This design comes from an exercise in tuning for small area, a short achievable clock period and few clock cycles on the open sky130 flow, not from production work. Only simulation tests tie the RTL to the original design; equivalence was not proved. Not every run is shown, and edits may drop behaviour that the tests do not exercise.

$ cat config.mk
export PLATFORM = sky130hd
export DESIGN_NAME = kernel
export DESIGN_NICKNAME = kernel
export VERILOG_FILES = /design/flow/design.v
export SDC_FILE = /design/flow/constraint.sdc
export NUM_CORES = 4
export LEC_CHECK = 0
export ABC_AREA = 0
export CAP_MARGIN = 40
export CORE_MARGIN = 2
export CORE_UTILIZATION = 35
export PLACE_DENSITY = 0.5
export SETUP_SLACK_MARGIN = 1.0
export SLEW_MARGIN = 40
export SYNTH_HIERARCHICAL = 1
export SYNTH_MINIMUM_KEEP_SIZE = 0
$ cat constraint.sdc
create_clock -name core_clock -period 7.0 [get_ports {clock}]
set_input_delay 1.4000 -clock core_clock [delete_from_list [all_inputs] [get_ports {clock}]]
set_output_delay 1.4000 -clock core_clock [all_outputs]
set_load 0.01 [all_outputs]
$ cat design.v
`timescale 1ns / 1ps
module mult_param (
    input  [191:0] LANE,
    input  [107:0] ENC,
    output [8*324-1:0] PP
    );
    genvar s, t, i;
    for (s = 0; s < 8; s = s + 1) begin : g_slot
        for (t = 0; t < 9; t = t + 1) begin : g_tap
            wire [7:0] a = LANE[8*(6*(s/4 + t/3) + s%4 + t%3) +: 8];
            wire [8:0] x  = {a[7], a};
            wire [8:0] x2 = {a, 1'b0};
            for (i = 0; i < 4; i = i + 1) begin : g_row
                wire [8:0] p = (({9{ENC[12*t + i]}} & x) | ({9{ENC[12*t + 4 + i]}} & x2)) ^ {9{ENC[12*t + 8 + i]}};
                assign PP[324*s + 36*t + 9*i +: 9] = {~p[8], p[7:0]};
            end
        end
    end
endmodule
`timescale 1ns / 1ps
module subkernel_f (
    input  [323:0] pp,
    input  [21:0] nb,
    output [43:0] cout
    );
    wire f1;
    wire f2;
    wire f3;
    wire f4;
    wire f5;
    wire f6;
    wire f7;
    wire f8;
    wire f9;
    wire f10;
    wire f11;
    wire f12;
    wire f13;
    wire f14;
    wire f15;
    wire f16;
    wire f17;
    wire f18;
    wire f19;
    wire f20;
    wire f21;
    wire f22;
    wire f23;
    wire f24;
    wire f25;
    wire f26;
    wire f27;
    wire f28;
    wire f29;
    wire f30;
    wire f31;
    wire f32;
    wire f33;
    wire f34;
    wire f35;
    wire f36;
    wire f37;
    wire f38;
    wire f39;
    wire f40;
    wire f41;
    wire f42;
    wire f43;
    wire f44;
    wire f45;
    wire f46;
    wire f47;
    wire f48;
    wire f49;
    wire f50;
    wire f51;
    wire f52;
    wire f53;
    wire f54;
    wire f55;
    wire f56;
    wire f57;
    wire f58;
    wire f59;
    wire f60;
    wire f61;
    wire f62;
    wire f63;
    wire f64;
    wire f65;
    wire f66;
    wire f67;
    wire f68;
    wire f69;
    wire f70;
    wire f71;
    wire f72;
    wire f73;
    wire f74;
    wire f75;
    wire f76;
    wire f77;
    wire f78;
    wire f79;
    wire f80;
    wire f81;
    wire f82;
    wire f83;
    wire f84;
    wire f85;
    wire f86;
    wire f87;
    wire f88;
    wire f89;
    wire f90;
    wire f91;
    wire f92;
    wire f93;
    wire f94;
    wire f95;
    wire f96;
    wire f97;
    wire f98;
    wire f99;
    wire f100;
    wire f101;
    wire f102;
    wire f103;
    wire f104;
    wire f105;
    wire f106;
    wire f107;
    wire f108;
    wire f109;
    wire f110;
    wire f111;
    wire f112;
    wire f113;
    wire f114;
    wire f115;
    wire f116;
    wire f117;
    wire f118;
    wire f119;
    wire f120;
    wire f121;
    wire f122;
    wire f123;
    wire f124;
    wire f125;
    wire f126;
    wire f127;
    wire f128;
    wire f129;
    wire f130;
    wire f131;
    wire f132;
    wire f133;
    wire f134;
    wire f135;
    wire f136;
    wire f137;
    wire f138;
    wire f139;
    wire f140;
    wire f141;
    wire f142;
    wire f143;
    wire f144;
    wire f145;
    wire f146;
    wire f147;
    wire f148;
    wire f149;
    wire f150;
    wire f151;
    wire f152;
    wire f153;
    wire f154;
    wire f155;
    wire f156;
    wire f157;
    wire f158;
    wire f159;
    wire f160;
    wire f161;
    wire f162;
    wire f163;
    wire f164;
    wire f165;
    wire f166;
    wire f167;
    wire f168;
    wire f169;
    wire f170;
    wire f171;
    wire f172;
    wire f173;
    wire f174;
    wire f175;
    wire f176;
    wire f177;
    wire f178;
    wire f179;
    wire f180;
    wire f181;
    wire f182;
    wire f183;
    wire f184;
    wire f185;
    wire f186;
    wire f187;
    wire f188;
    wire f189;
    wire f190;
    wire f191;
    wire f192;
    wire f193;
    wire f194;
    wire f195;
    wire f196;
    wire f197;
    wire f198;
    wire f199;
    wire f200;
    wire f201;
    wire f202;
    wire f203;
    wire f204;
    wire f205;
    wire f206;
    wire f207;
    wire f208;
    wire f209;
    wire f210;
    wire f211;
    wire f212;
    wire f213;
    wire f214;
    wire f215;
    wire f216;
    wire f217;
    wire f218;
    wire f219;
    wire f220;
    wire f221;
    wire f222;
    wire f223;
    wire f224;
    wire f225;
    wire f226;
    wire f227;
    wire f228;
    wire f229;
    wire f230;
    wire f231;
    wire f232;
    wire f233;
    wire f234;
    wire f235;
    wire f236;
    wire f237;
    wire f238;
    wire f239;
    wire f240;
    wire f241;
    wire f242;
    wire f243;
    wire f244;
    wire f245;
    wire f246;
    wire f247;
    wire f248;
    wire f249;
    wire f250;
    wire f251;
    wire f252;
    wire f253;
    wire f254;
    wire f255;
    wire f256;
    wire f257;
    wire f258;
    wire f259;
    wire f260;
    wire f261;
    wire f262;
    wire f263;
    wire f264;
    wire f265;
    wire f266;
    wire f267;
    wire f268;
    wire f269;
    wire f270;
    wire f271;
    wire f272;
    wire f273;
    wire f274;
    wire f275;
    wire f276;
    wire f277;
    wire f278;
    wire f279;
    wire f280;
    wire f281;
    wire f282;
    wire f283;
    wire f284;
    wire f285;
    wire f286;
    wire f287;
    wire f288;
    wire f289;
    wire f290;
    wire f291;
    wire f292;
    wire f293;
    wire f294;
    wire f295;
    wire f296;
    wire f297;
    wire f298;
    wire f299;
    wire f300;
    wire f301;
    wire f302;
    wire f303;
    wire f304;
    wire f305;
    wire f306;
    wire f307;
    wire f308;
    wire f309;
    wire f310;
    wire f311;
    wire f312;
    wire f313;
    wire f314;
    wire f315;
    wire f316;
    wire f317;
    wire f318;
    wire f319;
    wire f320;
    wire f321;
    wire f322;
    wire f323;
    wire f324;
    wire f325;
    wire f326;
    wire f327;
    wire f328;
    wire f329;
    wire f330;
    wire f331;
    wire f332;
    wire f333;
    wire f334;
    wire f335;
    wire f336;
    wire f337;
    wire f338;
    wire f339;
    wire f340;
    wire f341;
    wire f342;
    wire f343;
    wire f344;
    wire f345;
    wire f346;
    wire f347;
    wire f348;
    wire f349;
    wire f350;
    wire f351;
    wire f352;
    wire f353;
    wire f354;
    wire f355;
    wire f356;
    wire f357;
    wire f358;
    wire f359;
    wire f360;
    wire f361;
    wire f362;
    wire f363;
    wire f364;
    wire f365;
    wire f366;
    wire f367;
    wire f368;
    wire f369;
    wire f370;
    wire f371;
    wire f372;
    wire f373;
    wire f374;
    wire f375;
    wire f376;
    wire f377;
    wire f378;
    wire f379;
    wire f380;
    wire f381;
    wire f382;
    wire f383;
    wire f384;
    wire f385;
    wire f386;
    wire f387;
    wire f388;
    wire f389;
    wire f390;
    wire f391;
    wire f392;
    wire f393;
    wire f394;
    wire f395;
    wire f396;
    wire f397;
    wire f398;
    wire f399;
    wire f400;
    wire f401;
    wire f402;
    wire f403;
    wire f404;
    wire f405;
    wire f406;
    wire f407;
    wire f408;
    wire f409;
    wire f410;
    wire f411;
    wire f412;
    wire f413;
    wire f414;
    wire f415;
    wire f416;
    wire f417;
    wire f418;
    wire f419;
    wire f420;
    wire f421;
    wire f422;
    wire f423;
    wire f424;
    wire f425;
    wire f426;
    wire f427;
    wire f428;
    wire f429;
    wire f430;
    wire f431;
    wire f432;
    wire f433;
    wire f434;
    wire f435;
    wire f436;
    wire f437;
    wire f438;
    wire f439;
    wire f440;
    wire f441;
    wire f442;
    wire f443;
    wire f444;
    wire f445;
    wire f446;
    wire f447;
    wire f448;
    wire f449;
    wire f450;
    wire f451;
    wire f452;
    wire f453;
    wire f454;
    wire f455;
    wire f456;
    wire f457;
    wire f458;
    wire f459;
    wire f460;
    wire f461;
    wire f462;
    wire f463;
    wire f464;
    wire f465;
    wire f466;
    wire f467;
    wire f468;
    wire f469;
    wire f470;
    wire f471;
    wire f472;
    wire f473;
    wire f474;
    wire f475;
    wire f476;
    wire f477;
    wire f478;
    wire f479;
    wire f480;
    wire f481;
    wire f482;
    wire f483;
    wire f484;
    wire f485;
    wire f486;
    wire f487;
    wire f488;
    wire f489;
    wire f490;
    wire f491;
    wire f492;
    wire f493;
    wire f494;
    wire f495;
    wire f496;
    wire f497;
    wire f498;
    wire f499;
    wire f500;
    wire f501;
    wire f502;
    wire f503;
    wire f504;
    wire f505;
    wire f506;
    wire f507;
    wire f508;
    wire f509;
    wire f510;
    wire f511;
    wire f512;
    wire f513;
    wire f514;
    wire f515;
    wire f516;
    wire f517;
    wire f518;
    wire f519;
    wire f520;
    wire f521;
    wire f522;
    wire f523;
    wire f524;
    wire f525;
    wire f526;
    wire f527;
    wire f528;
    wire f529;
    wire f530;
    wire f531;
    wire f532;
    wire f533;
    wire f534;
    wire f535;
    wire f536;
    wire f537;
    wire f538;
    wire f539;
    wire f540;
    wire f541;
    wire f542;
    wire f543;
    wire f544;
    wire f545;
    wire f546;
    wire f547;
    wire f548;
    wire f549;
    wire f550;
    wire f551;
    wire f552;
    wire f553;
    wire f554;
    wire f555;
    wire f556;
    wire f557;
    wire f558;
    wire f559;
    wire f560;
    fa uf1 (.a(pp[0]), .b(pp[36]), .c(pp[72]), .s(f1), .co(f2));
    fa uf3 (.a(pp[108]), .b(pp[144]), .c(pp[180]), .s(f3), .co(f4));
    fa uf5 (.a(pp[216]), .b(pp[252]), .c(pp[288]), .s(f5), .co(f6));
    fa uf7 (.a(f1), .b(f3), .c(f5), .s(f7), .co(f8));
    fa uf9 (.a(pp[1]), .b(pp[37]), .c(pp[73]), .s(f9), .co(f10));
    fa uf11 (.a(pp[109]), .b(pp[145]), .c(pp[181]), .s(f11), .co(f12));
    fa uf13 (.a(pp[217]), .b(pp[253]), .c(pp[289]), .s(f13), .co(f14));
    fa uf15 (.a(f2), .b(f4), .c(f6), .s(f15), .co(f16));
    fa uf17 (.a(f9), .b(f11), .c(f13), .s(f17), .co(f18));
    fa uf19 (.a(f8), .b(f15), .c(f17), .s(f19), .co(f20));
    fa uf21 (.a(pp[2]), .b(pp[9]), .c(pp[38]), .s(f21), .co(f22));
    fa uf23 (.a(pp[45]), .b(pp[74]), .c(pp[81]), .s(f23), .co(f24));
    fa uf25 (.a(pp[110]), .b(pp[117]), .c(pp[146]), .s(f25), .co(f26));
    fa uf27 (.a(pp[153]), .b(pp[182]), .c(pp[189]), .s(f27), .co(f28));
    fa uf29 (.a(pp[218]), .b(pp[225]), .c(pp[254]), .s(f29), .co(f30));
    fa uf31 (.a(pp[261]), .b(pp[290]), .c(pp[297]), .s(f31), .co(f32));
    fa uf33 (.a(f10), .b(f12), .c(f14), .s(f33), .co(f34));
    fa uf35 (.a(f21), .b(f23), .c(f25), .s(f35), .co(f36));
    fa uf37 (.a(f27), .b(f29), .c(f31), .s(f37), .co(f38));
    fa uf39 (.a(f16), .b(f18), .c(f33), .s(f39), .co(f40));
    fa uf41 (.a(f35), .b(f37), .c(f20), .s(f41), .co(f42));
    fa uf43 (.a(pp[3]), .b(pp[10]), .c(pp[39]), .s(f43), .co(f44));
    fa uf45 (.a(pp[46]), .b(pp[75]), .c(pp[82]), .s(f45), .co(f46));
    fa uf47 (.a(pp[111]), .b(pp[118]), .c(pp[147]), .s(f47), .co(f48));
    fa uf49 (.a(pp[154]), .b(pp[183]), .c(pp[190]), .s(f49), .co(f50));
    fa uf51 (.a(pp[219]), .b(pp[226]), .c(pp[255]), .s(f51), .co(f52));
    fa uf53 (.a(pp[262]), .b(pp[291]), .c(pp[298]), .s(f53), .co(f54));
    fa uf55 (.a(f22), .b(f24), .c(f26), .s(f55), .co(f56));
    fa uf57 (.a(f28), .b(f30), .c(f32), .s(f57), .co(f58));
    fa uf59 (.a(f43), .b(f45), .c(f47), .s(f59), .co(f60));
    fa uf61 (.a(f49), .b(f51), .c(f53), .s(f61), .co(f62));
    fa uf63 (.a(f34), .b(f36), .c(f38), .s(f63), .co(f64));
    fa uf65 (.a(f55), .b(f57), .c(f59), .s(f65), .co(f66));
    fa uf67 (.a(f61), .b(f40), .c(f63), .s(f67), .co(f68));
    fa uf69 (.a(f65), .b(f42), .c(f67), .s(f69), .co(f70));
    fa uf71 (.a(pp[4]), .b(pp[11]), .c(pp[18]), .s(f71), .co(f72));
    fa uf73 (.a(pp[40]), .b(pp[47]), .c(pp[54]), .s(f73), .co(f74));
    fa uf75 (.a(pp[76]), .b(pp[83]), .c(pp[90]), .s(f75), .co(f76));
    fa uf77 (.a(pp[112]), .b(pp[119]), .c(pp[126]), .s(f77), .co(f78));
    fa uf79 (.a(pp[148]), .b(pp[155]), .c(pp[162]), .s(f79), .co(f80));
    fa uf81 (.a(pp[184]), .b(pp[191]), .c(pp[198]), .s(f81), .co(f82));
    fa uf83 (.a(pp[220]), .b(pp[227]), .c(pp[234]), .s(f83), .co(f84));
    fa uf85 (.a(pp[256]), .b(pp[263]), .c(pp[270]), .s(f85), .co(f86));
    fa uf87 (.a(pp[292]), .b(pp[299]), .c(pp[306]), .s(f87), .co(f88));
    fa uf89 (.a(f44), .b(f46), .c(f48), .s(f89), .co(f90));
    fa uf91 (.a(f50), .b(f52), .c(f54), .s(f91), .co(f92));
    fa uf93 (.a(f71), .b(f73), .c(f75), .s(f93), .co(f94));
    fa uf95 (.a(f77), .b(f79), .c(f81), .s(f95), .co(f96));
    fa uf97 (.a(f83), .b(f85), .c(f87), .s(f97), .co(f98));
    fa uf99 (.a(f56), .b(f58), .c(f60), .s(f99), .co(f100));
    fa uf101 (.a(f62), .b(f89), .c(f91), .s(f101), .co(f102));
    fa uf103 (.a(f93), .b(f95), .c(f97), .s(f103), .co(f104));
    fa uf105 (.a(f64), .b(f66), .c(f99), .s(f105), .co(f106));
    fa uf107 (.a(f101), .b(f103), .c(f68), .s(f107), .co(f108));
    fa uf109 (.a(f105), .b(f70), .c(f107), .s(f109), .co(f110));
    fa uf111 (.a(pp[5]), .b(pp[12]), .c(pp[19]), .s(f111), .co(f112));
    fa uf113 (.a(pp[41]), .b(pp[48]), .c(pp[55]), .s(f113), .co(f114));
    fa uf115 (.a(pp[77]), .b(pp[84]), .c(pp[91]), .s(f115), .co(f116));
    fa uf117 (.a(pp[113]), .b(pp[120]), .c(pp[127]), .s(f117), .co(f118));
    fa uf119 (.a(pp[149]), .b(pp[156]), .c(pp[163]), .s(f119), .co(f120));
    fa uf121 (.a(pp[185]), .b(pp[192]), .c(pp[199]), .s(f121), .co(f122));
    fa uf123 (.a(pp[221]), .b(pp[228]), .c(pp[235]), .s(f123), .co(f124));
    fa uf125 (.a(pp[257]), .b(pp[264]), .c(pp[271]), .s(f125), .co(f126));
    fa uf127 (.a(pp[293]), .b(pp[300]), .c(pp[307]), .s(f127), .co(f128));
    fa uf129 (.a(f72), .b(f74), .c(f76), .s(f129), .co(f130));
    fa uf131 (.a(f78), .b(f80), .c(f82), .s(f131), .co(f132));
    fa uf133 (.a(f84), .b(f86), .c(f88), .s(f133), .co(f134));
    fa uf135 (.a(f111), .b(f113), .c(f115), .s(f135), .co(f136));
    fa uf137 (.a(f117), .b(f119), .c(f121), .s(f137), .co(f138));
    fa uf139 (.a(f123), .b(f125), .c(f127), .s(f139), .co(f140));
    fa uf141 (.a(f90), .b(f92), .c(f94), .s(f141), .co(f142));
    fa uf143 (.a(f96), .b(f98), .c(f129), .s(f143), .co(f144));
    fa uf145 (.a(f131), .b(f133), .c(f135), .s(f145), .co(f146));
    fa uf147 (.a(f137), .b(f139), .c(f100), .s(f147), .co(f148));
    fa uf149 (.a(f102), .b(f104), .c(f141), .s(f149), .co(f150));
    fa uf151 (.a(f143), .b(f145), .c(f147), .s(f151), .co(f152));
    fa uf153 (.a(f106), .b(f149), .c(f151), .s(f153), .co(f154));
    fa uf155 (.a(pp[6]), .b(pp[13]), .c(pp[20]), .s(f155), .co(f156));
    fa uf157 (.a(pp[27]), .b(pp[42]), .c(pp[49]), .s(f157), .co(f158));
    fa uf159 (.a(pp[56]), .b(pp[63]), .c(pp[78]), .s(f159), .co(f160));
    fa uf161 (.a(pp[85]), .b(pp[92]), .c(pp[99]), .s(f161), .co(f162));
    fa uf163 (.a(pp[114]), .b(pp[121]), .c(pp[128]), .s(f163), .co(f164));
    fa uf165 (.a(pp[135]), .b(pp[150]), .c(pp[157]), .s(f165), .co(f166));
    fa uf167 (.a(pp[164]), .b(pp[171]), .c(pp[186]), .s(f167), .co(f168));
    fa uf169 (.a(pp[193]), .b(pp[200]), .c(pp[207]), .s(f169), .co(f170));
    fa uf171 (.a(pp[222]), .b(pp[229]), .c(pp[236]), .s(f171), .co(f172));
    fa uf173 (.a(pp[243]), .b(pp[258]), .c(pp[265]), .s(f173), .co(f174));
    fa uf175 (.a(pp[272]), .b(pp[279]), .c(pp[294]), .s(f175), .co(f176));
    fa uf177 (.a(pp[301]), .b(pp[308]), .c(pp[315]), .s(f177), .co(f178));
    fa uf179 (.a(f112), .b(f114), .c(f116), .s(f179), .co(f180));
    fa uf181 (.a(f118), .b(f120), .c(f122), .s(f181), .co(f182));
    fa uf183 (.a(f124), .b(f126), .c(f128), .s(f183), .co(f184));
    fa uf185 (.a(f155), .b(f157), .c(f159), .s(f185), .co(f186));
    fa uf187 (.a(f161), .b(f163), .c(f165), .s(f187), .co(f188));
    fa uf189 (.a(f167), .b(f169), .c(f171), .s(f189), .co(f190));
    fa uf191 (.a(f173), .b(f175), .c(f177), .s(f191), .co(f192));
    fa uf193 (.a(f130), .b(f132), .c(f134), .s(f193), .co(f194));
    fa uf195 (.a(f136), .b(f138), .c(f140), .s(f195), .co(f196));
    fa uf197 (.a(f179), .b(f181), .c(f183), .s(f197), .co(f198));
    fa uf199 (.a(f185), .b(f187), .c(f189), .s(f199), .co(f200));
    fa uf201 (.a(f191), .b(f142), .c(f144), .s(f201), .co(f202));
    fa uf203 (.a(f146), .b(f193), .c(f195), .s(f203), .co(f204));
    fa uf205 (.a(f197), .b(f199), .c(f148), .s(f205), .co(f206));
    fa uf207 (.a(f150), .b(f201), .c(f203), .s(f207), .co(f208));
    fa uf209 (.a(f152), .b(f205), .c(f207), .s(f209), .co(f210));
    fa uf211 (.a(pp[7]), .b(pp[14]), .c(pp[21]), .s(f211), .co(f212));
    fa uf213 (.a(pp[28]), .b(pp[43]), .c(pp[50]), .s(f213), .co(f214));
    fa uf215 (.a(pp[57]), .b(pp[64]), .c(pp[79]), .s(f215), .co(f216));
    fa uf217 (.a(pp[86]), .b(pp[93]), .c(pp[100]), .s(f217), .co(f218));
    fa uf219 (.a(pp[115]), .b(pp[122]), .c(pp[129]), .s(f219), .co(f220));
    fa uf221 (.a(pp[136]), .b(pp[151]), .c(pp[158]), .s(f221), .co(f222));
    fa uf223 (.a(pp[165]), .b(pp[172]), .c(pp[187]), .s(f223), .co(f224));
    fa uf225 (.a(pp[194]), .b(pp[201]), .c(pp[208]), .s(f225), .co(f226));
    fa uf227 (.a(pp[223]), .b(pp[230]), .c(pp[237]), .s(f227), .co(f228));
    fa uf229 (.a(pp[244]), .b(pp[259]), .c(pp[266]), .s(f229), .co(f230));
    fa uf231 (.a(pp[273]), .b(pp[280]), .c(pp[295]), .s(f231), .co(f232));
    fa uf233 (.a(pp[302]), .b(pp[309]), .c(pp[316]), .s(f233), .co(f234));
    fa uf235 (.a(f156), .b(f158), .c(f160), .s(f235), .co(f236));
    fa uf237 (.a(f162), .b(f164), .c(f166), .s(f237), .co(f238));
    fa uf239 (.a(f168), .b(f170), .c(f172), .s(f239), .co(f240));
    fa uf241 (.a(f174), .b(f176), .c(f178), .s(f241), .co(f242));
    fa uf243 (.a(f211), .b(f213), .c(f215), .s(f243), .co(f244));
    fa uf245 (.a(f217), .b(f219), .c(f221), .s(f245), .co(f246));
    fa uf247 (.a(f223), .b(f225), .c(f227), .s(f247), .co(f248));
    fa uf249 (.a(f229), .b(f231), .c(f233), .s(f249), .co(f250));
    fa uf251 (.a(f180), .b(f182), .c(f184), .s(f251), .co(f252));
    fa uf253 (.a(f186), .b(f188), .c(f190), .s(f253), .co(f254));
    fa uf255 (.a(f192), .b(f235), .c(f237), .s(f255), .co(f256));
    fa uf257 (.a(f239), .b(f241), .c(f243), .s(f257), .co(f258));
    fa uf259 (.a(f245), .b(f247), .c(f249), .s(f259), .co(f260));
    fa uf261 (.a(f194), .b(f196), .c(f198), .s(f261), .co(f262));
    fa uf263 (.a(f200), .b(f251), .c(f253), .s(f263), .co(f264));
    fa uf265 (.a(f255), .b(f257), .c(f259), .s(f265), .co(f266));
    fa uf267 (.a(f202), .b(f204), .c(f261), .s(f267), .co(f268));
    fa uf269 (.a(f263), .b(f265), .c(f206), .s(f269), .co(f270));
    fa uf271 (.a(pp[8]), .b(pp[15]), .c(pp[22]), .s(f271), .co(f272));
    fa uf273 (.a(pp[29]), .b(pp[44]), .c(pp[51]), .s(f273), .co(f274));
    fa uf275 (.a(pp[58]), .b(pp[65]), .c(pp[80]), .s(f275), .co(f276));
    fa uf277 (.a(pp[87]), .b(pp[94]), .c(pp[101]), .s(f277), .co(f278));
    fa uf279 (.a(pp[116]), .b(pp[123]), .c(pp[130]), .s(f279), .co(f280));
    fa uf281 (.a(pp[137]), .b(pp[152]), .c(pp[159]), .s(f281), .co(f282));
    fa uf283 (.a(pp[166]), .b(pp[173]), .c(pp[188]), .s(f283), .co(f284));
    fa uf285 (.a(pp[195]), .b(pp[202]), .c(pp[209]), .s(f285), .co(f286));
    fa uf287 (.a(pp[224]), .b(pp[231]), .c(pp[238]), .s(f287), .co(f288));
    fa uf289 (.a(pp[245]), .b(pp[260]), .c(pp[267]), .s(f289), .co(f290));
    fa uf291 (.a(pp[274]), .b(pp[281]), .c(pp[296]), .s(f291), .co(f292));
    fa uf293 (.a(pp[303]), .b(pp[310]), .c(pp[317]), .s(f293), .co(f294));
    fa uf295 (.a(f212), .b(f214), .c(f216), .s(f295), .co(f296));
    fa uf297 (.a(f218), .b(f220), .c(f222), .s(f297), .co(f298));
    fa uf299 (.a(f224), .b(f226), .c(f228), .s(f299), .co(f300));
    fa uf301 (.a(f230), .b(f232), .c(f234), .s(f301), .co(f302));
    fa uf303 (.a(f271), .b(f273), .c(f275), .s(f303), .co(f304));
    fa uf305 (.a(f277), .b(f279), .c(f281), .s(f305), .co(f306));
    fa uf307 (.a(f283), .b(f285), .c(f287), .s(f307), .co(f308));
    fa uf309 (.a(f289), .b(f291), .c(f293), .s(f309), .co(f310));
    fa uf311 (.a(f236), .b(f238), .c(f240), .s(f311), .co(f312));
    fa uf313 (.a(f242), .b(f244), .c(f246), .s(f313), .co(f314));
    fa uf315 (.a(f248), .b(f250), .c(f295), .s(f315), .co(f316));
    fa uf317 (.a(f297), .b(f299), .c(f301), .s(f317), .co(f318));
    fa uf319 (.a(f303), .b(f305), .c(f307), .s(f319), .co(f320));
    fa uf321 (.a(f309), .b(f252), .c(f254), .s(f321), .co(f322));
    fa uf323 (.a(f256), .b(f258), .c(f260), .s(f323), .co(f324));
    fa uf325 (.a(f311), .b(f313), .c(f315), .s(f325), .co(f326));
    fa uf327 (.a(f317), .b(f319), .c(f262), .s(f327), .co(f328));
    fa uf329 (.a(f264), .b(f266), .c(f321), .s(f329), .co(f330));
    fa uf331 (.a(f323), .b(f325), .c(f327), .s(f331), .co(f332));
    fa uf333 (.a(pp[16]), .b(pp[23]), .c(pp[30]), .s(f333), .co(f334));
    fa uf335 (.a(pp[52]), .b(pp[59]), .c(pp[66]), .s(f335), .co(f336));
    fa uf337 (.a(pp[88]), .b(pp[95]), .c(pp[102]), .s(f337), .co(f338));
    fa uf339 (.a(pp[124]), .b(pp[131]), .c(pp[138]), .s(f339), .co(f340));
    fa uf341 (.a(pp[160]), .b(pp[167]), .c(pp[174]), .s(f341), .co(f342));
    fa uf343 (.a(pp[196]), .b(pp[203]), .c(pp[210]), .s(f343), .co(f344));
    fa uf345 (.a(pp[232]), .b(pp[239]), .c(pp[246]), .s(f345), .co(f346));
    fa uf347 (.a(pp[268]), .b(pp[275]), .c(pp[282]), .s(f347), .co(f348));
    fa uf349 (.a(pp[304]), .b(pp[311]), .c(pp[318]), .s(f349), .co(f350));
    fa uf351 (.a(f272), .b(f274), .c(f276), .s(f351), .co(f352));
    fa uf353 (.a(f278), .b(f280), .c(f282), .s(f353), .co(f354));
    fa uf355 (.a(f284), .b(f286), .c(f288), .s(f355), .co(f356));
    fa uf357 (.a(f290), .b(f292), .c(f294), .s(f357), .co(f358));
    fa uf359 (.a(f333), .b(f335), .c(f337), .s(f359), .co(f360));
    fa uf361 (.a(f339), .b(f341), .c(f343), .s(f361), .co(f362));
    fa uf363 (.a(f345), .b(f347), .c(f349), .s(f363), .co(f364));
    fa uf365 (.a(f296), .b(f298), .c(f300), .s(f365), .co(f366));
    fa uf367 (.a(f302), .b(f304), .c(f306), .s(f367), .co(f368));
    fa uf369 (.a(f308), .b(f310), .c(f351), .s(f369), .co(f370));
    fa uf371 (.a(f353), .b(f355), .c(f357), .s(f371), .co(f372));
    fa uf373 (.a(f359), .b(f361), .c(f363), .s(f373), .co(f374));
    fa uf375 (.a(f312), .b(f314), .c(f316), .s(f375), .co(f376));
    fa uf377 (.a(f318), .b(f320), .c(f365), .s(f377), .co(f378));
    fa uf379 (.a(f367), .b(f369), .c(f371), .s(f379), .co(f380));
    fa uf381 (.a(f373), .b(f322), .c(f324), .s(f381), .co(f382));
    fa uf383 (.a(f326), .b(f375), .c(f377), .s(f383), .co(f384));
    fa uf385 (.a(f379), .b(f328), .c(f330), .s(f385), .co(f386));
    fa uf387 (.a(pp[17]), .b(pp[24]), .c(pp[31]), .s(f387), .co(f388));
    fa uf389 (.a(pp[53]), .b(pp[60]), .c(pp[67]), .s(f389), .co(f390));
    fa uf391 (.a(pp[89]), .b(pp[96]), .c(pp[103]), .s(f391), .co(f392));
    fa uf393 (.a(pp[125]), .b(pp[132]), .c(pp[139]), .s(f393), .co(f394));
    fa uf395 (.a(pp[161]), .b(pp[168]), .c(pp[175]), .s(f395), .co(f396));
    fa uf397 (.a(pp[197]), .b(pp[204]), .c(pp[211]), .s(f397), .co(f398));
    fa uf399 (.a(pp[233]), .b(pp[240]), .c(pp[247]), .s(f399), .co(f400));
    fa uf401 (.a(pp[269]), .b(pp[276]), .c(pp[283]), .s(f401), .co(f402));
    fa uf403 (.a(pp[305]), .b(pp[312]), .c(pp[319]), .s(f403), .co(f404));
    fa uf405 (.a(f334), .b(f336), .c(f338), .s(f405), .co(f406));
    fa uf407 (.a(f340), .b(f342), .c(f344), .s(f407), .co(f408));
    fa uf409 (.a(f346), .b(f348), .c(f350), .s(f409), .co(f410));
    fa uf411 (.a(f387), .b(f389), .c(f391), .s(f411), .co(f412));
    fa uf413 (.a(f393), .b(f395), .c(f397), .s(f413), .co(f414));
    fa uf415 (.a(f399), .b(f401), .c(f403), .s(f415), .co(f416));
    fa uf417 (.a(f352), .b(f354), .c(f356), .s(f417), .co(f418));
    fa uf419 (.a(f358), .b(f360), .c(f362), .s(f419), .co(f420));
    fa uf421 (.a(f364), .b(f405), .c(f407), .s(f421), .co(f422));
    fa uf423 (.a(f409), .b(f411), .c(f413), .s(f423), .co(f424));
    fa uf425 (.a(f415), .b(f366), .c(f368), .s(f425), .co(f426));
    fa uf427 (.a(f370), .b(f372), .c(f374), .s(f427), .co(f428));
    fa uf429 (.a(f417), .b(f419), .c(f421), .s(f429), .co(f430));
    fa uf431 (.a(f423), .b(f376), .c(f378), .s(f431), .co(f432));
    fa uf433 (.a(f380), .b(f425), .c(f427), .s(f433), .co(f434));
    fa uf435 (.a(f429), .b(f382), .c(f384), .s(f435), .co(f436));
    fa uf437 (.a(pp[25]), .b(pp[32]), .c(pp[61]), .s(f437), .co(f438));
    fa uf439 (.a(pp[68]), .b(pp[97]), .c(pp[104]), .s(f439), .co(f440));
    fa uf441 (.a(pp[133]), .b(pp[140]), .c(pp[169]), .s(f441), .co(f442));
    fa uf443 (.a(pp[176]), .b(pp[205]), .c(pp[212]), .s(f443), .co(f444));
    fa uf445 (.a(pp[241]), .b(pp[248]), .c(pp[277]), .s(f445), .co(f446));
    fa uf447 (.a(pp[284]), .b(pp[313]), .c(pp[320]), .s(f447), .co(f448));
    fa uf449 (.a(f388), .b(f390), .c(f392), .s(f449), .co(f450));
    fa uf451 (.a(f394), .b(f396), .c(f398), .s(f451), .co(f452));
    fa uf453 (.a(f400), .b(f402), .c(f404), .s(f453), .co(f454));
    fa uf455 (.a(f437), .b(f439), .c(f441), .s(f455), .co(f456));
    fa uf457 (.a(f443), .b(f445), .c(f447), .s(f457), .co(f458));
    fa uf459 (.a(f406), .b(f408), .c(f410), .s(f459), .co(f460));
    fa uf461 (.a(f412), .b(f414), .c(f416), .s(f461), .co(f462));
    fa uf463 (.a(f449), .b(f451), .c(f453), .s(f463), .co(f464));
    fa uf465 (.a(f455), .b(f457), .c(f418), .s(f465), .co(f466));
    fa uf467 (.a(f420), .b(f422), .c(f424), .s(f467), .co(f468));
    fa uf469 (.a(f459), .b(f461), .c(f463), .s(f469), .co(f470));
    fa uf471 (.a(f465), .b(f426), .c(f428), .s(f471), .co(f472));
    fa uf473 (.a(f430), .b(f467), .c(f469), .s(f473), .co(f474));
    fa uf475 (.a(f432), .b(f434), .c(f471), .s(f475), .co(f476));
    fa uf477 (.a(pp[26]), .b(pp[33]), .c(pp[62]), .s(f477), .co(f478));
    fa uf479 (.a(pp[69]), .b(pp[98]), .c(pp[105]), .s(f479), .co(f480));
    fa uf481 (.a(pp[134]), .b(pp[141]), .c(pp[170]), .s(f481), .co(f482));
    fa uf483 (.a(pp[177]), .b(pp[206]), .c(pp[213]), .s(f483), .co(f484));
    fa uf485 (.a(pp[242]), .b(pp[249]), .c(pp[278]), .s(f485), .co(f486));
    fa uf487 (.a(pp[285]), .b(pp[314]), .c(pp[321]), .s(f487), .co(f488));
    fa uf489 (.a(f438), .b(f440), .c(f442), .s(f489), .co(f490));
    fa uf491 (.a(f444), .b(f446), .c(f448), .s(f491), .co(f492));
    fa uf493 (.a(f477), .b(f479), .c(f481), .s(f493), .co(f494));
    fa uf495 (.a(f483), .b(f485), .c(f487), .s(f495), .co(f496));
    fa uf497 (.a(f450), .b(f452), .c(f454), .s(f497), .co(f498));
    fa uf499 (.a(f456), .b(f458), .c(f489), .s(f499), .co(f500));
    fa uf501 (.a(f491), .b(f493), .c(f495), .s(f501), .co(f502));
    fa uf503 (.a(f460), .b(f462), .c(f464), .s(f503), .co(f504));
    fa uf505 (.a(f497), .b(f499), .c(f501), .s(f505), .co(f506));
    fa uf507 (.a(f466), .b(f468), .c(f470), .s(f507), .co(f508));
    fa uf509 (.a(f503), .b(f505), .c(f472), .s(f509), .co(f510));
    fa uf511 (.a(pp[34]), .b(pp[70]), .c(pp[106]), .s(f511), .co(f512));
    fa uf513 (.a(pp[142]), .b(pp[178]), .c(pp[214]), .s(f513), .co(f514));
    fa uf515 (.a(pp[250]), .b(pp[286]), .c(pp[322]), .s(f515), .co(f516));
    fa uf517 (.a(f478), .b(f480), .c(f482), .s(f517), .co(f518));
    fa uf519 (.a(f484), .b(f486), .c(f488), .s(f519), .co(f520));
    fa uf521 (.a(f511), .b(f513), .c(f515), .s(f521), .co(f522));
    fa uf523 (.a(f490), .b(f492), .c(f494), .s(f523), .co(f524));
    fa uf525 (.a(f496), .b(f517), .c(f519), .s(f525), .co(f526));
    fa uf527 (.a(f521), .b(f498), .c(f500), .s(f527), .co(f528));
    fa uf529 (.a(f502), .b(f523), .c(f525), .s(f529), .co(f530));
    fa uf531 (.a(f504), .b(f506), .c(f527), .s(f531), .co(f532));
    fa uf533 (.a(f529), .b(f508), .c(f531), .s(f533), .co(f534));
    fa uf535 (.a(pp[35]), .b(pp[71]), .c(pp[107]), .s(f535), .co(f536));
    fa uf537 (.a(pp[143]), .b(pp[179]), .c(pp[215]), .s(f537), .co(f538));
    fa uf539 (.a(pp[251]), .b(pp[287]), .c(pp[323]), .s(f539), .co(f540));
    fa uf541 (.a(f512), .b(f514), .c(f516), .s(f541), .co(f542));
    fa uf543 (.a(f535), .b(f537), .c(f539), .s(f543), .co(f544));
    fa uf545 (.a(f518), .b(f520), .c(f522), .s(f545), .co(f546));
    fa uf547 (.a(f541), .b(f543), .c(f524), .s(f547), .co(f548));
    fa uf549 (.a(f526), .b(f545), .c(f547), .s(f549), .co(f550));
    fa uf551 (.a(f528), .b(f530), .c(f549), .s(f551), .co(f552));
    fa uf553 (.a(f536), .b(f538), .c(f540), .s(f553), .co(f554));
    fa uf555 (.a(f542), .b(f544), .c(f553), .s(f555), .co(f556));
    fa uf557 (.a(f546), .b(f555), .c(f548), .s(f557), .co(f558));
    fa uf559 (.a(f554), .b(f556), .c(f558), .s(f559), .co(f560));
    assign cout[0] = f7;    
    assign cout[1] = f19;    
    assign cout[2] = f39;    
    assign cout[3] = f41;    
    assign cout[4] = f69;    
    assign cout[5] = f109;    
    assign cout[6] = f108;    
    assign cout[7] = f153;    
    assign cout[8] = f110;    
    assign cout[9] = f154;    
    assign cout[10] = f209;    
    assign cout[11] = f208;    
    assign cout[12] = f267;    
    assign cout[13] = f269;    
    assign cout[14] = f210;    
    assign cout[15] = f268;    
    assign cout[16] = f329;    
    assign cout[17] = f270;    
    assign cout[18] = f331;    
    assign cout[19] = f381;    
    assign cout[20] = f383;    
    assign cout[21] = f332;    
    assign cout[22] = f385;    
    assign cout[23] = f431;    
    assign cout[24] = f433;    
    assign cout[25] = f386;    
    assign cout[26] = f435;    
    assign cout[27] = f473;    
    assign cout[28] = f436;    
    assign cout[29] = f475;    
    assign cout[30] = f474;    
    assign cout[31] = f507;    
    assign cout[32] = f509;    
    assign cout[33] = f476;    
    assign cout[34] = f510;    
    assign cout[35] = f533;    
    assign cout[36] = f532;    
    assign cout[37] = f551;    
    assign cout[38] = f534;    
    assign cout[39] = f550;    
    assign cout[40] = f557;    
    assign cout[41] = f552;    
    assign cout[42] = f559;    
    assign cout[43] = f560;    
endmodule
module subkernel_b (
    input  [43:0] cin,
    input  [21:0] nb,
    output [21:0] result
    );
    wire b1;
    wire b2;
    wire b3;
    wire b4;
    wire b5;
    wire b6;
    wire b7;
    wire b8;
    wire b9;
    wire b10;
    wire b11;
    wire b12;
    wire b13;
    wire b14;
    wire b15;
    wire b16;
    wire b17;
    wire b18;
    wire b19;
    wire b20;
    wire b21;
    wire b22;
    wire b23;
    wire b24;
    wire b25;
    wire b26;
    wire b27;
    wire b28;
    wire b29;
    wire b30;
    wire b31;
    wire b32;
    wire b33;
    wire b34;
    wire b35;
    wire b36;
    wire b37;
    wire b38;
    wire b39;
    wire b40;
    wire b41;
    wire b42;
    wire b43;
    wire b44;
    wire b45;
    wire b46;
    wire b47;
    wire b48;
    wire b49;
    wire b50;
    wire b51;
    wire b52;
    wire b53;
    wire b54;
    wire b55;
    wire b56;
    wire b57;
    wire b58;
    wire b59;
    wire b60;
    wire b61;
    wire b62;
    wire b63;
    wire b64;
    wire b65;
    wire b66;
    assign b1 = cin[2] ^ cin[3];
    assign b2 = cin[2] & cin[3];
    assign b3 = cin[4] ^ b2;
    assign b4 = cin[4] & b2;
    assign b5 = cin[5] ^ nb[4];
    assign b6 = cin[5] & nb[4];
    fa ub7 (.a(cin[6]), .b(cin[7]), .c(cin[8]), .s(b7), .co(b8));
    assign b9 = nb[5] ^ b7;
    assign b10 = nb[5] & b7;
    fa ub11 (.a(cin[9]), .b(cin[10]), .c(nb[6]), .s(b11), .co(b12));
    assign b13 = b8 ^ b10;
    assign b14 = b8 & b10;
    fa ub15 (.a(cin[11]), .b(cin[12]), .c(cin[13]), .s(b15), .co(b16));
    fa ub17 (.a(cin[14]), .b(nb[7]), .c(b15), .s(b17), .co(b18));
    assign b19 = b12 ^ b17;
    assign b20 = b12 & b17;
    fa ub21 (.a(cin[15]), .b(cin[16]), .c(cin[17]), .s(b21), .co(b22));
    fa ub23 (.a(cin[18]), .b(nb[8]), .c(b16), .s(b23), .co(b24));
    fa ub25 (.a(b21), .b(b18), .c(b23), .s(b25), .co(b26));
    fa ub27 (.a(cin[19]), .b(cin[20]), .c(cin[21]), .s(b27), .co(b28));
    fa ub29 (.a(cin[22]), .b(nb[9]), .c(b22), .s(b29), .co(b30));
    fa ub31 (.a(b27), .b(b24), .c(b29), .s(b31), .co(b32));
    fa ub33 (.a(cin[23]), .b(cin[24]), .c(cin[25]), .s(b33), .co(b34));
    fa ub35 (.a(cin[26]), .b(nb[10]), .c(b28), .s(b35), .co(b36));
    fa ub37 (.a(b33), .b(b30), .c(b35), .s(b37), .co(b38));
    fa ub39 (.a(cin[27]), .b(cin[28]), .c(cin[29]), .s(b39), .co(b40));
    fa ub41 (.a(nb[11]), .b(b34), .c(b39), .s(b41), .co(b42));
    assign b43 = b36 ^ b41;
    assign b44 = b36 & b41;
    fa ub45 (.a(cin[30]), .b(cin[31]), .c(cin[32]), .s(b45), .co(b46));
    fa ub47 (.a(cin[33]), .b(nb[12]), .c(b40), .s(b47), .co(b48));
    fa ub49 (.a(b45), .b(b42), .c(b47), .s(b49), .co(b50));
    fa ub51 (.a(cin[34]), .b(cin[35]), .c(nb[13]), .s(b51), .co(b52));
    fa ub53 (.a(b46), .b(b51), .c(b48), .s(b53), .co(b54));
    fa ub55 (.a(cin[36]), .b(cin[37]), .c(cin[38]), .s(b55), .co(b56));
    fa ub57 (.a(nb[14]), .b(b55), .c(b52), .s(b57), .co(b58));
    fa ub59 (.a(cin[39]), .b(cin[40]), .c(cin[41]), .s(b59), .co(b60));
    fa ub61 (.a(nb[15]), .b(b56), .c(b59), .s(b61), .co(b62));
    fa ub63 (.a(cin[42]), .b(nb[16]), .c(b60), .s(b63), .co(b64));
    assign b65 = cin[43] ^ nb[17];
    assign b66 = cin[43] & nb[17];
    wire [21:0] ra = {nb[21], nb[20], nb[19], nb[18], b64, b62, b58, b54, b50, b44, b38, b32, b26, b20, b14, b11, b6, b4, nb[3], nb[2], cin[1], cin[0]};
    wire [21:0] rb = {1'b0, 1'b0, 1'b0, b66, b65, b63, b61, b57, b53, b49, b43, b37, b31, b25, b19, b13, b9, b5, b3, b1, nb[1], nb[0]};
    assign result = ra + rb;
endmodule
module fa (input a, b, c, output s, co);
    wire x = a ^ b;
    assign s = x ^ c;
    assign co = (a & b) | (x & c);
endmodule
`timescale 1ns / 1ps
module kernel#(parameter BIT_SIZE = 8,
               parameter INPUT_WIDTH=6,
               parameter INPUT_HEIGHT=6,
               parameter CHANNEL_SIZE=1,
               parameter SUBKERNEL_OUT_BIT = 20,
               parameter KERNEL_WIDTH = 3,
               parameter KERNEL_HEIGHT = 3,
               parameter STRIDE = 1,
               parameter OUTPUT_WIDTH = (INPUT_WIDTH - KERNEL_WIDTH) / STRIDE + 1,
               parameter OUTPUT_HEIGHT = (INPUT_HEIGHT - KERNEL_HEIGHT) / STRIDE + 1,
               parameter CHANNEL_EXTENSION_BIT = 2
               )(
    input [INPUT_WIDTH*INPUT_HEIGHT*CHANNEL_SIZE*BIT_SIZE-1:0] input_buffer,
    input [KERNEL_WIDTH*KERNEL_HEIGHT*CHANNEL_SIZE*BIT_SIZE-1:0] kernel_buffer,
    input signed [BIT_SIZE-1:0] bias,
    input clock,reset,enable,
    output  [(SUBKERNEL_OUT_BIT + CHANNEL_EXTENSION_BIT)*OUTPUT_WIDTH*OUTPUT_HEIGHT - 1 :0] conv_result,
    output reg done
    );
    localparam RW = 22;
    localparam NC = 44;
    localparam PPW = 324;
    wire [191:0] lane = reset ? input_buffer[0 +: 192] : input_buffer[96 +: 192];
    wire [107:0] enc;
    wire [21:0] nb;
    wire [8:0] negs [0:3];
    genvar t, i, r, c;
    for (t = 0; t < 9; t = t + 1) begin : g_w
        wire [7:0] w = kernel_buffer[8*t +: 8];
        wire [8:0] wx = {w, 1'b0};
        for (i = 0; i < 4; i = i + 1) begin : g_d
            wire b2 = wx[2*i+2], b1 = wx[2*i+1], b0 = wx[2*i];
            assign enc[12*t + i]     = b1 ^ b0;
            assign enc[12*t + 4 + i] = (b2 & ~b1 & ~b0) | (~b2 & b1 & b0);
            assign enc[12*t + 8 + i] = b2;
            assign negs[i][t] = b2;
        end
    end
    wire nbs1;
    wire nbs2;
    wire nbs3;
    wire nbs4;
    wire nbs5;
    wire nbs6;
    wire nbs7;
    wire nbs8;
    wire nbs9;
    wire nbs10;
    wire nbs11;
    wire nbs12;
    wire nbs13;
    wire nbs14;
    wire nbs15;
    wire nbs16;
    wire nbs17;
    wire nbs18;
    wire nbs19;
    wire nbs20;
    wire nbs21;
    wire nbs22;
    wire nbs23;
    wire nbs24;
    wire nbs25;
    wire nbs26;
    wire nbs27;
    wire nbs28;
    wire nbs29;
    wire nbs30;
    wire nbs31;
    wire nbs32;
    wire nbs33;
    wire nbs34;
    wire nbs35;
    wire nbs36;
    wire nbs37;
    wire nbs38;
    wire nbs39;
    wire nbs40;
    wire nbs41;
    wire nbs42;
    wire nbs43;
    wire nbs44;
    wire nbs45;
    wire nbs46;
    wire nbs47;
    wire nbs48;
    wire nbs49;
    wire nbs50;
    wire nbs51;
    wire nbs52;
    wire nbs53;
    wire nbs54;
    wire nbs55;
    wire nbs56;
    wire nbs57;
    wire nbs58;
    wire nbs59;
    wire nbs60;
    wire nbs61;
    wire nbs62;
    wire nbs63;
    wire nbs64;
    wire nbs65;
    wire nbs66;
    wire nbs67;
    wire nbs68;
    wire nbs69;
    wire nbs70;
    wire nbs71;
    wire nbs72;
    wire nbs73;
    wire nbs74;
    wire nbs75;
    wire nbs76;
    wire nbs77;
    wire nbs78;
    wire nbs79;
    wire nbs80;
    wire nbs81;
    wire nbs82;
    wire nbs83;
    wire nbs84;
    assign nbs3 = bias[0] ^ negs[0][0];
    assign nbs1 = nbs3 ^ negs[0][1];
    assign nbs2 = (bias[0] & negs[0][0]) | (nbs3 & negs[0][1]);
    assign nbs6 = negs[0][2] ^ negs[0][3];
    assign nbs4 = nbs6 ^ negs[0][4];
    assign nbs5 = (negs[0][2] & negs[0][3]) | (nbs6 & negs[0][4]);
    assign nbs9 = negs[0][5] ^ negs[0][6];
    assign nbs7 = nbs9 ^ negs[0][7];
    assign nbs8 = (negs[0][5] & negs[0][6]) | (nbs9 & negs[0][7]);
    assign nbs12 = negs[0][8] ^ nbs1;
    assign nbs10 = nbs12 ^ nbs4;
    assign nbs11 = (negs[0][8] & nbs1) | (nbs12 & nbs4);
    assign nbs15 = bias[1] ^ nbs2;
    assign nbs13 = nbs15 ^ nbs5;
    assign nbs14 = (bias[1] & nbs2) | (nbs15 & nbs5);
    assign nbs16 = nbs8 ^ nbs11;
    assign nbs17 = nbs8 & nbs11;
    assign nbs20 = bias[2] ^ negs[1][0];
    assign nbs18 = nbs20 ^ negs[1][1];
    assign nbs19 = (bias[2] & negs[1][0]) | (nbs20 & negs[1][1]);
    assign nbs23 = negs[1][2] ^ negs[1][3];
    assign nbs21 = nbs23 ^ negs[1][4];
    assign nbs22 = (negs[1][2] & negs[1][3]) | (nbs23 & negs[1][4]);
    assign nbs26 = negs[1][5] ^ negs[1][6];
    assign nbs24 = nbs26 ^ negs[1][7];
    assign nbs25 = (negs[1][5] & negs[1][6]) | (nbs26 & negs[1][7]);
    assign nbs29 = negs[1][8] ^ nbs18;
    assign nbs27 = nbs29 ^ nbs21;
    assign nbs28 = (negs[1][8] & nbs18) | (nbs29 & nbs21);
    assign nbs32 = nbs24 ^ nbs14;
    assign nbs30 = nbs32 ^ nbs27;
    assign nbs31 = (nbs24 & nbs14) | (nbs32 & nbs27);
    assign nbs35 = bias[3] ^ nbs19;
    assign nbs33 = nbs35 ^ nbs22;
    assign nbs34 = (bias[3] & nbs19) | (nbs35 & nbs22);
    assign nbs38 = nbs25 ^ nbs28;
    assign nbs36 = nbs38 ^ nbs33;
    assign nbs37 = (nbs25 & nbs28) | (nbs38 & nbs33);
    assign nbs41 = bias[4] ^ negs[2][0];
    assign nbs39 = nbs41 ^ negs[2][1];
    assign nbs40 = (bias[4] & negs[2][0]) | (nbs41 & negs[2][1]);
    assign nbs44 = negs[2][2] ^ negs[2][3];
    assign nbs42 = nbs44 ^ negs[2][4];
    assign nbs43 = (negs[2][2] & negs[2][3]) | (nbs44 & negs[2][4]);
    assign nbs47 = negs[2][5] ^ negs[2][6];
    assign nbs45 = nbs47 ^ negs[2][7];
    assign nbs46 = (negs[2][5] & negs[2][6]) | (nbs47 & negs[2][7]);
    assign nbs50 = negs[2][8] ^ nbs39;
    assign nbs48 = nbs50 ^ nbs42;
    assign nbs49 = (negs[2][8] & nbs39) | (nbs50 & nbs42);
    assign nbs53 = nbs45 ^ nbs34;
    assign nbs51 = nbs53 ^ nbs48;
    assign nbs52 = (nbs45 & nbs34) | (nbs53 & nbs48);
    assign nbs56 = bias[5] ^ nbs40;
    assign nbs54 = nbs56 ^ nbs43;
    assign nbs55 = (bias[5] & nbs40) | (nbs56 & nbs43);
    assign nbs59 = nbs46 ^ nbs49;
    assign nbs57 = nbs59 ^ nbs54;
    assign nbs58 = (nbs46 & nbs49) | (nbs59 & nbs54);
    assign nbs62 = bias[6] ^ negs[3][0];
    assign nbs60 = nbs62 ^ negs[3][1];
    assign nbs61 = (bias[6] & negs[3][0]) | (nbs62 & negs[3][1]);
    assign nbs65 = negs[3][2] ^ negs[3][3];
    assign nbs63 = nbs65 ^ negs[3][4];
    assign nbs64 = (negs[3][2] & negs[3][3]) | (nbs65 & negs[3][4]);
    assign nbs68 = negs[3][5] ^ negs[3][6];
    assign nbs66 = nbs68 ^ negs[3][7];
    assign nbs67 = (negs[3][5] & negs[3][6]) | (nbs68 & negs[3][7]);
    assign nbs71 = negs[3][8] ^ nbs60;
    assign nbs69 = nbs71 ^ nbs63;
    assign nbs70 = (negs[3][8] & nbs60) | (nbs71 & nbs63);
    assign nbs74 = nbs66 ^ nbs55;
    assign nbs72 = nbs74 ^ nbs69;
    assign nbs73 = (nbs66 & nbs55) | (nbs74 & nbs69);
    assign nbs77 = ~bias[7] ^ 1'b1;
    assign nbs75 = nbs77 ^ nbs61;
    assign nbs76 = (~bias[7] & 1'b1) | (nbs77 & nbs61);
    assign nbs80 = nbs64 ^ nbs67;
    assign nbs78 = nbs80 ^ nbs75;
    assign nbs79 = (nbs64 & nbs67) | (nbs80 & nbs75);
    assign nbs81 = nbs70 ^ nbs78;
    assign nbs82 = nbs70 & nbs78;
    assign nbs83 = nbs76 ^ nbs79;
    assign nbs84 = nbs76 & nbs79;
    assign nb = {1'b1, 1'b1, 1'b1, 1'b1, 1'b0, 1'b1, 1'b0, 1'b0, 1'b0, 1'b0, 1'b0, 1'b0, 1'b1, nbs82, nbs73, nbs58, nbs52, nbs37, nbs31, nbs17, nbs13, nbs7} + {1'b0, 1'b0, 1'b0, 1'b0, 1'b0, 1'b0, 1'b0, 1'b0, 1'b0, 1'b0, 1'b0, 1'b0, nbs84, nbs83, nbs81, nbs72, nbs57, nbs51, nbs36, nbs30, nbs16, nbs10};
    wire [8*PPW-1:0] pp;
    mult_param mp (.LANE(lane), .ENC(enc), .PP(pp));
    reg [8*NC-1:0] st;
    reg [21:0] nb_q;
    reg [8*RW-1:0] lo;
    wire [8*RW-1:0] fin;
    reg ph;
    for (r = 0; r < 2; r = r + 1) begin : g_r
        for (c = 0; c < 4; c = c + 1) begin : g_c
            wire [NC-1:0] f_out;
            subkernel_f skf (.pp(pp[PPW*(4*r+c) +: PPW]), .nb(nb), .cout(f_out));
            always @(posedge clock) st[NC*(4*r+c) +: NC] <= f_out;
            subkernel_b skb (.cin(st[NC*(4*r+c) +: NC]), .nb(nb_q), .result(fin[RW*(4*r+c) +: RW]));
        end
    end
    always @(posedge clock) begin
        nb_q <= nb;
        ph <= reset;
        if (ph) lo <= fin;
        done <= ~reset;
    end
    assign conv_result = {fin, lo};
endmodule
$ cat flow/run.sh
#!/bin/bash
# The standard layout (standard.sh, unchanged synthesis and steps),
# with plain buffers (buf_2) as the port buffers instead of the default
# delay-cell buffers.  All tool output goes to the ORFS logs and to
# standard_sh.log in this folder.
set -euo pipefail
export BUFFER_PORTS_ARGS="-buffer_cell sky130_fd_sc_hd__buf_2"
bash standard.sh > standard_sh.log 2>&1
$ cat standard.sh
#!/bin/bash
# synth_recipe.tcl (not shown) runs the flow's synth.tcl, then flattens the netlist and writes it again
# the make line also repeats each setting of config.mk as NAME=value (left out here)
make -C /OpenROAD-flow-scripts/flow DESIGN_CONFIG=/design/flow/config.mk WORK_HOME=/design/flow/orfs CLKGATE_MAP_FILE= SYNTH_SCRIPT=/design/flow/synth_recipe.tcl "${@:-finish}"
**Run 1: layout detail**

Scale bar: 10 um. Region (294, 171) to (319, 196) um. Cells in grey, sequential cells in the stronger grey; small squares are vias.
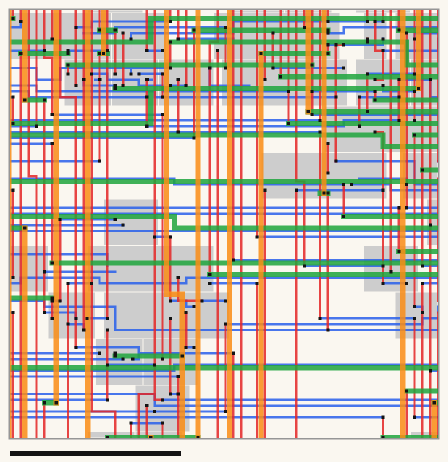
Key: blue = M1; red = M2; orange = M4; green = M3
Most frequent: xnor2_1 (9), fa_1 (7), a22oi_1 (5). 22 logic cells have their middle in the window. Sequential cells in the window: 0.

**Run 1: metal 4**

Supply wires on this layer in grey.
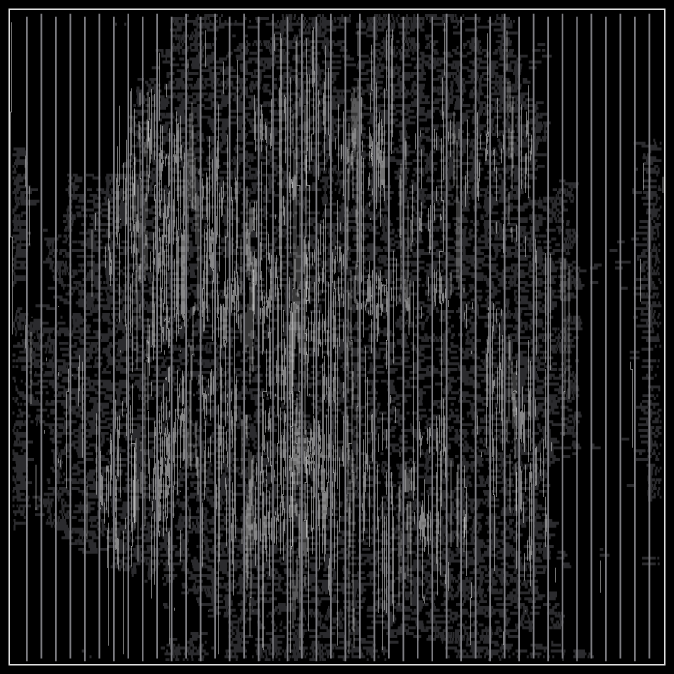
505 nets have wire on it. The layer carries 43.7 mm of wire. The layer holds 6.6% of the routed length.
WL final: 661000 um
vias: 103794

==> reports/qor.yml, run 1 <==
clock_latency_ns: 0.86
hp-start: "st[264]"
critical_path_arrival_ns: 6.72
run_status: "complete, no violations"
gp_congestion: 0.987
synth_most_common_cell: "fa_1"
dp_cells: 16013
synthesis.area_um2: 130000
startpoint: "reset"
die_w_um: 613
slew_violations: 0
sh_seq_area: 0.0913
crit_required_ns: 7.68
ff_latch_area_um2: 12600
drive_above_1_share: 0.196
root_buffer: "clkbuf_16"
r2r_end: "lo[108]"
clk_pin_slew_ns: 0.06
nWellTaps: 4950
yosysTopAreaCell: "fa_1"
synth_cell_types: 50
netlist_top_cells_count: "2475 x fa_1, 2389 x xnor2_1, 1496 x a22oi_1"
fin_cells: 16206
finalSetupTns_ns: 0
final_nets: 14236
die_h_um: 613
port_buffers: 722
timing.final.crit_share: 0.863
htree_levels: 3
fin_crit_ns: 6.04
avgSynthCellArea_um2: 11.4
relSlewSlack: 0.297
critPathMaxFanout: 32
synth.area.top_cells: "fa_1 38%, xnor2_1 16%, a22oi_1 8.6%"
start_util: 0.352
std_cell_rows: 223
cts_tree: "yes"
ctsLongestPathBuffers: 4
ys_seq_elements: 541
synth_top_area_frac: 0.382
antenna_found_initial: 72
die_area_um2: 376000
clock_tree_area_fraction: 0.0199
gr-total-overflow: 0
coreArea_um2: 369000
max_freq_mhz: 166
whs_endpoint: "lo[132]"
fill_cells: 35912
worstHoldPathType: "flop to flop"
first_iter_violations: 16402
hold_depth: 1
synth_edf_count: 176
grt_pass1_wl_um: 897000
r2r_start: "st[191]"
drc: 0
hold_viol: 0
grt_max_degree: 89
yosys_warnings: 7
pin_count: 724
syn_inst: 11420
crit_type: "primary input to flop"
rrSetupSlack_ns: 3.42
multi_input_gates: 9265
synth_ff_type: "dfxtp_1"
drv_cap: 0
dp_hpwl_um: 449000
largest_class: "multi-input combinational cells"
rsz0062_at_grt: "no"
diodes: 33
inv_count: 55
cp-start-kind: "primary input"
drt_first_pass_iters: 9
endpoint: "st[165]"
Testbench counts for the RTL of run 1, summed over its fixed seeds: cycles 192.
**Run 1: supply network**

Scale bar: 200 um. Pins as bars on the die edge.
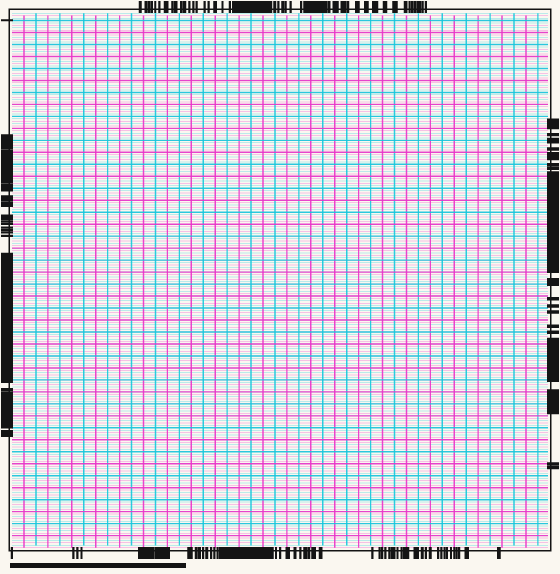
Key: cyan = VDD; magenta = VSS
224 met1 rails follow the rows. The core has 223 rows. 44 straps on met4. 44 straps on met5.

**Run 1: track usage over the die**

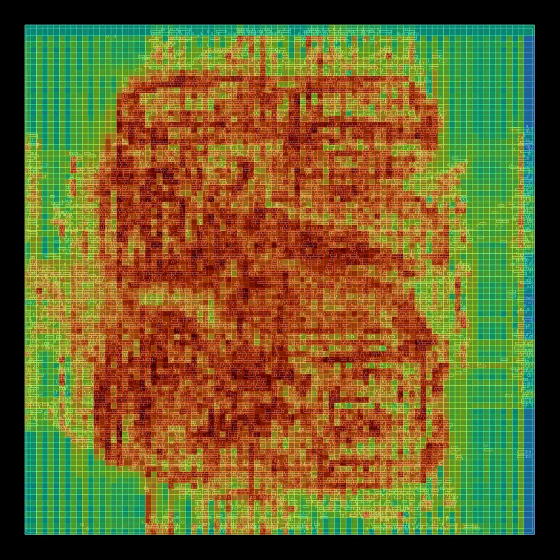
fin util: 0.375
met1 usage: 0.444
All-Layer GR Usage: 0.346
WL/cell: 40.8 um
met3 Use GR: 0.171

-- run 1: stage by stage --
stage,util,worst slack [ns],cell area [um2]
final,0.375,0.958,138000
after global routing,0.375,1.01,138000
after CTS,0.374,1.00,138000
after detailed placement,0.366,0.314,135000
after global placement,0.365,0.293,135000
after floorplan,-,1.11,130000
-- run 1: cell families (layout without fill, tap and decap cells) --
| logic type | after synthesis | after routing | synth area share |
|---|---|---|---|
| flops | 541 | 541 | 0.0970 |
| mux | 193 | 193 | 0.0167 |
| fa+ha+maj | 2704 | 2704 | 0.404 |
| compound gates | 2770 | 2770 | 0.172 |
| xor+xnor | 2769 | 2769 | 0.187 |
| simple gates | 701 | 701 | 0.0246 |
| buf+inv | 1740 | 1417 | 0.0996 |
| other cells | 2 | 161 | 0.0000578 |
-- run 1: critical path, cell delays in order --
cell,delay [ns]
buf_8,0.18
buf_12,0.29
buf_4,0.29
mux2_2,0.19
buf_4,0.58
a22oi_1,0.18
xnor2_1,0.21
fa_1,0.46
fa_1,0.79
fa_1,0.50
fa_1,0.41
fa_1,0.48
fa_1,0.53
-- run 1: per-module statistics from Yosys, one instance, submodules excluded --
module       cells  area (um2)  flip-flops and latches  copies in the design
mult_param    6480       52900                       0                     1
kernel         988       16700                     541                     1
subkernel_b    145        1090                       0                     8
subkernel_f     44         330                       0                     8
fa               1        20.0                       0                  2440
-- run 1: repair_timing --
action,in CTS,in global routing
hold buffers,0,0
setup buffers,0,5
resized for setup,7,5
setup endpoints to repair,24,21
-- run 1: metal layers --
| metal | vias up | share of wire | wire, um |
|---|---|---|---|
| met5 | - | 0.00083 | 550 |
| met4 | 66 | 0.066 | 43700 |
| li1 | 37772 | - | - |
| met2 | 9903 | 0.39 | 259000 |
| met3 | 2322 | 0.16 | 106000 |
| met1 | 53731 | 0.38 | 251000 |
-- run 1: sequential cells by signal, summed over array words and instances (netlist names) --
signal and flops:
st 352, nb_q 11, ph 1, done 1, lo 176
## Run 2: what changed since run 1
--- a/config.mk
+++ b/config.mk
@@ -12,3 +12,3 @@
 export PLACE_DENSITY = 0.5
-export SETUP_SLACK_MARGIN = 1.0
+export SETUP_SLACK_MARGIN = 1.5
 export SLEW_MARGIN = 40
**Run 2: supply network**

Scale bar: 200 um. Pins as bars on the die edge.
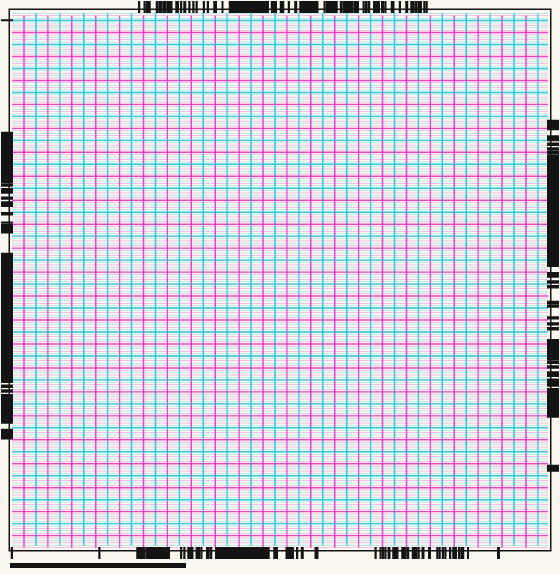
Key: magenta = VSS; cyan = VDD
44 straps on met4. 224 met1 rails follow the rows. The core has 223 rows. 724 signal pins sit on the boundary. 44 straps on met5.
Die Height: 613 um
Chip Width: 613 um

**Run 2: metal 4**

Supply wires on this layer in grey.
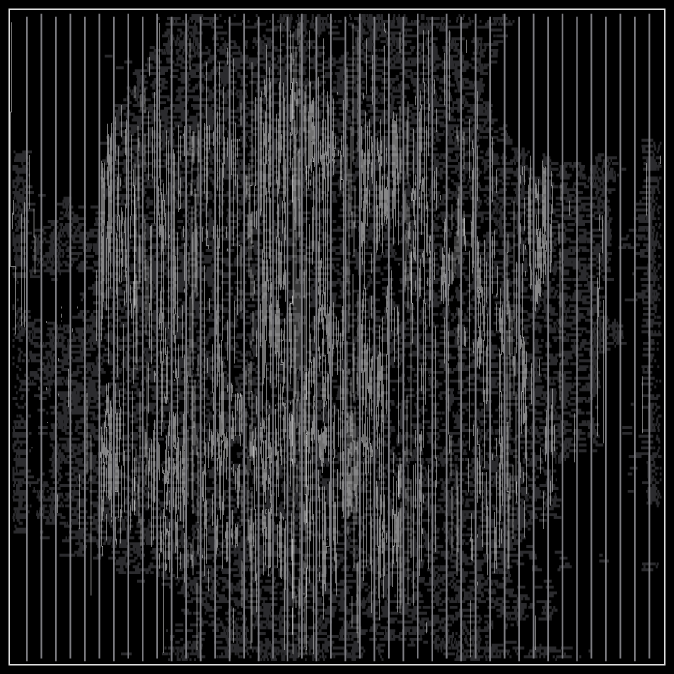
vias: 104232
WL final: 680000 um

**Run 2: layout detail**

Scale bar: 10 um. Region (294, 171) to (319, 196) um. Cells in grey, sequential cells in the stronger grey; small squares are vias.
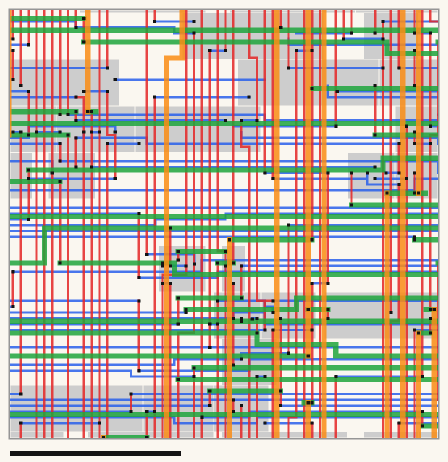
Key: green = M3; red = M2; blue = M1; orange = M4
Sequential cells in the window: 0. 20 logic cells have their middle in the window. Most frequent: xnor2_1 (6), a22oi_1 (3).

==> reports/qor.yml, run 2 <==
run_status: "complete, no violations"
max_freq_mhz: 178  # +7.3%
largest_registers: "st x352, lo x176, nb_q x11"
synth_cell_types: 50  # unchanged
largest_register_ffs: 352  # unchanged
syn_inst: 11420  # unchanged
yosys_warnings: 7  # unchanged
relSlewSlack: 0.282  # -0.0152
drt-wirelength-per-cell_um: 41.6  # +2.0%
root_buffer: "clkbuf_16"
gp_congestion: 0.994  # +0.69%
max_stage_delay_ns: 0.54  # -0.25 ns
setup_ws_ns: 1.37  # +0.409 ns
critical_path_arrival_ns: 4.23  # -2.49 ns
first_iter_violations: 15444  # -5.8%
path_delay_family: "adder cells"
coreArea_um2: 369000  # unchanged
dp_hpwl_um: 467000  # +4.2%
synthesis.area_um2: 130000  # unchanged
r2r_start: "st[321]"
gr-usage-met1: 0.450  # +0.00635
port_buffers: 722  # unchanged
synth_ff_type: "dfxtp_1"
hold_viol: 0  # unchanged
antenna_found_initial: 63  # -13%
htree_levels: 3  # unchanged
startpoint: "st[321]"
hp-start: "st[220]"
timing.final.crit_share: 0.805  # -0.0584
start_util: 0.352  # unchanged
grt_max_degree: 79  # -11%
finalSetupTns_ns: 0  # unchanged
drt_first_pass_iters: 8  # -1
crit_type: "flop to output pin"
final_nets: 14391  # +1.1%
std_cell_rows: 223  # unchanged
crit_buf_inv: 1  # -3
critPathMaxFanout: 4  # -88%
fill_cells: 35745  # -0.47%
-- run 2: per-stage QoR --
step,cells,cell area [um2]
after floorplan,11546,132000
after global placement,16046,136000
after detailed placement,16066,137000
after CTS,16265,141000
after global routing,16331,143000
final,16347,143000
-- run 2: cell type report --
class,count,area share
antenna,19,0.000332
clock inverter,41,0.00296
timing repair buffer,1370,0.0852
inverter,55,0.00144
multi-input combinational,9267,0.762
sequential,541,0.0884
clock buffer,104,0.0166
tap,4950,0.0432
-- run 2: repair_timing --
item / CTS / global route
cloned: 3 / 4
endpoints found under the setup margin: 186 / 184
pin swaps: 110 / 148
resized for setup: 232 / 301
buffers inserted: 51 / 53
-- run 2: path summary, 6_finish.rpt --
check / endpoint / depth (start not counted) / slack [ns]
hold reg to reg: lo[110] / 1 / 0.57
setup / recovery: conv_result[344] / 11 / 1.37
setup reg to reg: lo[172] / 11 / 3.53
hold / removal: lo[110] / 1 / 0.57
-- run 2: logic make-up (layout without fill, tap and decap cells) --
family | after synthesis | after routing | synth area share
AO/OA/AOI/OAI | 2770 | 2770 | 0.172
adder cells (fa/ha/maj) | 2704 | 2704 | 0.404
buffers and inverters | 1740 | 1570 | 0.0996
AND/OR/NAND/NOR | 701 | 701 | 0.0246
multiplexers | 193 | 195 | 0.0167
other | 2 | 147 | 0.0000578
XOR/XNOR | 2769 | 2769 | 0.187
flip-flops | 541 | 541 | 0.0970
-- run 2: layer usage --
layer  share of wire  wire, um
met3            0.15    104000
met1            0.37    252000
met5         0.00081       549
met2            0.40    270000
met4           0.078     52900
-- run 2: Yosys stat by module (local to each module, per instance) --
module       cells inside  copies in the design  flops+latches
mult_param           6480                     1              0
subkernel_b           145                     8              0
fa                      1                  2440              0
kernel                988                     1            541
subkernel_f            44                     8              0
**Run 2: track usage over the die**

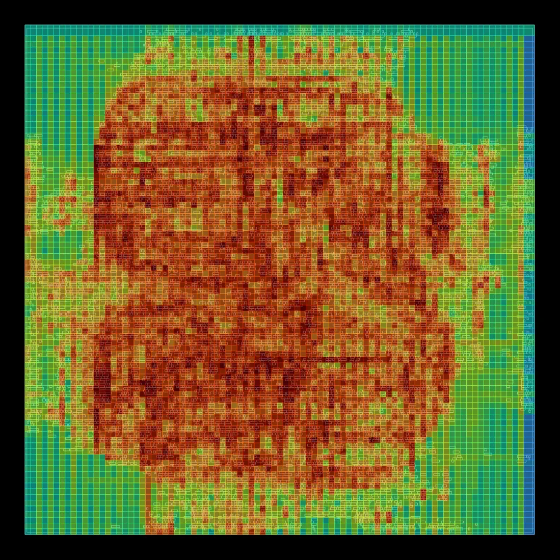

## Run 3: what changed since run 2
--- a/config.mk
+++ b/config.mk
@@ -11,3 +11,3 @@
 export CORE_UTILIZATION = 35
-export PLACE_DENSITY = 0.5
+export PLACE_DENSITY = 0.6
 export SETUP_SLACK_MARGIN = 1.5
**Run 3: track usage over the die**

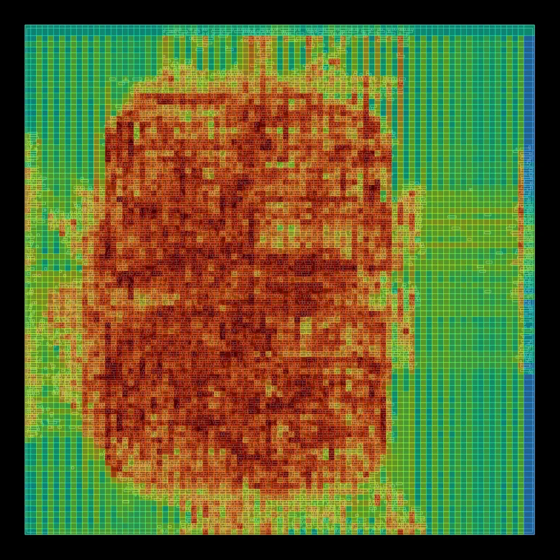
met3 Use GR: 0.164
GR Util met2: 0.422
fin util: 0.385
met1 usage: 0.398
grt peak-use layer: met2

**Run 3: supply network**

Scale bar: 200 um. Pins as bars on the die edge.
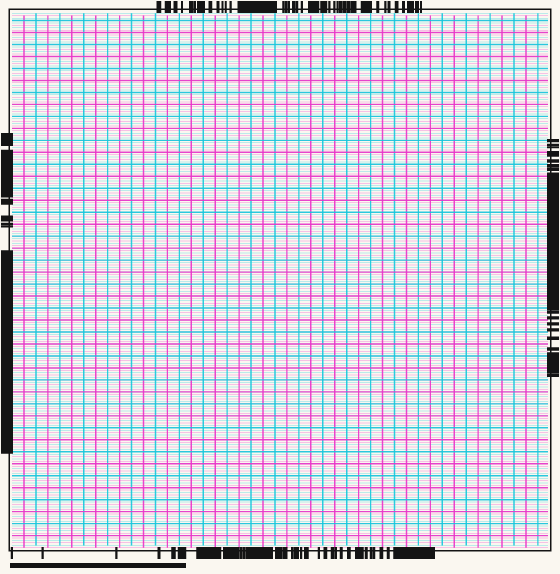
Key: cyan = VDD; magenta = VSS
44 straps on met4. The core has 223 rows. 44 straps on met5.
core area: 369000 um2

**Run 3: metal 4**

Supply wires on this layer in grey.
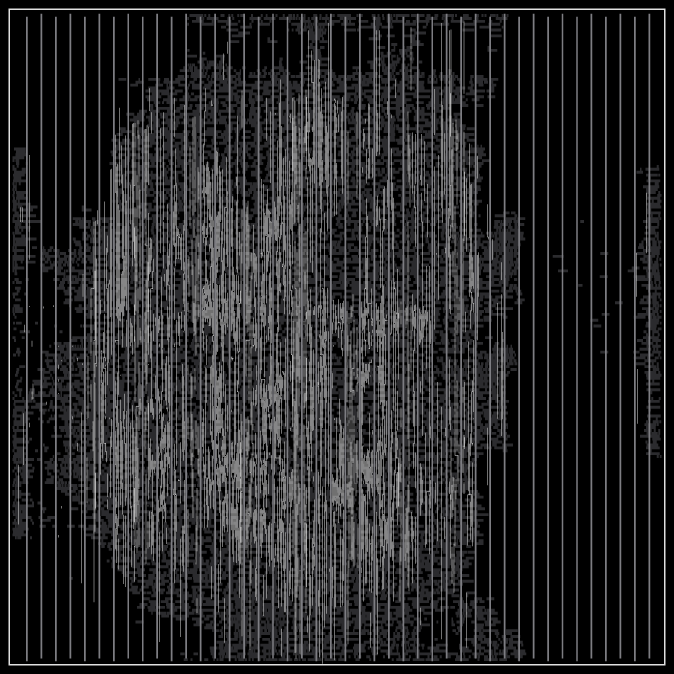
The layer carries 52.5 mm of wire. The layer holds 8.6% of the routed length.
vias: 104109
WL final: 611000 um

==> reports/qor.yml, run 3 <==
dp_hpwl_um: 417000  # -11%
gp_congestion: 1.01  # +2.1%
worst_pin_slew_ns: 1.05
max_stage_delay_ns: 0.54  # about the same
ant_nets: 0
grtUsageTotal: 0.319
dp_cells: 15982  # -0.52%
synth_top_area_frac: 0.382
first_iter_violations: 17119  # +11%
dpl-instance-area_um2: 135000  # -0.85%
die_h_um: 613  # unchanged
antenna_found_initial: 76  # +21%
critical_path_arrival_ns: 4.23  # about the same
run_status: "complete, no violations"
fin_cells: 16319  # -0.17%
start_util: 0.352  # unchanged
timing.final.crit_share: 0.804  # about the same
htree_levels: 3  # unchanged
drt-wirelength-per-cell_um: 37.4  # -10%
crit_buf_inv: 2  # +1
finalSetupTns_ns: 0  # unchanged
path_cells: "fa_2, fa_1, fa_1, ha_4, buf_6, nand2_4, o21a_1, o31a_1, o21ai_2, a21oi_2, xnor2_2, buf_2"
drt_first_pass_iters: 13  # +5
largest_registers: "st x352, lo x176, nb_q x11"
pin_count: 724
synthesis.area_um2: 130000  # unchanged
critPathMaxFanout: 3  # -1
std_cell_rows: 223  # unchanged
crit_type: "flop to output pin"
synth_edf_count: 176
fin_area_um2: 142000  # -0.78%
synth_cell_types: 50  # unchanged
path_delay_family: "adder cells"
ctsHoldBuffers: 0
slew_violations: 0
grt_max_degree: 91  # +15%
clock_latency_ns: 0.91
yosys_warnings: 7  # unchanged
final_nets: 14331  # -0.42%
rrSetupSlack_ns: 3.48  # -0.05 ns
max_freq_mhz: 178  # about the same
die_w_um: 613  # unchanged
hold_viol: 0  # unchanged
port_buffers: 722  # unchanged
clk_pin_slew_ns: 0.06
syn_inst: 11420  # unchanged
synth_ff_type: "dfxtp_1"
relSlewSlack: 0.303  # +0.0210
root_buffer: "clkbuf_16"
largest_register_ffs: 352  # unchanged
setup_ws_ns: 1.37  # +0.00440 ns
[run 3: final timing paths]
check / from / endpoint / cells past startpoint
max reg2reg: st[57] / lo[39] / 12
max: st[57] / conv_result[211] / 12
min reg2reg: st[88] / lo[44] / 1
min: st[88] / lo[44] / 1
[run 3: timing repair]
item,4_1_cts,5_1_grt
resized for setup,270,239
setup buffers,70,57
gates cloned,1,4
pin swaps,97,129
endpoints found under the setup margin,217,195
[run 3: per-module statistics from Yosys, one instance, submodules excluded]
module       cells inside  times used  cell area, um2
fa                      1        2440            20.0
mult_param           6480           1           52900
subkernel_f            44           8             330
subkernel_b           145           8            1090
kernel                988           1           16700
[run 3: cell families after synthesis]
group,after synthesis,share of synthesized area
compound gates,2770,0.172
other cells,2,0.0000578
fa+ha+maj,2704,0.404
flops,541,0.0970
mux,193,0.0167
buf+inv,1740,0.0996
simple gates,701,0.0246
xor+xnor,2769,0.187
[run 3: final cells by class]
| type | instances | area (um2) |
|---|---|---|
| Clock inverter | 41 | 353 |
| Clock buffer | 106 | 2310 |
| Sequential cell | 541 | 12600 |
| Inverter | 55 | 206 |
| Multi-Input combinational cell | 9266 | 109000 |
| Antenna cell | 51 | 128 |
| Tap cell | 4950 | 6190 |
| Timing Repair Buffer | 1309 | 11300 |
| Fill cell | 35827 | 227000 |
[run 3: metal layers]
layer | share of wire | wire length, um | vias to the layer above | GRT usage
met5 | 0.0024 | 1450 | - | 0.0132
met4 | 0.086 | 52500 | 77 | 0.211
met3 | 0.17 | 105000 | 2767 | 0.164
met2 | 0.38 | 232000 | 10639 | 0.422
met1 | 0.36 | 220000 | 52650 | 0.398
li1 | - | - | 37976 | -
[run 3: worst register-to-register path: stages, from the launching register on]
cell,delay [ns]
dfxtp_2,0.32
fa_2,0.37
fa_1,0.47
fa_1,0.54
ha_4,0.32
buf_6,0.11
nand2_4,0.06
o21a_1,0.16
o31a_1,0.12
o21ai_2,0.25
a31oi_2,0.15
xnor2_2,0.17
buf_6,0.14
**Run 3: layout detail**

Scale bar: 10 um. Region (294, 171) to (319, 196) um. Cells in grey, sequential cells in the stronger grey; small squares are vias.
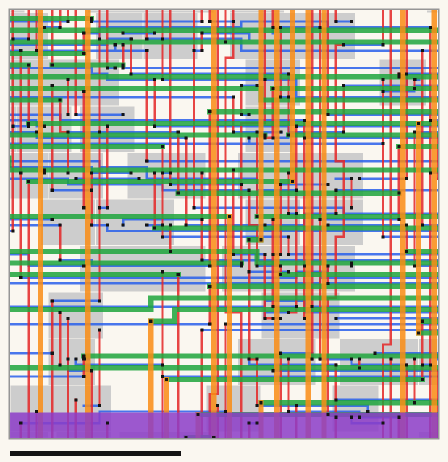

## Run 4: what changed since run 3
--- a/config.mk
+++ b/config.mk
@@ -10,4 +10,4 @@
 export CORE_MARGIN = 2
-export CORE_UTILIZATION = 35
-export PLACE_DENSITY = 0.6
+export CORE_UTILIZATION = 40
+export PLACE_DENSITY = 0.55
 export SETUP_SLACK_MARGIN = 1.5
**Run 4: layout detail**

Scale bar: 10 um. Region (274, 160) to (299, 185) um. Cells in grey, sequential cells in the stronger grey; small squares are vias.
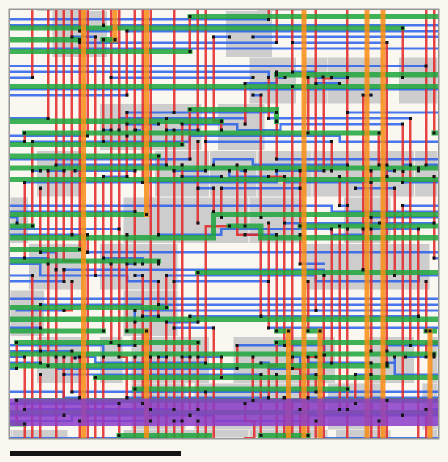

**Run 4: track usage over the die**

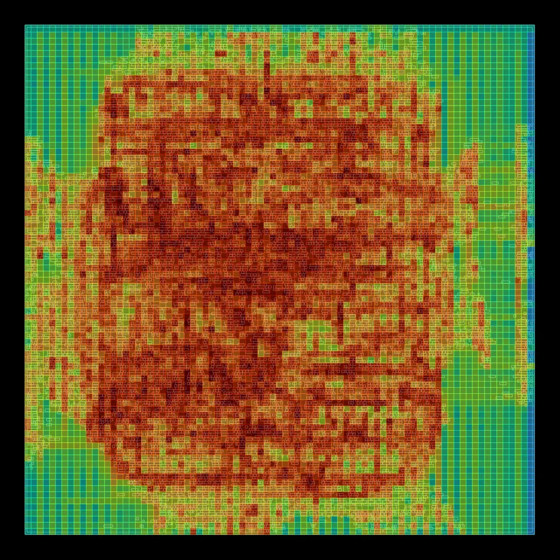
fin util: 0.441
WL/cell: 41.2 um
All-Layer GR Usage: 0.383

==> reports/qor.yml, run 4 <==
ys_seq_elements: 541
max_stage_delay_ns: 0.59  # +0.05 ns
fin_crit_ns: 5.66
hold_viol: 0  # unchanged
die_h_um: 574  # -6.4%
largest_registers: "st x352, lo x176, nb_q x11"
vias_per_cell: 6.70
hold_depth: 1  # unchanged
reg2regPathDepth: 11  # -1
start_util: 0.401  # +0.0497
worstHoldPathType: "flop to flop"
ys_async_sr_fraction: 0
crit_required_ns: 5.60
synth_top_family_by_area: "adder cells"
die_area_um2: 329000
coreArea_um2: 323000  # -12%
synth.area.top_cells: "fa_1 38%, xnor2_1 16%, a22oi_1 8.6%"
dp_hpwl_um: 447000  # +7.3%
pin_count: 724  # unchanged
setup_ws_ns: 1.34  # -0.0317 ns
yosys_warnings: 7  # unchanged
port_buffers: 722  # unchanged
avgSynthCellArea_um2: 11.4
worst_pin_slew_ns: 1.14  # +0.0957 ns
critPathMaxFanout: 3  # unchanged
drt_first_pass_iters: 7  # -6
timing.final.crit_share: 0.809  # +0.00453
fin_cells: 15751  # -3.5%
path_common_cell: "fa_2"
root_buffer: "clkbuf_16"
cts_sinks: 541
grt_pass1_wl_um: 880000
relSlewSlack: 0.239  # -0.0638
critical_path_arrival_ns: 4.26  # +0.03 ns
final_nets: 14402  # +0.50%
clk_pin_slew_ns: 0.06  # about the same
whs_endpoint: "lo[44]"
synth_xor_area_frac: 0.187  # unchanged
finalSetupTns_ns: 0  # unchanged
run_status: "complete, no violations"
first_iter_violations: 17881  # +4.5%
cts_tree: "yes"
hp-start: "st[88]"
crit_type: "flop to output pin"
synth_top_area_frac: 0.382  # unchanged
syn_inst: 11420  # unchanged
path_cells: "fa_2, fa_1, fa_2, ha_4, a21oi_4, nand2_1, o31a_1, a21o_1, a21oi_2, xnor2_2, buf_2"
synth_most_common_cell: "fa_1"
grt_pass1_vias: 109802
fin_area_um2: 143000  # +0.41%
vias: 105609  # +1.4%
synthesis.area_um2: 130000  # unchanged
slew_violations: 0  # unchanged
htree_levels: 3  # unchanged
setup_viol: 0
antenna_found_initial: 55  # -28%
r2r_end: "lo[130]"
synth_mux_area_frac: 0.0167  # unchanged
gp_congestion: 1.04  # +2.5%
ant_nets: 0  # unchanged
cp-start-kind: "flop"
ctsLongestPathBuffers: 4
ctsHoldBuffers: 0  # unchanged
max_freq_mhz: 177  # -0.56%
rrSetupSlack_ns: 3.52  # +0.04 ns
yosysTopAreaCell: "fa_1"
std_cell_rows: 209  # -6.3%
r2r_start: "st[233]"
synth_compound_area_frac: 0.172  # unchanged
synth_edf_count: 176  # unchanged
rsz0062_at_grt: "yes"
wl_um: 649000  # +6.3%
synth_ff_type: "dfxtp_1"
clock_latency_ns: 0.87  # -0.04 ns
regMostFlops: "st"
layout_commonest_cell: "xnor2_1"
dp_cells: 15445  # -3.4%
preCtsSetupSlack_ns: 0.250
die_w_um: 574  # -6.4%
synth-seq-area-share: 0.0970
startpoint: "st[17]"
crit_slowest_cell: "fa_2"
worst_clock_skew_ns: 0.0645
synth_cell_types: 50  # unchanged
fin_hold_ws_ns: 0.564
synthAdderAreaFrac: 0.404  # unchanged
gr-total-overflow: 0
dpl-instance-area_um2: 136000  # +0.26%
final_cell_mix: "2363 x xnor2_1, 2198 x fa_1, 1395 x a22oi_1, 668 x buf_2, 621 x a22oi_2"
numCtsBuffers: 82
drive_above_1_share: 0.263
cp-end-kind: "output pin"
drv_cap: 0
largest_register_ffs: 352  # unchanged
grt_max_degree: 79  # -13%
fill_cells: 29838  # -17%
yosys.area_share.simple: 0.0246  # unchanged
syn2layout_area_growth_pct: 9.90
netlist_top_cells_count: "2475 x fa_1, 2389 x xnor2_1, 1496 x a22oi_1"
**Run 4: supply network**

Scale bar: 200 um. Pins as bars on the die edge.
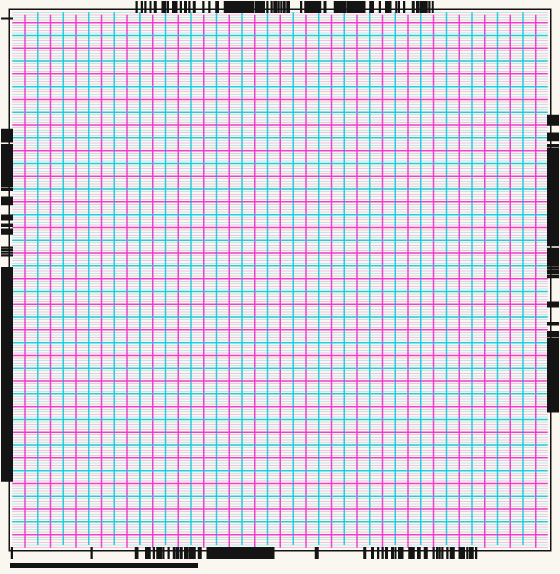
Key: cyan = VDD; magenta = VSS
41 straps on met4. 724 signal pins sit on the boundary. 210 met1 rails follow the rows. The core has 209 rows.

==> run 4: repair_timing <==
item | in CTS | in global routing
gates cloned | 3 | 5
resized for setup | 233 | 308
setup buffers | 52 | 60
endpoints found under the setup margin | 237 | 167
pin swaps | 91 | 138
==> run 4: per-layer routing <==
metal / up-vias / wire length [um] / part of all wire / GRT usage
li1: 38087 / - / - / -
met1: 53745 / 236000 / 0.36 / 0.484
met2: 11097 / 248000 / 0.38 / 0.506
met3: 2616 / 113000 / 0.17 / 0.207
met4: 64 / 51000 / 0.079 / 0.228
met5: - / 1460 / 0.0023 / 0.00890
==> run 4: layout make-up <==
type                    count  area (um2)  area share
diodes                     39        97.6    0.000684
clock buffers             108        2410      0.0169
repair buffers           1379       12300      0.0864
inverters                  55         206     0.00145
multi-input cells        9268      109000       0.765
clock inverters            36         407     0.00285
flip-flops and latches    541       12700      0.0887
well taps                4325        5410      0.0379
==> run 4: worst max-delay path by stage <==
stage,cells past startpoint,slack (ns),endpoint
final,11,1.34,conv_result[192]
after global routing,12,1.24,conv_result[278]
after CTS,11,1.32,conv_result[280]
after detailed placement,13,0.25,st[274]
after global placement,13,0.31,st[167]
after floorplan,14,1.44,st[142]
==> run 4: cells by family (layout without fill, tap and decap cells) <==
logic type / after synthesis / after routing
AOI/OAI and AO/OA: 2770 / 2770
and+or+nand+nor: 701 / 701
xor gates and xnor gates: 2769 / 2769
buffers and inverters: 1740 / 1578
muxes: 193 / 196
other: 2 / 167
adders and majority gates: 2704 / 2704
DFF: 541 / 541
==> run 4: per-module statistics from Yosys, one instance, submodules excluded <==
module | copies in the design | flip-flops and latches
mult_param | 1 | 0
kernel | 1 | 541
subkernel_b | 8 | 0
subkernel_f | 8 | 0
fa | 2440 | 0
==> run 4: critical path, delay by kind of cell, from the launching register on <==
family / cells / cell delay (ns)
AO/OA/AOI/OAI: 4 / 0.86
XOR/XNOR: 1 / 0.16
adder cells (fa/ha/maj): 4 / 1.78
buffers and inverters: 1 / 0.18
flip-flops: 1 / 0.32
AND/OR/NAND/NOR: 1 / 0.07
**Run 4: metal 4**

Supply wires on this layer in grey.
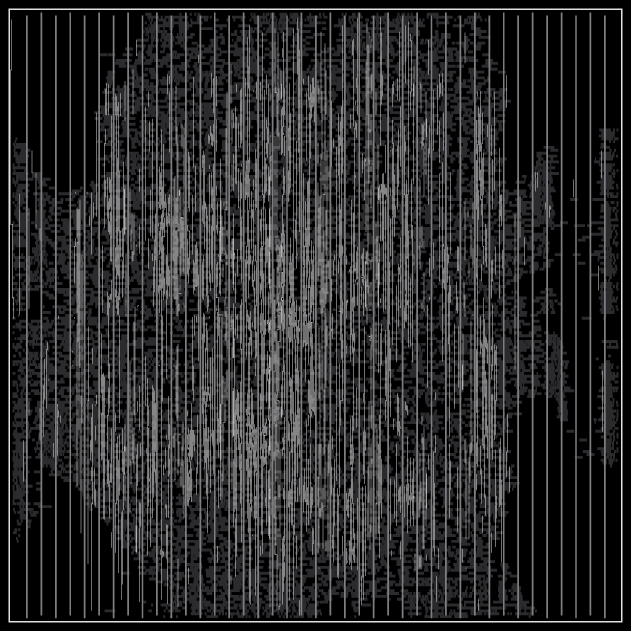

## Run 5: what changed since run 4
--- a/config.mk
+++ b/config.mk
@@ -8,8 +8,8 @@
 export ABC_AREA = 0
-export CAP_MARGIN = 40
+export CAP_MARGIN = 20
 export CORE_MARGIN = 2
-export CORE_UTILIZATION = 40
-export PLACE_DENSITY = 0.55
+export CORE_UTILIZATION = 35
+export PLACE_DENSITY = 0.5
 export SETUP_SLACK_MARGIN = 1.5
-export SLEW_MARGIN = 40
+export SLEW_MARGIN = 20
 export SYNTH_HIERARCHICAL = 1
**Run 5: metal 4**

Supply wires on this layer in grey.
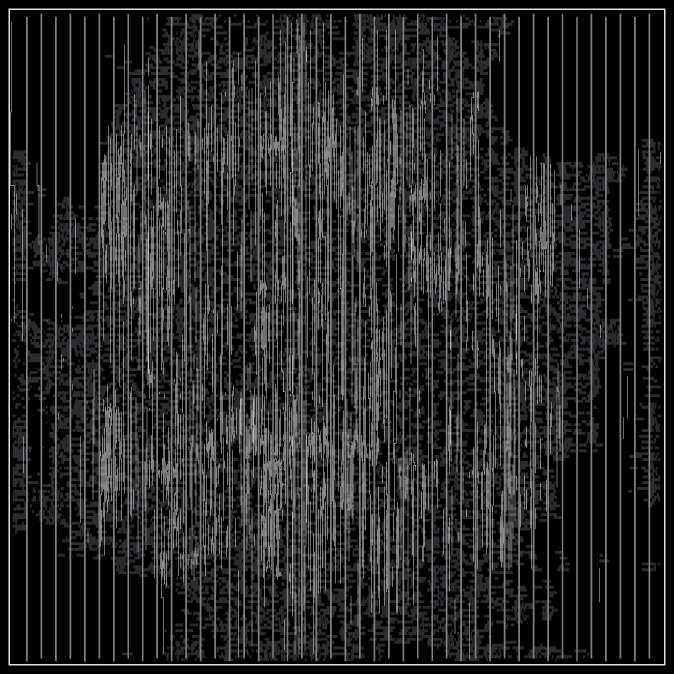
The wires run mostly vertical. The layer holds 7.5% of the routed length. The layer carries 50.6 mm of wire. 553 nets have wire on it. The longest straight run is 367 um.
WL final: 678000 um
vias: 104348

**Run 5: layout detail**

Scale bar: 10 um. Region (294, 171) to (319, 196) um. Cells in grey, sequential cells in the stronger grey; small squares are vias.
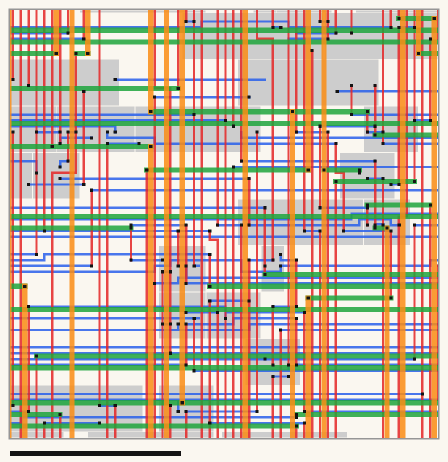
Key: green = M3; blue = M1; red = M2; orange = M4
Sequential cells in the window: 0. Most frequent: xnor2_1 (5), fa_1 (3), a22oi_1 (3). 19 logic cells have their middle in the window.

**Run 5: track usage over the die**

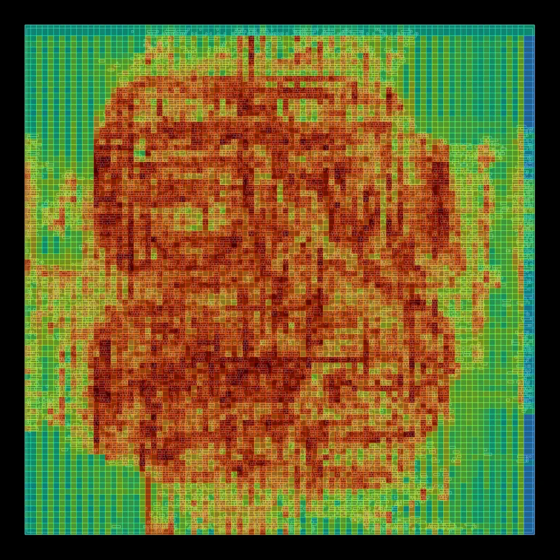
GR Util met2: 0.491
WL/cell: 41.4 um

==> reports/qor.yml, run 5 <==
coreArea_um2: 369000  # +14%
path_delay_family: "adder cells"
synth_most_common_cell: "fa_1"
cp-end-kind: "output pin"
drv_cap: 0  # unchanged
netlist_top_cells_count: "2475 x fa_1, 2389 x xnor2_1, 1496 x a22oi_1"
critPathMaxFanout: 4  # +1
dpl-instance-area_um2: 136000  # +0.27%
die_w_um: 613  # +6.9%
crit_buf_inv: 1  # unchanged
synth.area.top_cells: "fa_1 38%, xnor2_1 16%, a22oi_1 8.6%"
root_buffer: "clkbuf_16"
crit_required_ns: 5.60  # about the same
crit_type: "flop to output pin"
fin_crit_ns: 5.60  # -0.0610 ns
clock_latency_ns: 0.86  # about the same
final_nets: 14389  # -0.090%
setup_ws_ns: 1.40  # +0.0610 ns
largest_registers: "st x352, lo x176, nb_q x11"
synthesis.area_um2: 130000  # unchanged
startpoint: "st[323]"
path_cells: "fa_2, fa_1, fa_2, ha_4, a21oi_2, nand2_1, o31a_1, a21o_1, a21oi_2, xnor2_2, buf_2"
antenna_found_initial: 61  # +11%
critical_path_arrival_ns: 4.20  # -0.06 ns
synth_ff_type: "dfxtp_1"
grt_pass1_wl_um: 915000  # +3.9%
worst_clock_skew_ns: 0.0477  # -0.0168 ns
die_area_um2: 376000  # +14%
cts_tree: "yes"
r2r_end: "lo[108]"
ctsLongestPathBuffers: 4  # unchanged
run_status: "complete, no violations"
endpoint: "conv_result[346]"
rsz0062_at_grt: "yes"
fin_hold_ws_ns: 0.583  # +0.0195 ns
std_cell_rows: 223  # +6.7%
htree_levels: 3  # unchanged
worstHoldPathType: "flop to flop"
pin_count: 724  # unchanged
rrSetupSlack_ns: 3.58  # +0.06 ns
setup_viol: 0  # unchanged
grtUsageTotal: 0.354  # -0.0285
port_buffers: 722  # unchanged
gp_congestion: 0.994  # -4.4%
synth_top_area_frac: 0.382  # unchanged
clk_pin_slew_ns: 0.06  # about the same
relSlewSlack: 0.172  # -0.0677
cp-start-kind: "flop"
gr-total-overflow: 0  # unchanged
syn_inst: 11420  # unchanged
syn2layout_area_growth_pct: 10.1
grt_max_degree: 79  # unchanged
yosysTopAreaCell: "fa_1"
drive_above_1_share: 0.262  # -0.000999
start_util: 0.352  # -0.0497
yosys_warnings: 7  # unchanged
ant_nets: 0  # unchanged
synth_edf_count: 176  # unchanged
preCtsSetupSlack_ns: 0.234  # -0.0167 ns
max_stage_delay_ns: 0.64  # +0.05 ns
numCtsBuffers: 82  # unchanged
fin_area_um2: 143000  # +0.16%
cp.depth: 11  # unchanged
crit_slowest_cell: "fa_2"
avgSynthCellArea_um2: 11.4  # unchanged
r2r_start: "st[203]"
ys_seq_elements: 541  # unchanged
synth-seq-area-share: 0.0970  # unchanged
==> run 5: cell counts after synthesis <==
No cell type changed its count.
==> run 5: metal layers <==
metal	global-route usage	vias up	routed length, um	share of wire
met4	0.212	48	50600	0.075
met1	0.451	54102	253000	0.37
met5	0.00194	-	523	0.00077
met2	0.491	9717	271000	0.40
met3	0.157	2409	104000	0.15
li1	-	38072	-	-
==> run 5: cells by family (layout without fill, tap and decap cells) <==
family                   after synthesis  count (layout)  synth area share
buffers and inverters               1740            1570            0.0996
flip-flops                           541             541            0.0970
adder cells (fa/ha/maj)             2704            2704             0.404
AO/OA/AOI/OAI                       2770            2770             0.172
multiplexers                         193             194            0.0167
AND/OR/NAND/NOR                      701             701            0.0246
XOR/XNOR                            2769            2769             0.187
other                                  2             159         0.0000578
==> run 5: worst min path at each step <==
| stage | startpoint | endpoint | slack (ns) | depth (start not counted) |
|---|---|---|---|---|
| after floorplan | st[0] | lo[0] | 0.58 | 1 |
| after global placement | st[264] | lo[132] | 0.58 | 1 |
| after detailed placement | st[220] | lo[110] | 0.57 | 1 |
| after CTS | st[264] | lo[132] | 0.59 | 1 |
| after global routing | st[264] | lo[132] | 0.61 | 1 |
| final | st[264] | lo[132] | 0.58 | 1 |
==> run 5: layout make-up <==
class | instances | area, um2
Clock inverter | 34 | 322
Antenna cell | 31 | 77.6
Multi-Input combinational cell | 9266 | 109000
Tap cell | 4950 | 6190
Clock buffer | 113 | 2400
Sequential cell | 541 | 12700
Inverter | 55 | 206
Timing Repair Buffer | 1368 | 12000
Fill cell | 35678 | 226000
==> run 5: worst reg2reg max path: stages, from the launching register on <==
cell	delay (ns)
dfxtp_1	0.31
fa_1	0.43
fa_1	0.51
fa_1	0.42
ha_2	0.40
nand2_1	0.19
nor2_4	0.26
nand2_1	0.08
nor2_1	0.19
nand3_2	0.11
o2bb2ai_4	0.14
buf_4	0.14
==> run 5: repair_timing <==
item                       4_1_cts  5_1_grt
resized for setup              269      261
pin swaps                      112      118
setup buffers                   78       48
cloned                           4        2
setup endpoints to repair      254      201
--- run 6: outline of the changes from run 5 ---
design.v: 1262 -> 1255 lines; modules unchanged: 2
  subkernel_f: edited, 890 -> 904 lines
  subkernel_b: edited, 116 -> 95 lines
  kernel: edited, 230 -> 230 lines
==> module subkernel_b as of run 6 <==
module subkernel_b (
    input  [36:0] cin,
    input  [21:0] nb,
    output [21:0] result
    );
    wire b1;
    wire b2;
    wire b3;
    wire b4;
    wire b5;
    wire b6;
    wire b7;
    wire b8;
    wire b9;
    wire b10;
    wire b11;
    wire b12;
    wire b13;
    wire b14;
    wire b15;
    wire b16;
    wire b17;
    wire b18;
    wire b19;
    wire b20;
    wire b21;
    wire b22;
    wire b23;
    wire b24;
    wire b25;
    wire b26;
    wire b27;
    wire b28;
    wire b29;
    wire b30;
    wire b31;
    wire b32;
    wire b33;
    wire b34;
    wire b35;
    wire b36;
    wire b37;
    wire b38;
    wire b39;
    wire b40;
    wire b41;
    wire b42;
    wire b43;
    wire b44;
    wire b45;
    wire b46;
    wire b47;
    wire b48;
    wire b49;
    wire b50;
    wire b51;
    wire b52;
    assign b1 = cin[2] ^ cin[3];
    assign b2 = cin[2] & cin[3];
    assign b3 = cin[4] ^ b2;
    assign b4 = cin[4] & b2;
    assign b5 = cin[5] ^ nb[4];
    assign b6 = cin[5] & nb[4];
    assign b7 = cin[6] ^ nb[5];
    assign b8 = cin[6] & nb[5];
    fa ub9 (.a(cin[7]), .b(cin[8]), .c(cin[9]), .s(b9), .co(b10));
    assign b11 = nb[6] ^ b9;
    assign b12 = nb[6] & b9;
    fa ub13 (.a(cin[10]), .b(cin[11]), .c(nb[7]), .s(b13), .co(b14));
    assign b15 = b10 ^ b12;
    assign b16 = b10 & b12;
    fa ub17 (.a(cin[12]), .b(cin[13]), .c(cin[14]), .s(b17), .co(b18));
    fa ub19 (.a(nb[8]), .b(b17), .c(b14), .s(b19), .co(b20));
    fa ub21 (.a(cin[15]), .b(cin[16]), .c(cin[17]), .s(b21), .co(b22));
    fa ub23 (.a(nb[9]), .b(b18), .c(b21), .s(b23), .co(b24));
    fa ub25 (.a(cin[18]), .b(cin[19]), .c(cin[20]), .s(b25), .co(b26));
    fa ub27 (.a(nb[10]), .b(b22), .c(b25), .s(b27), .co(b28));
    fa ub29 (.a(cin[21]), .b(cin[22]), .c(cin[23]), .s(b29), .co(b30));
    fa ub31 (.a(cin[24]), .b(nb[11]), .c(b26), .s(b31), .co(b32));
    assign b33 = b29 ^ b28;
    assign b34 = b29 & b28;
    fa ub35 (.a(cin[25]), .b(cin[26]), .c(nb[12]), .s(b35), .co(b36));
    fa ub37 (.a(b30), .b(b35), .c(b32), .s(b37), .co(b38));
    fa ub39 (.a(cin[27]), .b(cin[28]), .c(cin[29]), .s(b39), .co(b40));
    fa ub41 (.a(nb[13]), .b(b39), .c(b36), .s(b41), .co(b42));
    fa ub43 (.a(cin[30]), .b(cin[31]), .c(cin[32]), .s(b43), .co(b44));
    fa ub45 (.a(nb[14]), .b(b40), .c(b43), .s(b45), .co(b46));
    fa ub47 (.a(cin[33]), .b(nb[15]), .c(b44), .s(b47), .co(b48));
    fa ub49 (.a(cin[34]), .b(cin[35]), .c(nb[16]), .s(b49), .co(b50));
    assign b51 = cin[36] ^ nb[17];
    assign b52 = cin[36] & nb[17];
    wire [21:0] ra = {nb[21], nb[20], nb[19], nb[18], b50, b48, b46, b42, b38, b34, b31, b24, b20, b16, b13, b8, b6, b4, nb[3], nb[2], cin[1], cin[0]};
    wire [21:0] rb = {1'b0, 1'b0, 1'b0, b52, b51, b49, b47, b45, b41, b37, b33, b27, b23, b19, b15, b11, b7, b5, b3, b1, nb[1], nb[0]};
    assign result = ra + rb;
endmodule
==> config.mk (replaced) <==
export PLATFORM = sky130hd
export DESIGN_NAME = kernel
export DESIGN_NICKNAME = kernel
export VERILOG_FILES = /design/flow/design.v
export SDC_FILE = /design/flow/constraint.sdc
export NUM_CORES = 4
export LEC_CHECK = 0
export ABC_AREA = 0
export CAP_MARGIN = 40
export CORE_MARGIN = 2
export CORE_UTILIZATION = 40
export PLACE_DENSITY = 0.55
export SETUP_SLACK_MARGIN = 1.2
export SLEW_MARGIN = 40
export SYNTH_HIERARCHICAL = 1
export SYNTH_MINIMUM_KEEP_SIZE = 0
**Run 6: metal 4**

Supply wires on this layer in grey.
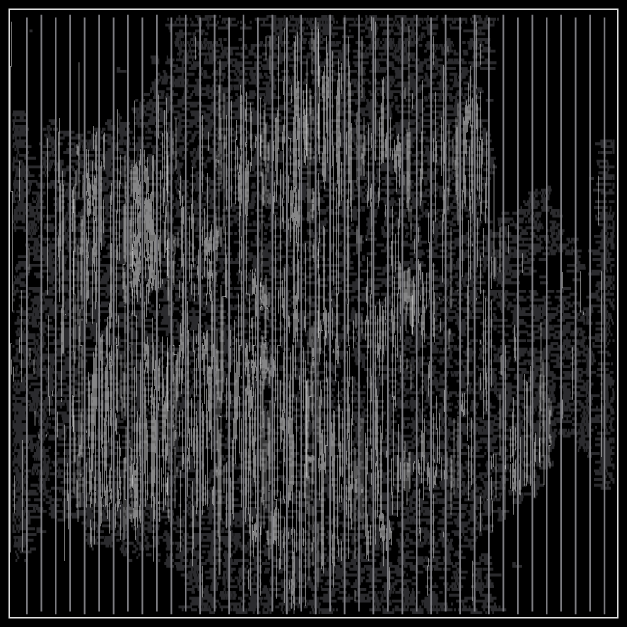
WL final: 644000 um
vias: 103462

**Run 6: supply network**

Scale bar: 200 um. Pins as bars on the die edge.
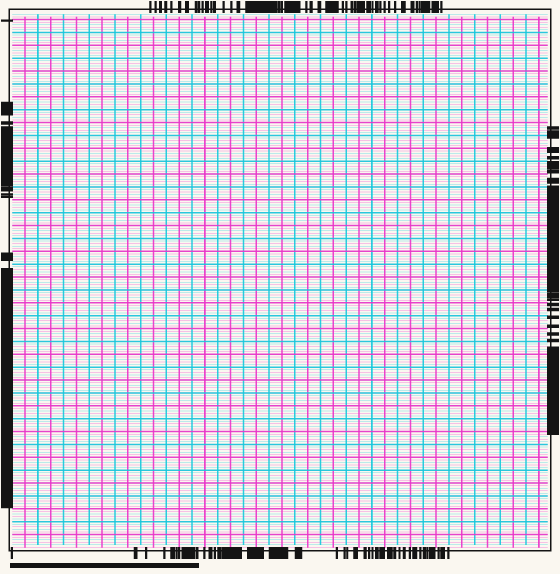
Key: cyan = VDD; magenta = VSS
The core has 207 rows. 208 met1 rails follow the rows. 41 straps on met5. 724 signal pins sit on the boundary. 41 straps on met4.

**Run 6: layout detail**

Scale bar: 10 um. Region (273, 159) to (298, 184) um. Cells in grey, sequential cells in the stronger grey; small squares are vias.
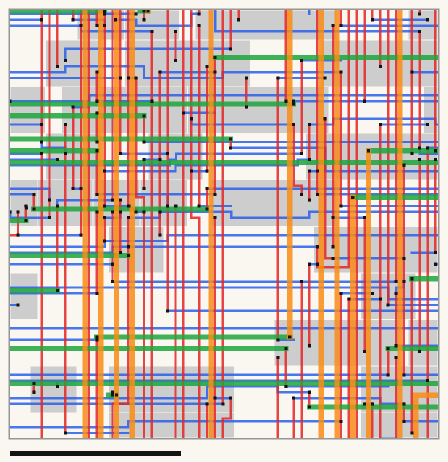

==> reports/qor.yml, run 6 <==
largest_registers: "st x296, lo x176, nb_q x11"
synth_edf_count: 176  # unchanged
drive_above_1_share: 0.232  # -0.0307
gp_congestion: 1.01  # +1.3%
cts_tree: "yes"
critical_path_arrival_ns: 6.53  # +2.33 ns
worst_clock_skew_ns: 0.0252  # -0.0225 ns
run_status: "complete, no violations"
fill_cells: 29716  # -17%
path_cells: "buf_16, buf_16, buf_4, mux2_2, buf_12, a22oi_2, xnor2_1, fa_2, fa_1, fa_1, fa_1, fa_1, fa_1, fa_1"
worstHoldPathType: "flop to flop"
cp-start-kind: "primary input"
gr-total-overflow: 0  # unchanged
rsz0062_at_grt: "yes"
clock_latency_ns: 0.79  # -0.07 ns
crit_slowest_cell: "fa_1"
relSlewSlack: 0.332  # +0.160
grt_pass1_vias: 108134
ant_nets: 0  # unchanged
grt_max_degree: 89  # +13%
ys_async_sr_fraction: 0
std_cell_rows: 207  # -7.2%
cp-end-kind: "flop"
htree_levels: 2  # -1
ctsLongestPathBuffers: 3  # -1
syn_inst: 11300  # -1.1%
crit_type: "primary input to flop"
path_delay_family: "adder cells"
ys_seq_elements: 485  # -10%
die_area_um2: 325000  # -13%
netlist_top_cells_count: "2475 x fa_1, 2389 x xnor2_1, 1496 x a22oi_1"
crit_buf_inv: 4  # +3
synth-seq-area-share: 0.0894  # -0.00759
die_w_um: 570  # -7.0%
grtUsageTotal: 0.385  # +0.0310
numCtsBuffers: 61  # -26%
syn2layout_area_growth_pct: 7.47
timing.final.crit_share: 0.840
synth_ff_type: "dfxtp_1"
pin_count: 724  # unchanged
fin_area_um2: 138000  # -3.5%
yosysTopAreaCell: "fa_1"
port_buffers: 722  # unchanged
drt-wirelength-per-cell_um: 41.8  # +0.80%
synthesis.area_um2: 128000  # -1.2%
fin_crit_ns: 5.88  # +0.280 ns
dpl-instance-area_um2: 134000  # -1.2%
clk_pin_slew_ns: 0.06  # about the same
critPathMaxFanout: 48  # +44
grt_pass1_wl_um: 871000  # -4.8%
setup_viol: 0  # unchanged
final_nets: 14237  # -1.1%
drv_cap: 0  # unchanged
root_buffer: "clkbuf_16"
synth.area.top_cells: "fa_1 39%, xnor2_1 16%, a22oi_1 8.8%"
avgSynthCellArea_um2: 11.4  # -0.12%
crit_required_ns: 7.65  # +2.05 ns
max_stage_delay_ns: 0.62  # -0.02 ns
Testbench counts for the RTL of run 6, summed over its fixed seeds: cycles 192.
-- run 6: timing repair --
| item | CTS | global route |
|---|---|---|
| endpoints found under the setup margin | 105 | 81 |
| buffers inserted | 9 | 22 |
| gates cloned | 3 | 11 |
| gates resized for setup | 41 | 101 |
| pin swaps | 2 | 16 |
-- run 6: final cells by class --
cell class | count | area [um2] | share of cell area
flip-flops and latches | 485 | 11500 | 0.0835
diodes | 34 | 85.1 | 0.000617
well taps | 4180 | 5230 | 0.0379
inverters | 63 | 236 | 0.00171
multi-input cells | 9255 | 107000 | 0.779
clock inverters | 25 | 154 | 0.00112
repair buffers | 1296 | 11400 | 0.0824
clock buffers | 90 | 1880 | 0.0136
-- run 6: routing by layer --
metal / wire [um] / track usage / part of all wire
met2: 257000 / 0.535 / 0.40
met5: 1760 / 0.0156 / 0.0027
met1: 234000 / 0.484 / 0.36
met4: 51600 / 0.244 / 0.080
met3: 99800 / 0.169 / 0.15
-- run 6: kinds of logic after synthesis --
logic type	after synthesis	share of synthesized area
muxes	193	0.0169
DFF	485	0.0894
other	2	0.0000585
AOI/OAI and AO/OA	2754	0.173
buffers and inverters	1692	0.0978
xor gates and xnor gates	2769	0.189
adders and majority gates	2704	0.408
and+or+nand+nor	701	0.0252
-- run 6: final timing paths --
check | start | end | slack [ns] | cells after the start
min | st[37] | lo[22] | 0.56 | 1
max reg2reg | nb_q[5] | lo[36] | 3.39 | 8
max | reset | st[128] | 1.12 | 14
min reg2reg | st[37] | lo[22] | 0.56 | 1
-- run 6: stage by stage --
stage	worst slack [ns]	util	hold slack, ns
2_1_floorplan	1.07	-	0.583
3_3_place_gp	-0.00313	0.421	0.560
3_5_place_dp	0.0341	0.422	0.558
4_1_cts	1.16	0.429	0.570
5_1_grt	1.12	0.433	0.579
6_report	1.12	0.433	0.562
-- run 6: modules after synthesis, one instance, submodules excluded --
module	flops+latches	copies in the design	cells inside
mult_param	0	1	6480
subkernel_f	0	8	37
kernel	485	1	932
subkernel_b	0	8	144
fa	0	2440	1
**Run 6: track usage over the die**

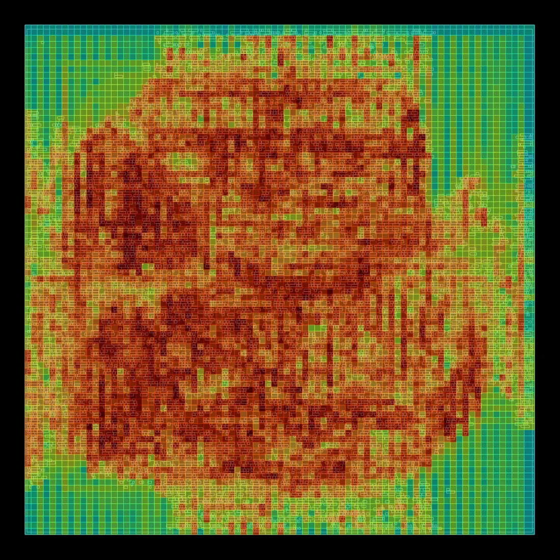

## Run 7: what changed since run 6
--- a/config.mk
+++ b/config.mk
@@ -10,5 +10,5 @@
 export CORE_MARGIN = 2
-export CORE_UTILIZATION = 40
-export PLACE_DENSITY = 0.55
-export SETUP_SLACK_MARGIN = 1.2
+export CORE_UTILIZATION = 35
+export PLACE_DENSITY = 0.5
+export SETUP_SLACK_MARGIN = 1.0
 export SLEW_MARGIN = 40
**Run 7: track usage over the die**

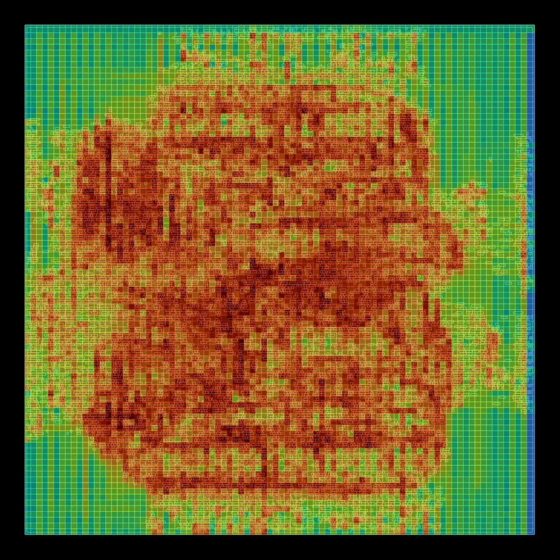
met3 Use GR: 0.154
All-Layer GR Usage: 0.351
met1 usage: 0.456
WL/cell: 41.4 um
fin util: 0.380

**Run 7: metal 4**

Supply wires on this layer in grey.
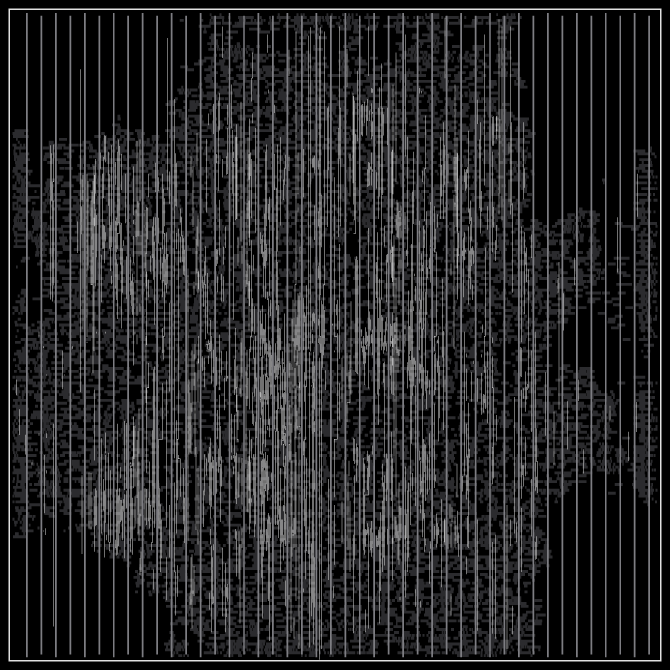
WL final: 667000 um
vias: 103203

==> reports/qor.yml, run 7 <==
cp-start-kind: "primary input"
syn2layout_area_growth_pct: 8.09
die_w_um: 610  # +6.9%
yosysTopAreaCell: "fa_1"
synth_compound_area_frac: 0.173  # unchanged
setup_ws_ns: 0.972  # -0.149 ns
ys_seq_elements: 485  # unchanged
ys_async_sr_fraction: 0  # unchanged
synth-seq-area-share: 0.0894  # unchanged
startpoint: "reset"
reg2regPathDepth: 10  # +2
synth_xor_area_frac: 0.189  # unchanged
gr-total-overflow: 0  # unchanged
htree_levels: 3  # +1
grt_max_degree: 89  # unchanged
hold_depth: 1  # unchanged
worstHoldPathType: "flop to flop"
synth_edf_count: 176  # unchanged
cts_tree: "yes"
synthAdderAreaFrac: 0.408  # unchanged
drv_cap: 0  # unchanged
grt_pass1_wl_um: 902000  # +3.6%
clock_latency_ns: 0.82  # +0.03 ns
run_status: "complete, no violations"
r2r_start: "nb_q[7]"
fin_hold_ws_ns: 0.573  # +0.0115 ns
numCtsBuffers: 74  # +21%
largest_registers: "st x296, lo x176, nb_q x11"
rrSetupSlack_ns: 3.50  # +0.11 ns
final_nets: 14286  # +0.34%
setup_viol: 0  # unchanged
crit_required_ns: 7.69  # +0.04 ns
grt_pass1_vias: 108255  # +0.11%
yosys.area_share.simple: 0.0252  # unchanged
worst_clock_skew_ns: 0.0362  # +0.0110 ns
synth_ff_type: "dfxtp_1"
die_area_um2: 372000  # +14%
clk_pin_slew_ns: 0.05  # about the same
std_cell_rows: 222  # +7.2%
preCtsSetupSlack_ns: 0.0504  # +0.0163 ns
**Run 7: layout detail**

Scale bar: 10 um. Region (292, 170) to (317, 195) um. Cells in grey, sequential cells in the stronger grey; small squares are vias.
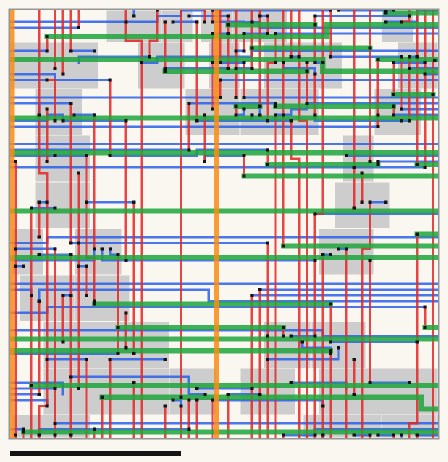

-- run 7: changes by cell type in the layout (fill, tap and decap cells not counted), sizes merged --
| cell | delta |
|---|---|
| buf | +44 |
| clkinv | +2 |
| bufbuf | -2 |
| clkbuf | +9 |
| mux2 | -6 |
| inv | -1 |
| bufinv | +5 |
| diode | +2 |
| clkinvlp | -1 |
-- run 7: what timing repair did --
item                                    CTS  global route
hold buffers                              0             0
endpoints found under the setup margin    4            47
cloned                                    0             4
resized for setup                         3            52
pin swaps                                 0             5
setup buffers                             0             8
-- run 7: final cells by class --
cell class	count	area, um2
diodes	36	90.1
clock buffers	99	2100
clock inverters	30	297
fillers	35458	227000
inverters	63	236
multi-input cells	9249	106000
flip-flops and latches	485	11500
well taps	4816	6030
repair buffers	1338	12600
-- run 7: kinds of logic (layout without fill, tap and decap cells) --
logic type,Yosys count,after routing
AOI/OAI and AO/OA,2754,2754
xor gates and xnor gates,2769,2769
adders and majority gates,2704,2704
buffers and inverters,1692,1530
DFF,485,485
muxes,193,193
other,2,164
and+or+nand+nor,701,701
-- run 7: Yosys stat by module, one instance, submodules excluded --
module       cell area, um2  times used  cells inside
fa                     20.0        2440             1
kernel                15600           1           932
mult_param            52900           1          6480
subkernel_b            1090           8           144
subkernel_f             278           8            37
-- run 7: critical path, cell delays in order --
cell	delay (ns)
buf_16	0.14
buf_12	0.18
clkbuf_16	0.21
mux2_2	0.78
a22oi_1	0.18
xnor2_1	0.27
fa_1	0.59
fa_1	0.63
fa_1	0.45
fa_1	0.39
fa_1	0.44
fa_1	0.53
fa_1	0.44
-- run 7: through the flow --
step / area, um2
2_1_floorplan: 129000
3_3_place_gp: 135000
3_5_place_dp: 136000
4_1_cts: 138000
5_1_grt: 139000
6_report: 139000
-- run 7: layer usage --
metal | up-vias | track usage | part of all wire
li1 | 37825 | - | -
met1 | 53837 | 0.456 | 0.38
met2 | 9415 | 0.486 | 0.40
met3 | 2076 | 0.154 | 0.15
met4 | 50 | 0.183 | 0.066
met5 | - | 0.00103 | 0.00071

==> port drivers added, routing unchanged <==
No port has a modelled driver above. Below, the same layouts with a new extraction and two added sets of constraints. Step 1: set_driving_cell puts a clkbuf_16 on clock and a buf_2 on each other input, an assumption about the parent block. Step 2, shift: input delay + t, output delay - t, t = (earliest + latest rising clock arrival at the registers) / 2. This alone moves slack from input paths to output paths. a / b / c = ideal / step 1 / step 2; a / b = the first two.
run | t (ns) | slack for setup (ns) | slew at the worst register clock pin (ns)
run 1 | 0.945 | 0.958 / 1.015 / 0.070 | 0.07 / 0.07
run 2 | 0.948 | 1.367 / 1.247 / 0.466 | 0.09 / 0.09
run 3 | 0.968 | 1.371 / 1.136 / 0.168 | 0.07 / 0.07
run 4 | 0.960 | 1.340 / 1.153 / 0.194 | 0.07 / 0.07
run 5 | 0.957 | 1.401 / 1.213 / 0.256 | 0.08 / 0.08
run 6 | 0.893 | 1.121 / 0.844 / -0.049 | 0.07 / 0.07
run 7 | 0.916 | 0.972 / 1.010 / 0.094 | 0.06 / 0.06
With both steps, setup timing fails in run 6, where it was met with ideal ports. The setup slack of run 3, which loses most, moves by -0.235 ns with the drivers and by -1.203 ns with both steps.
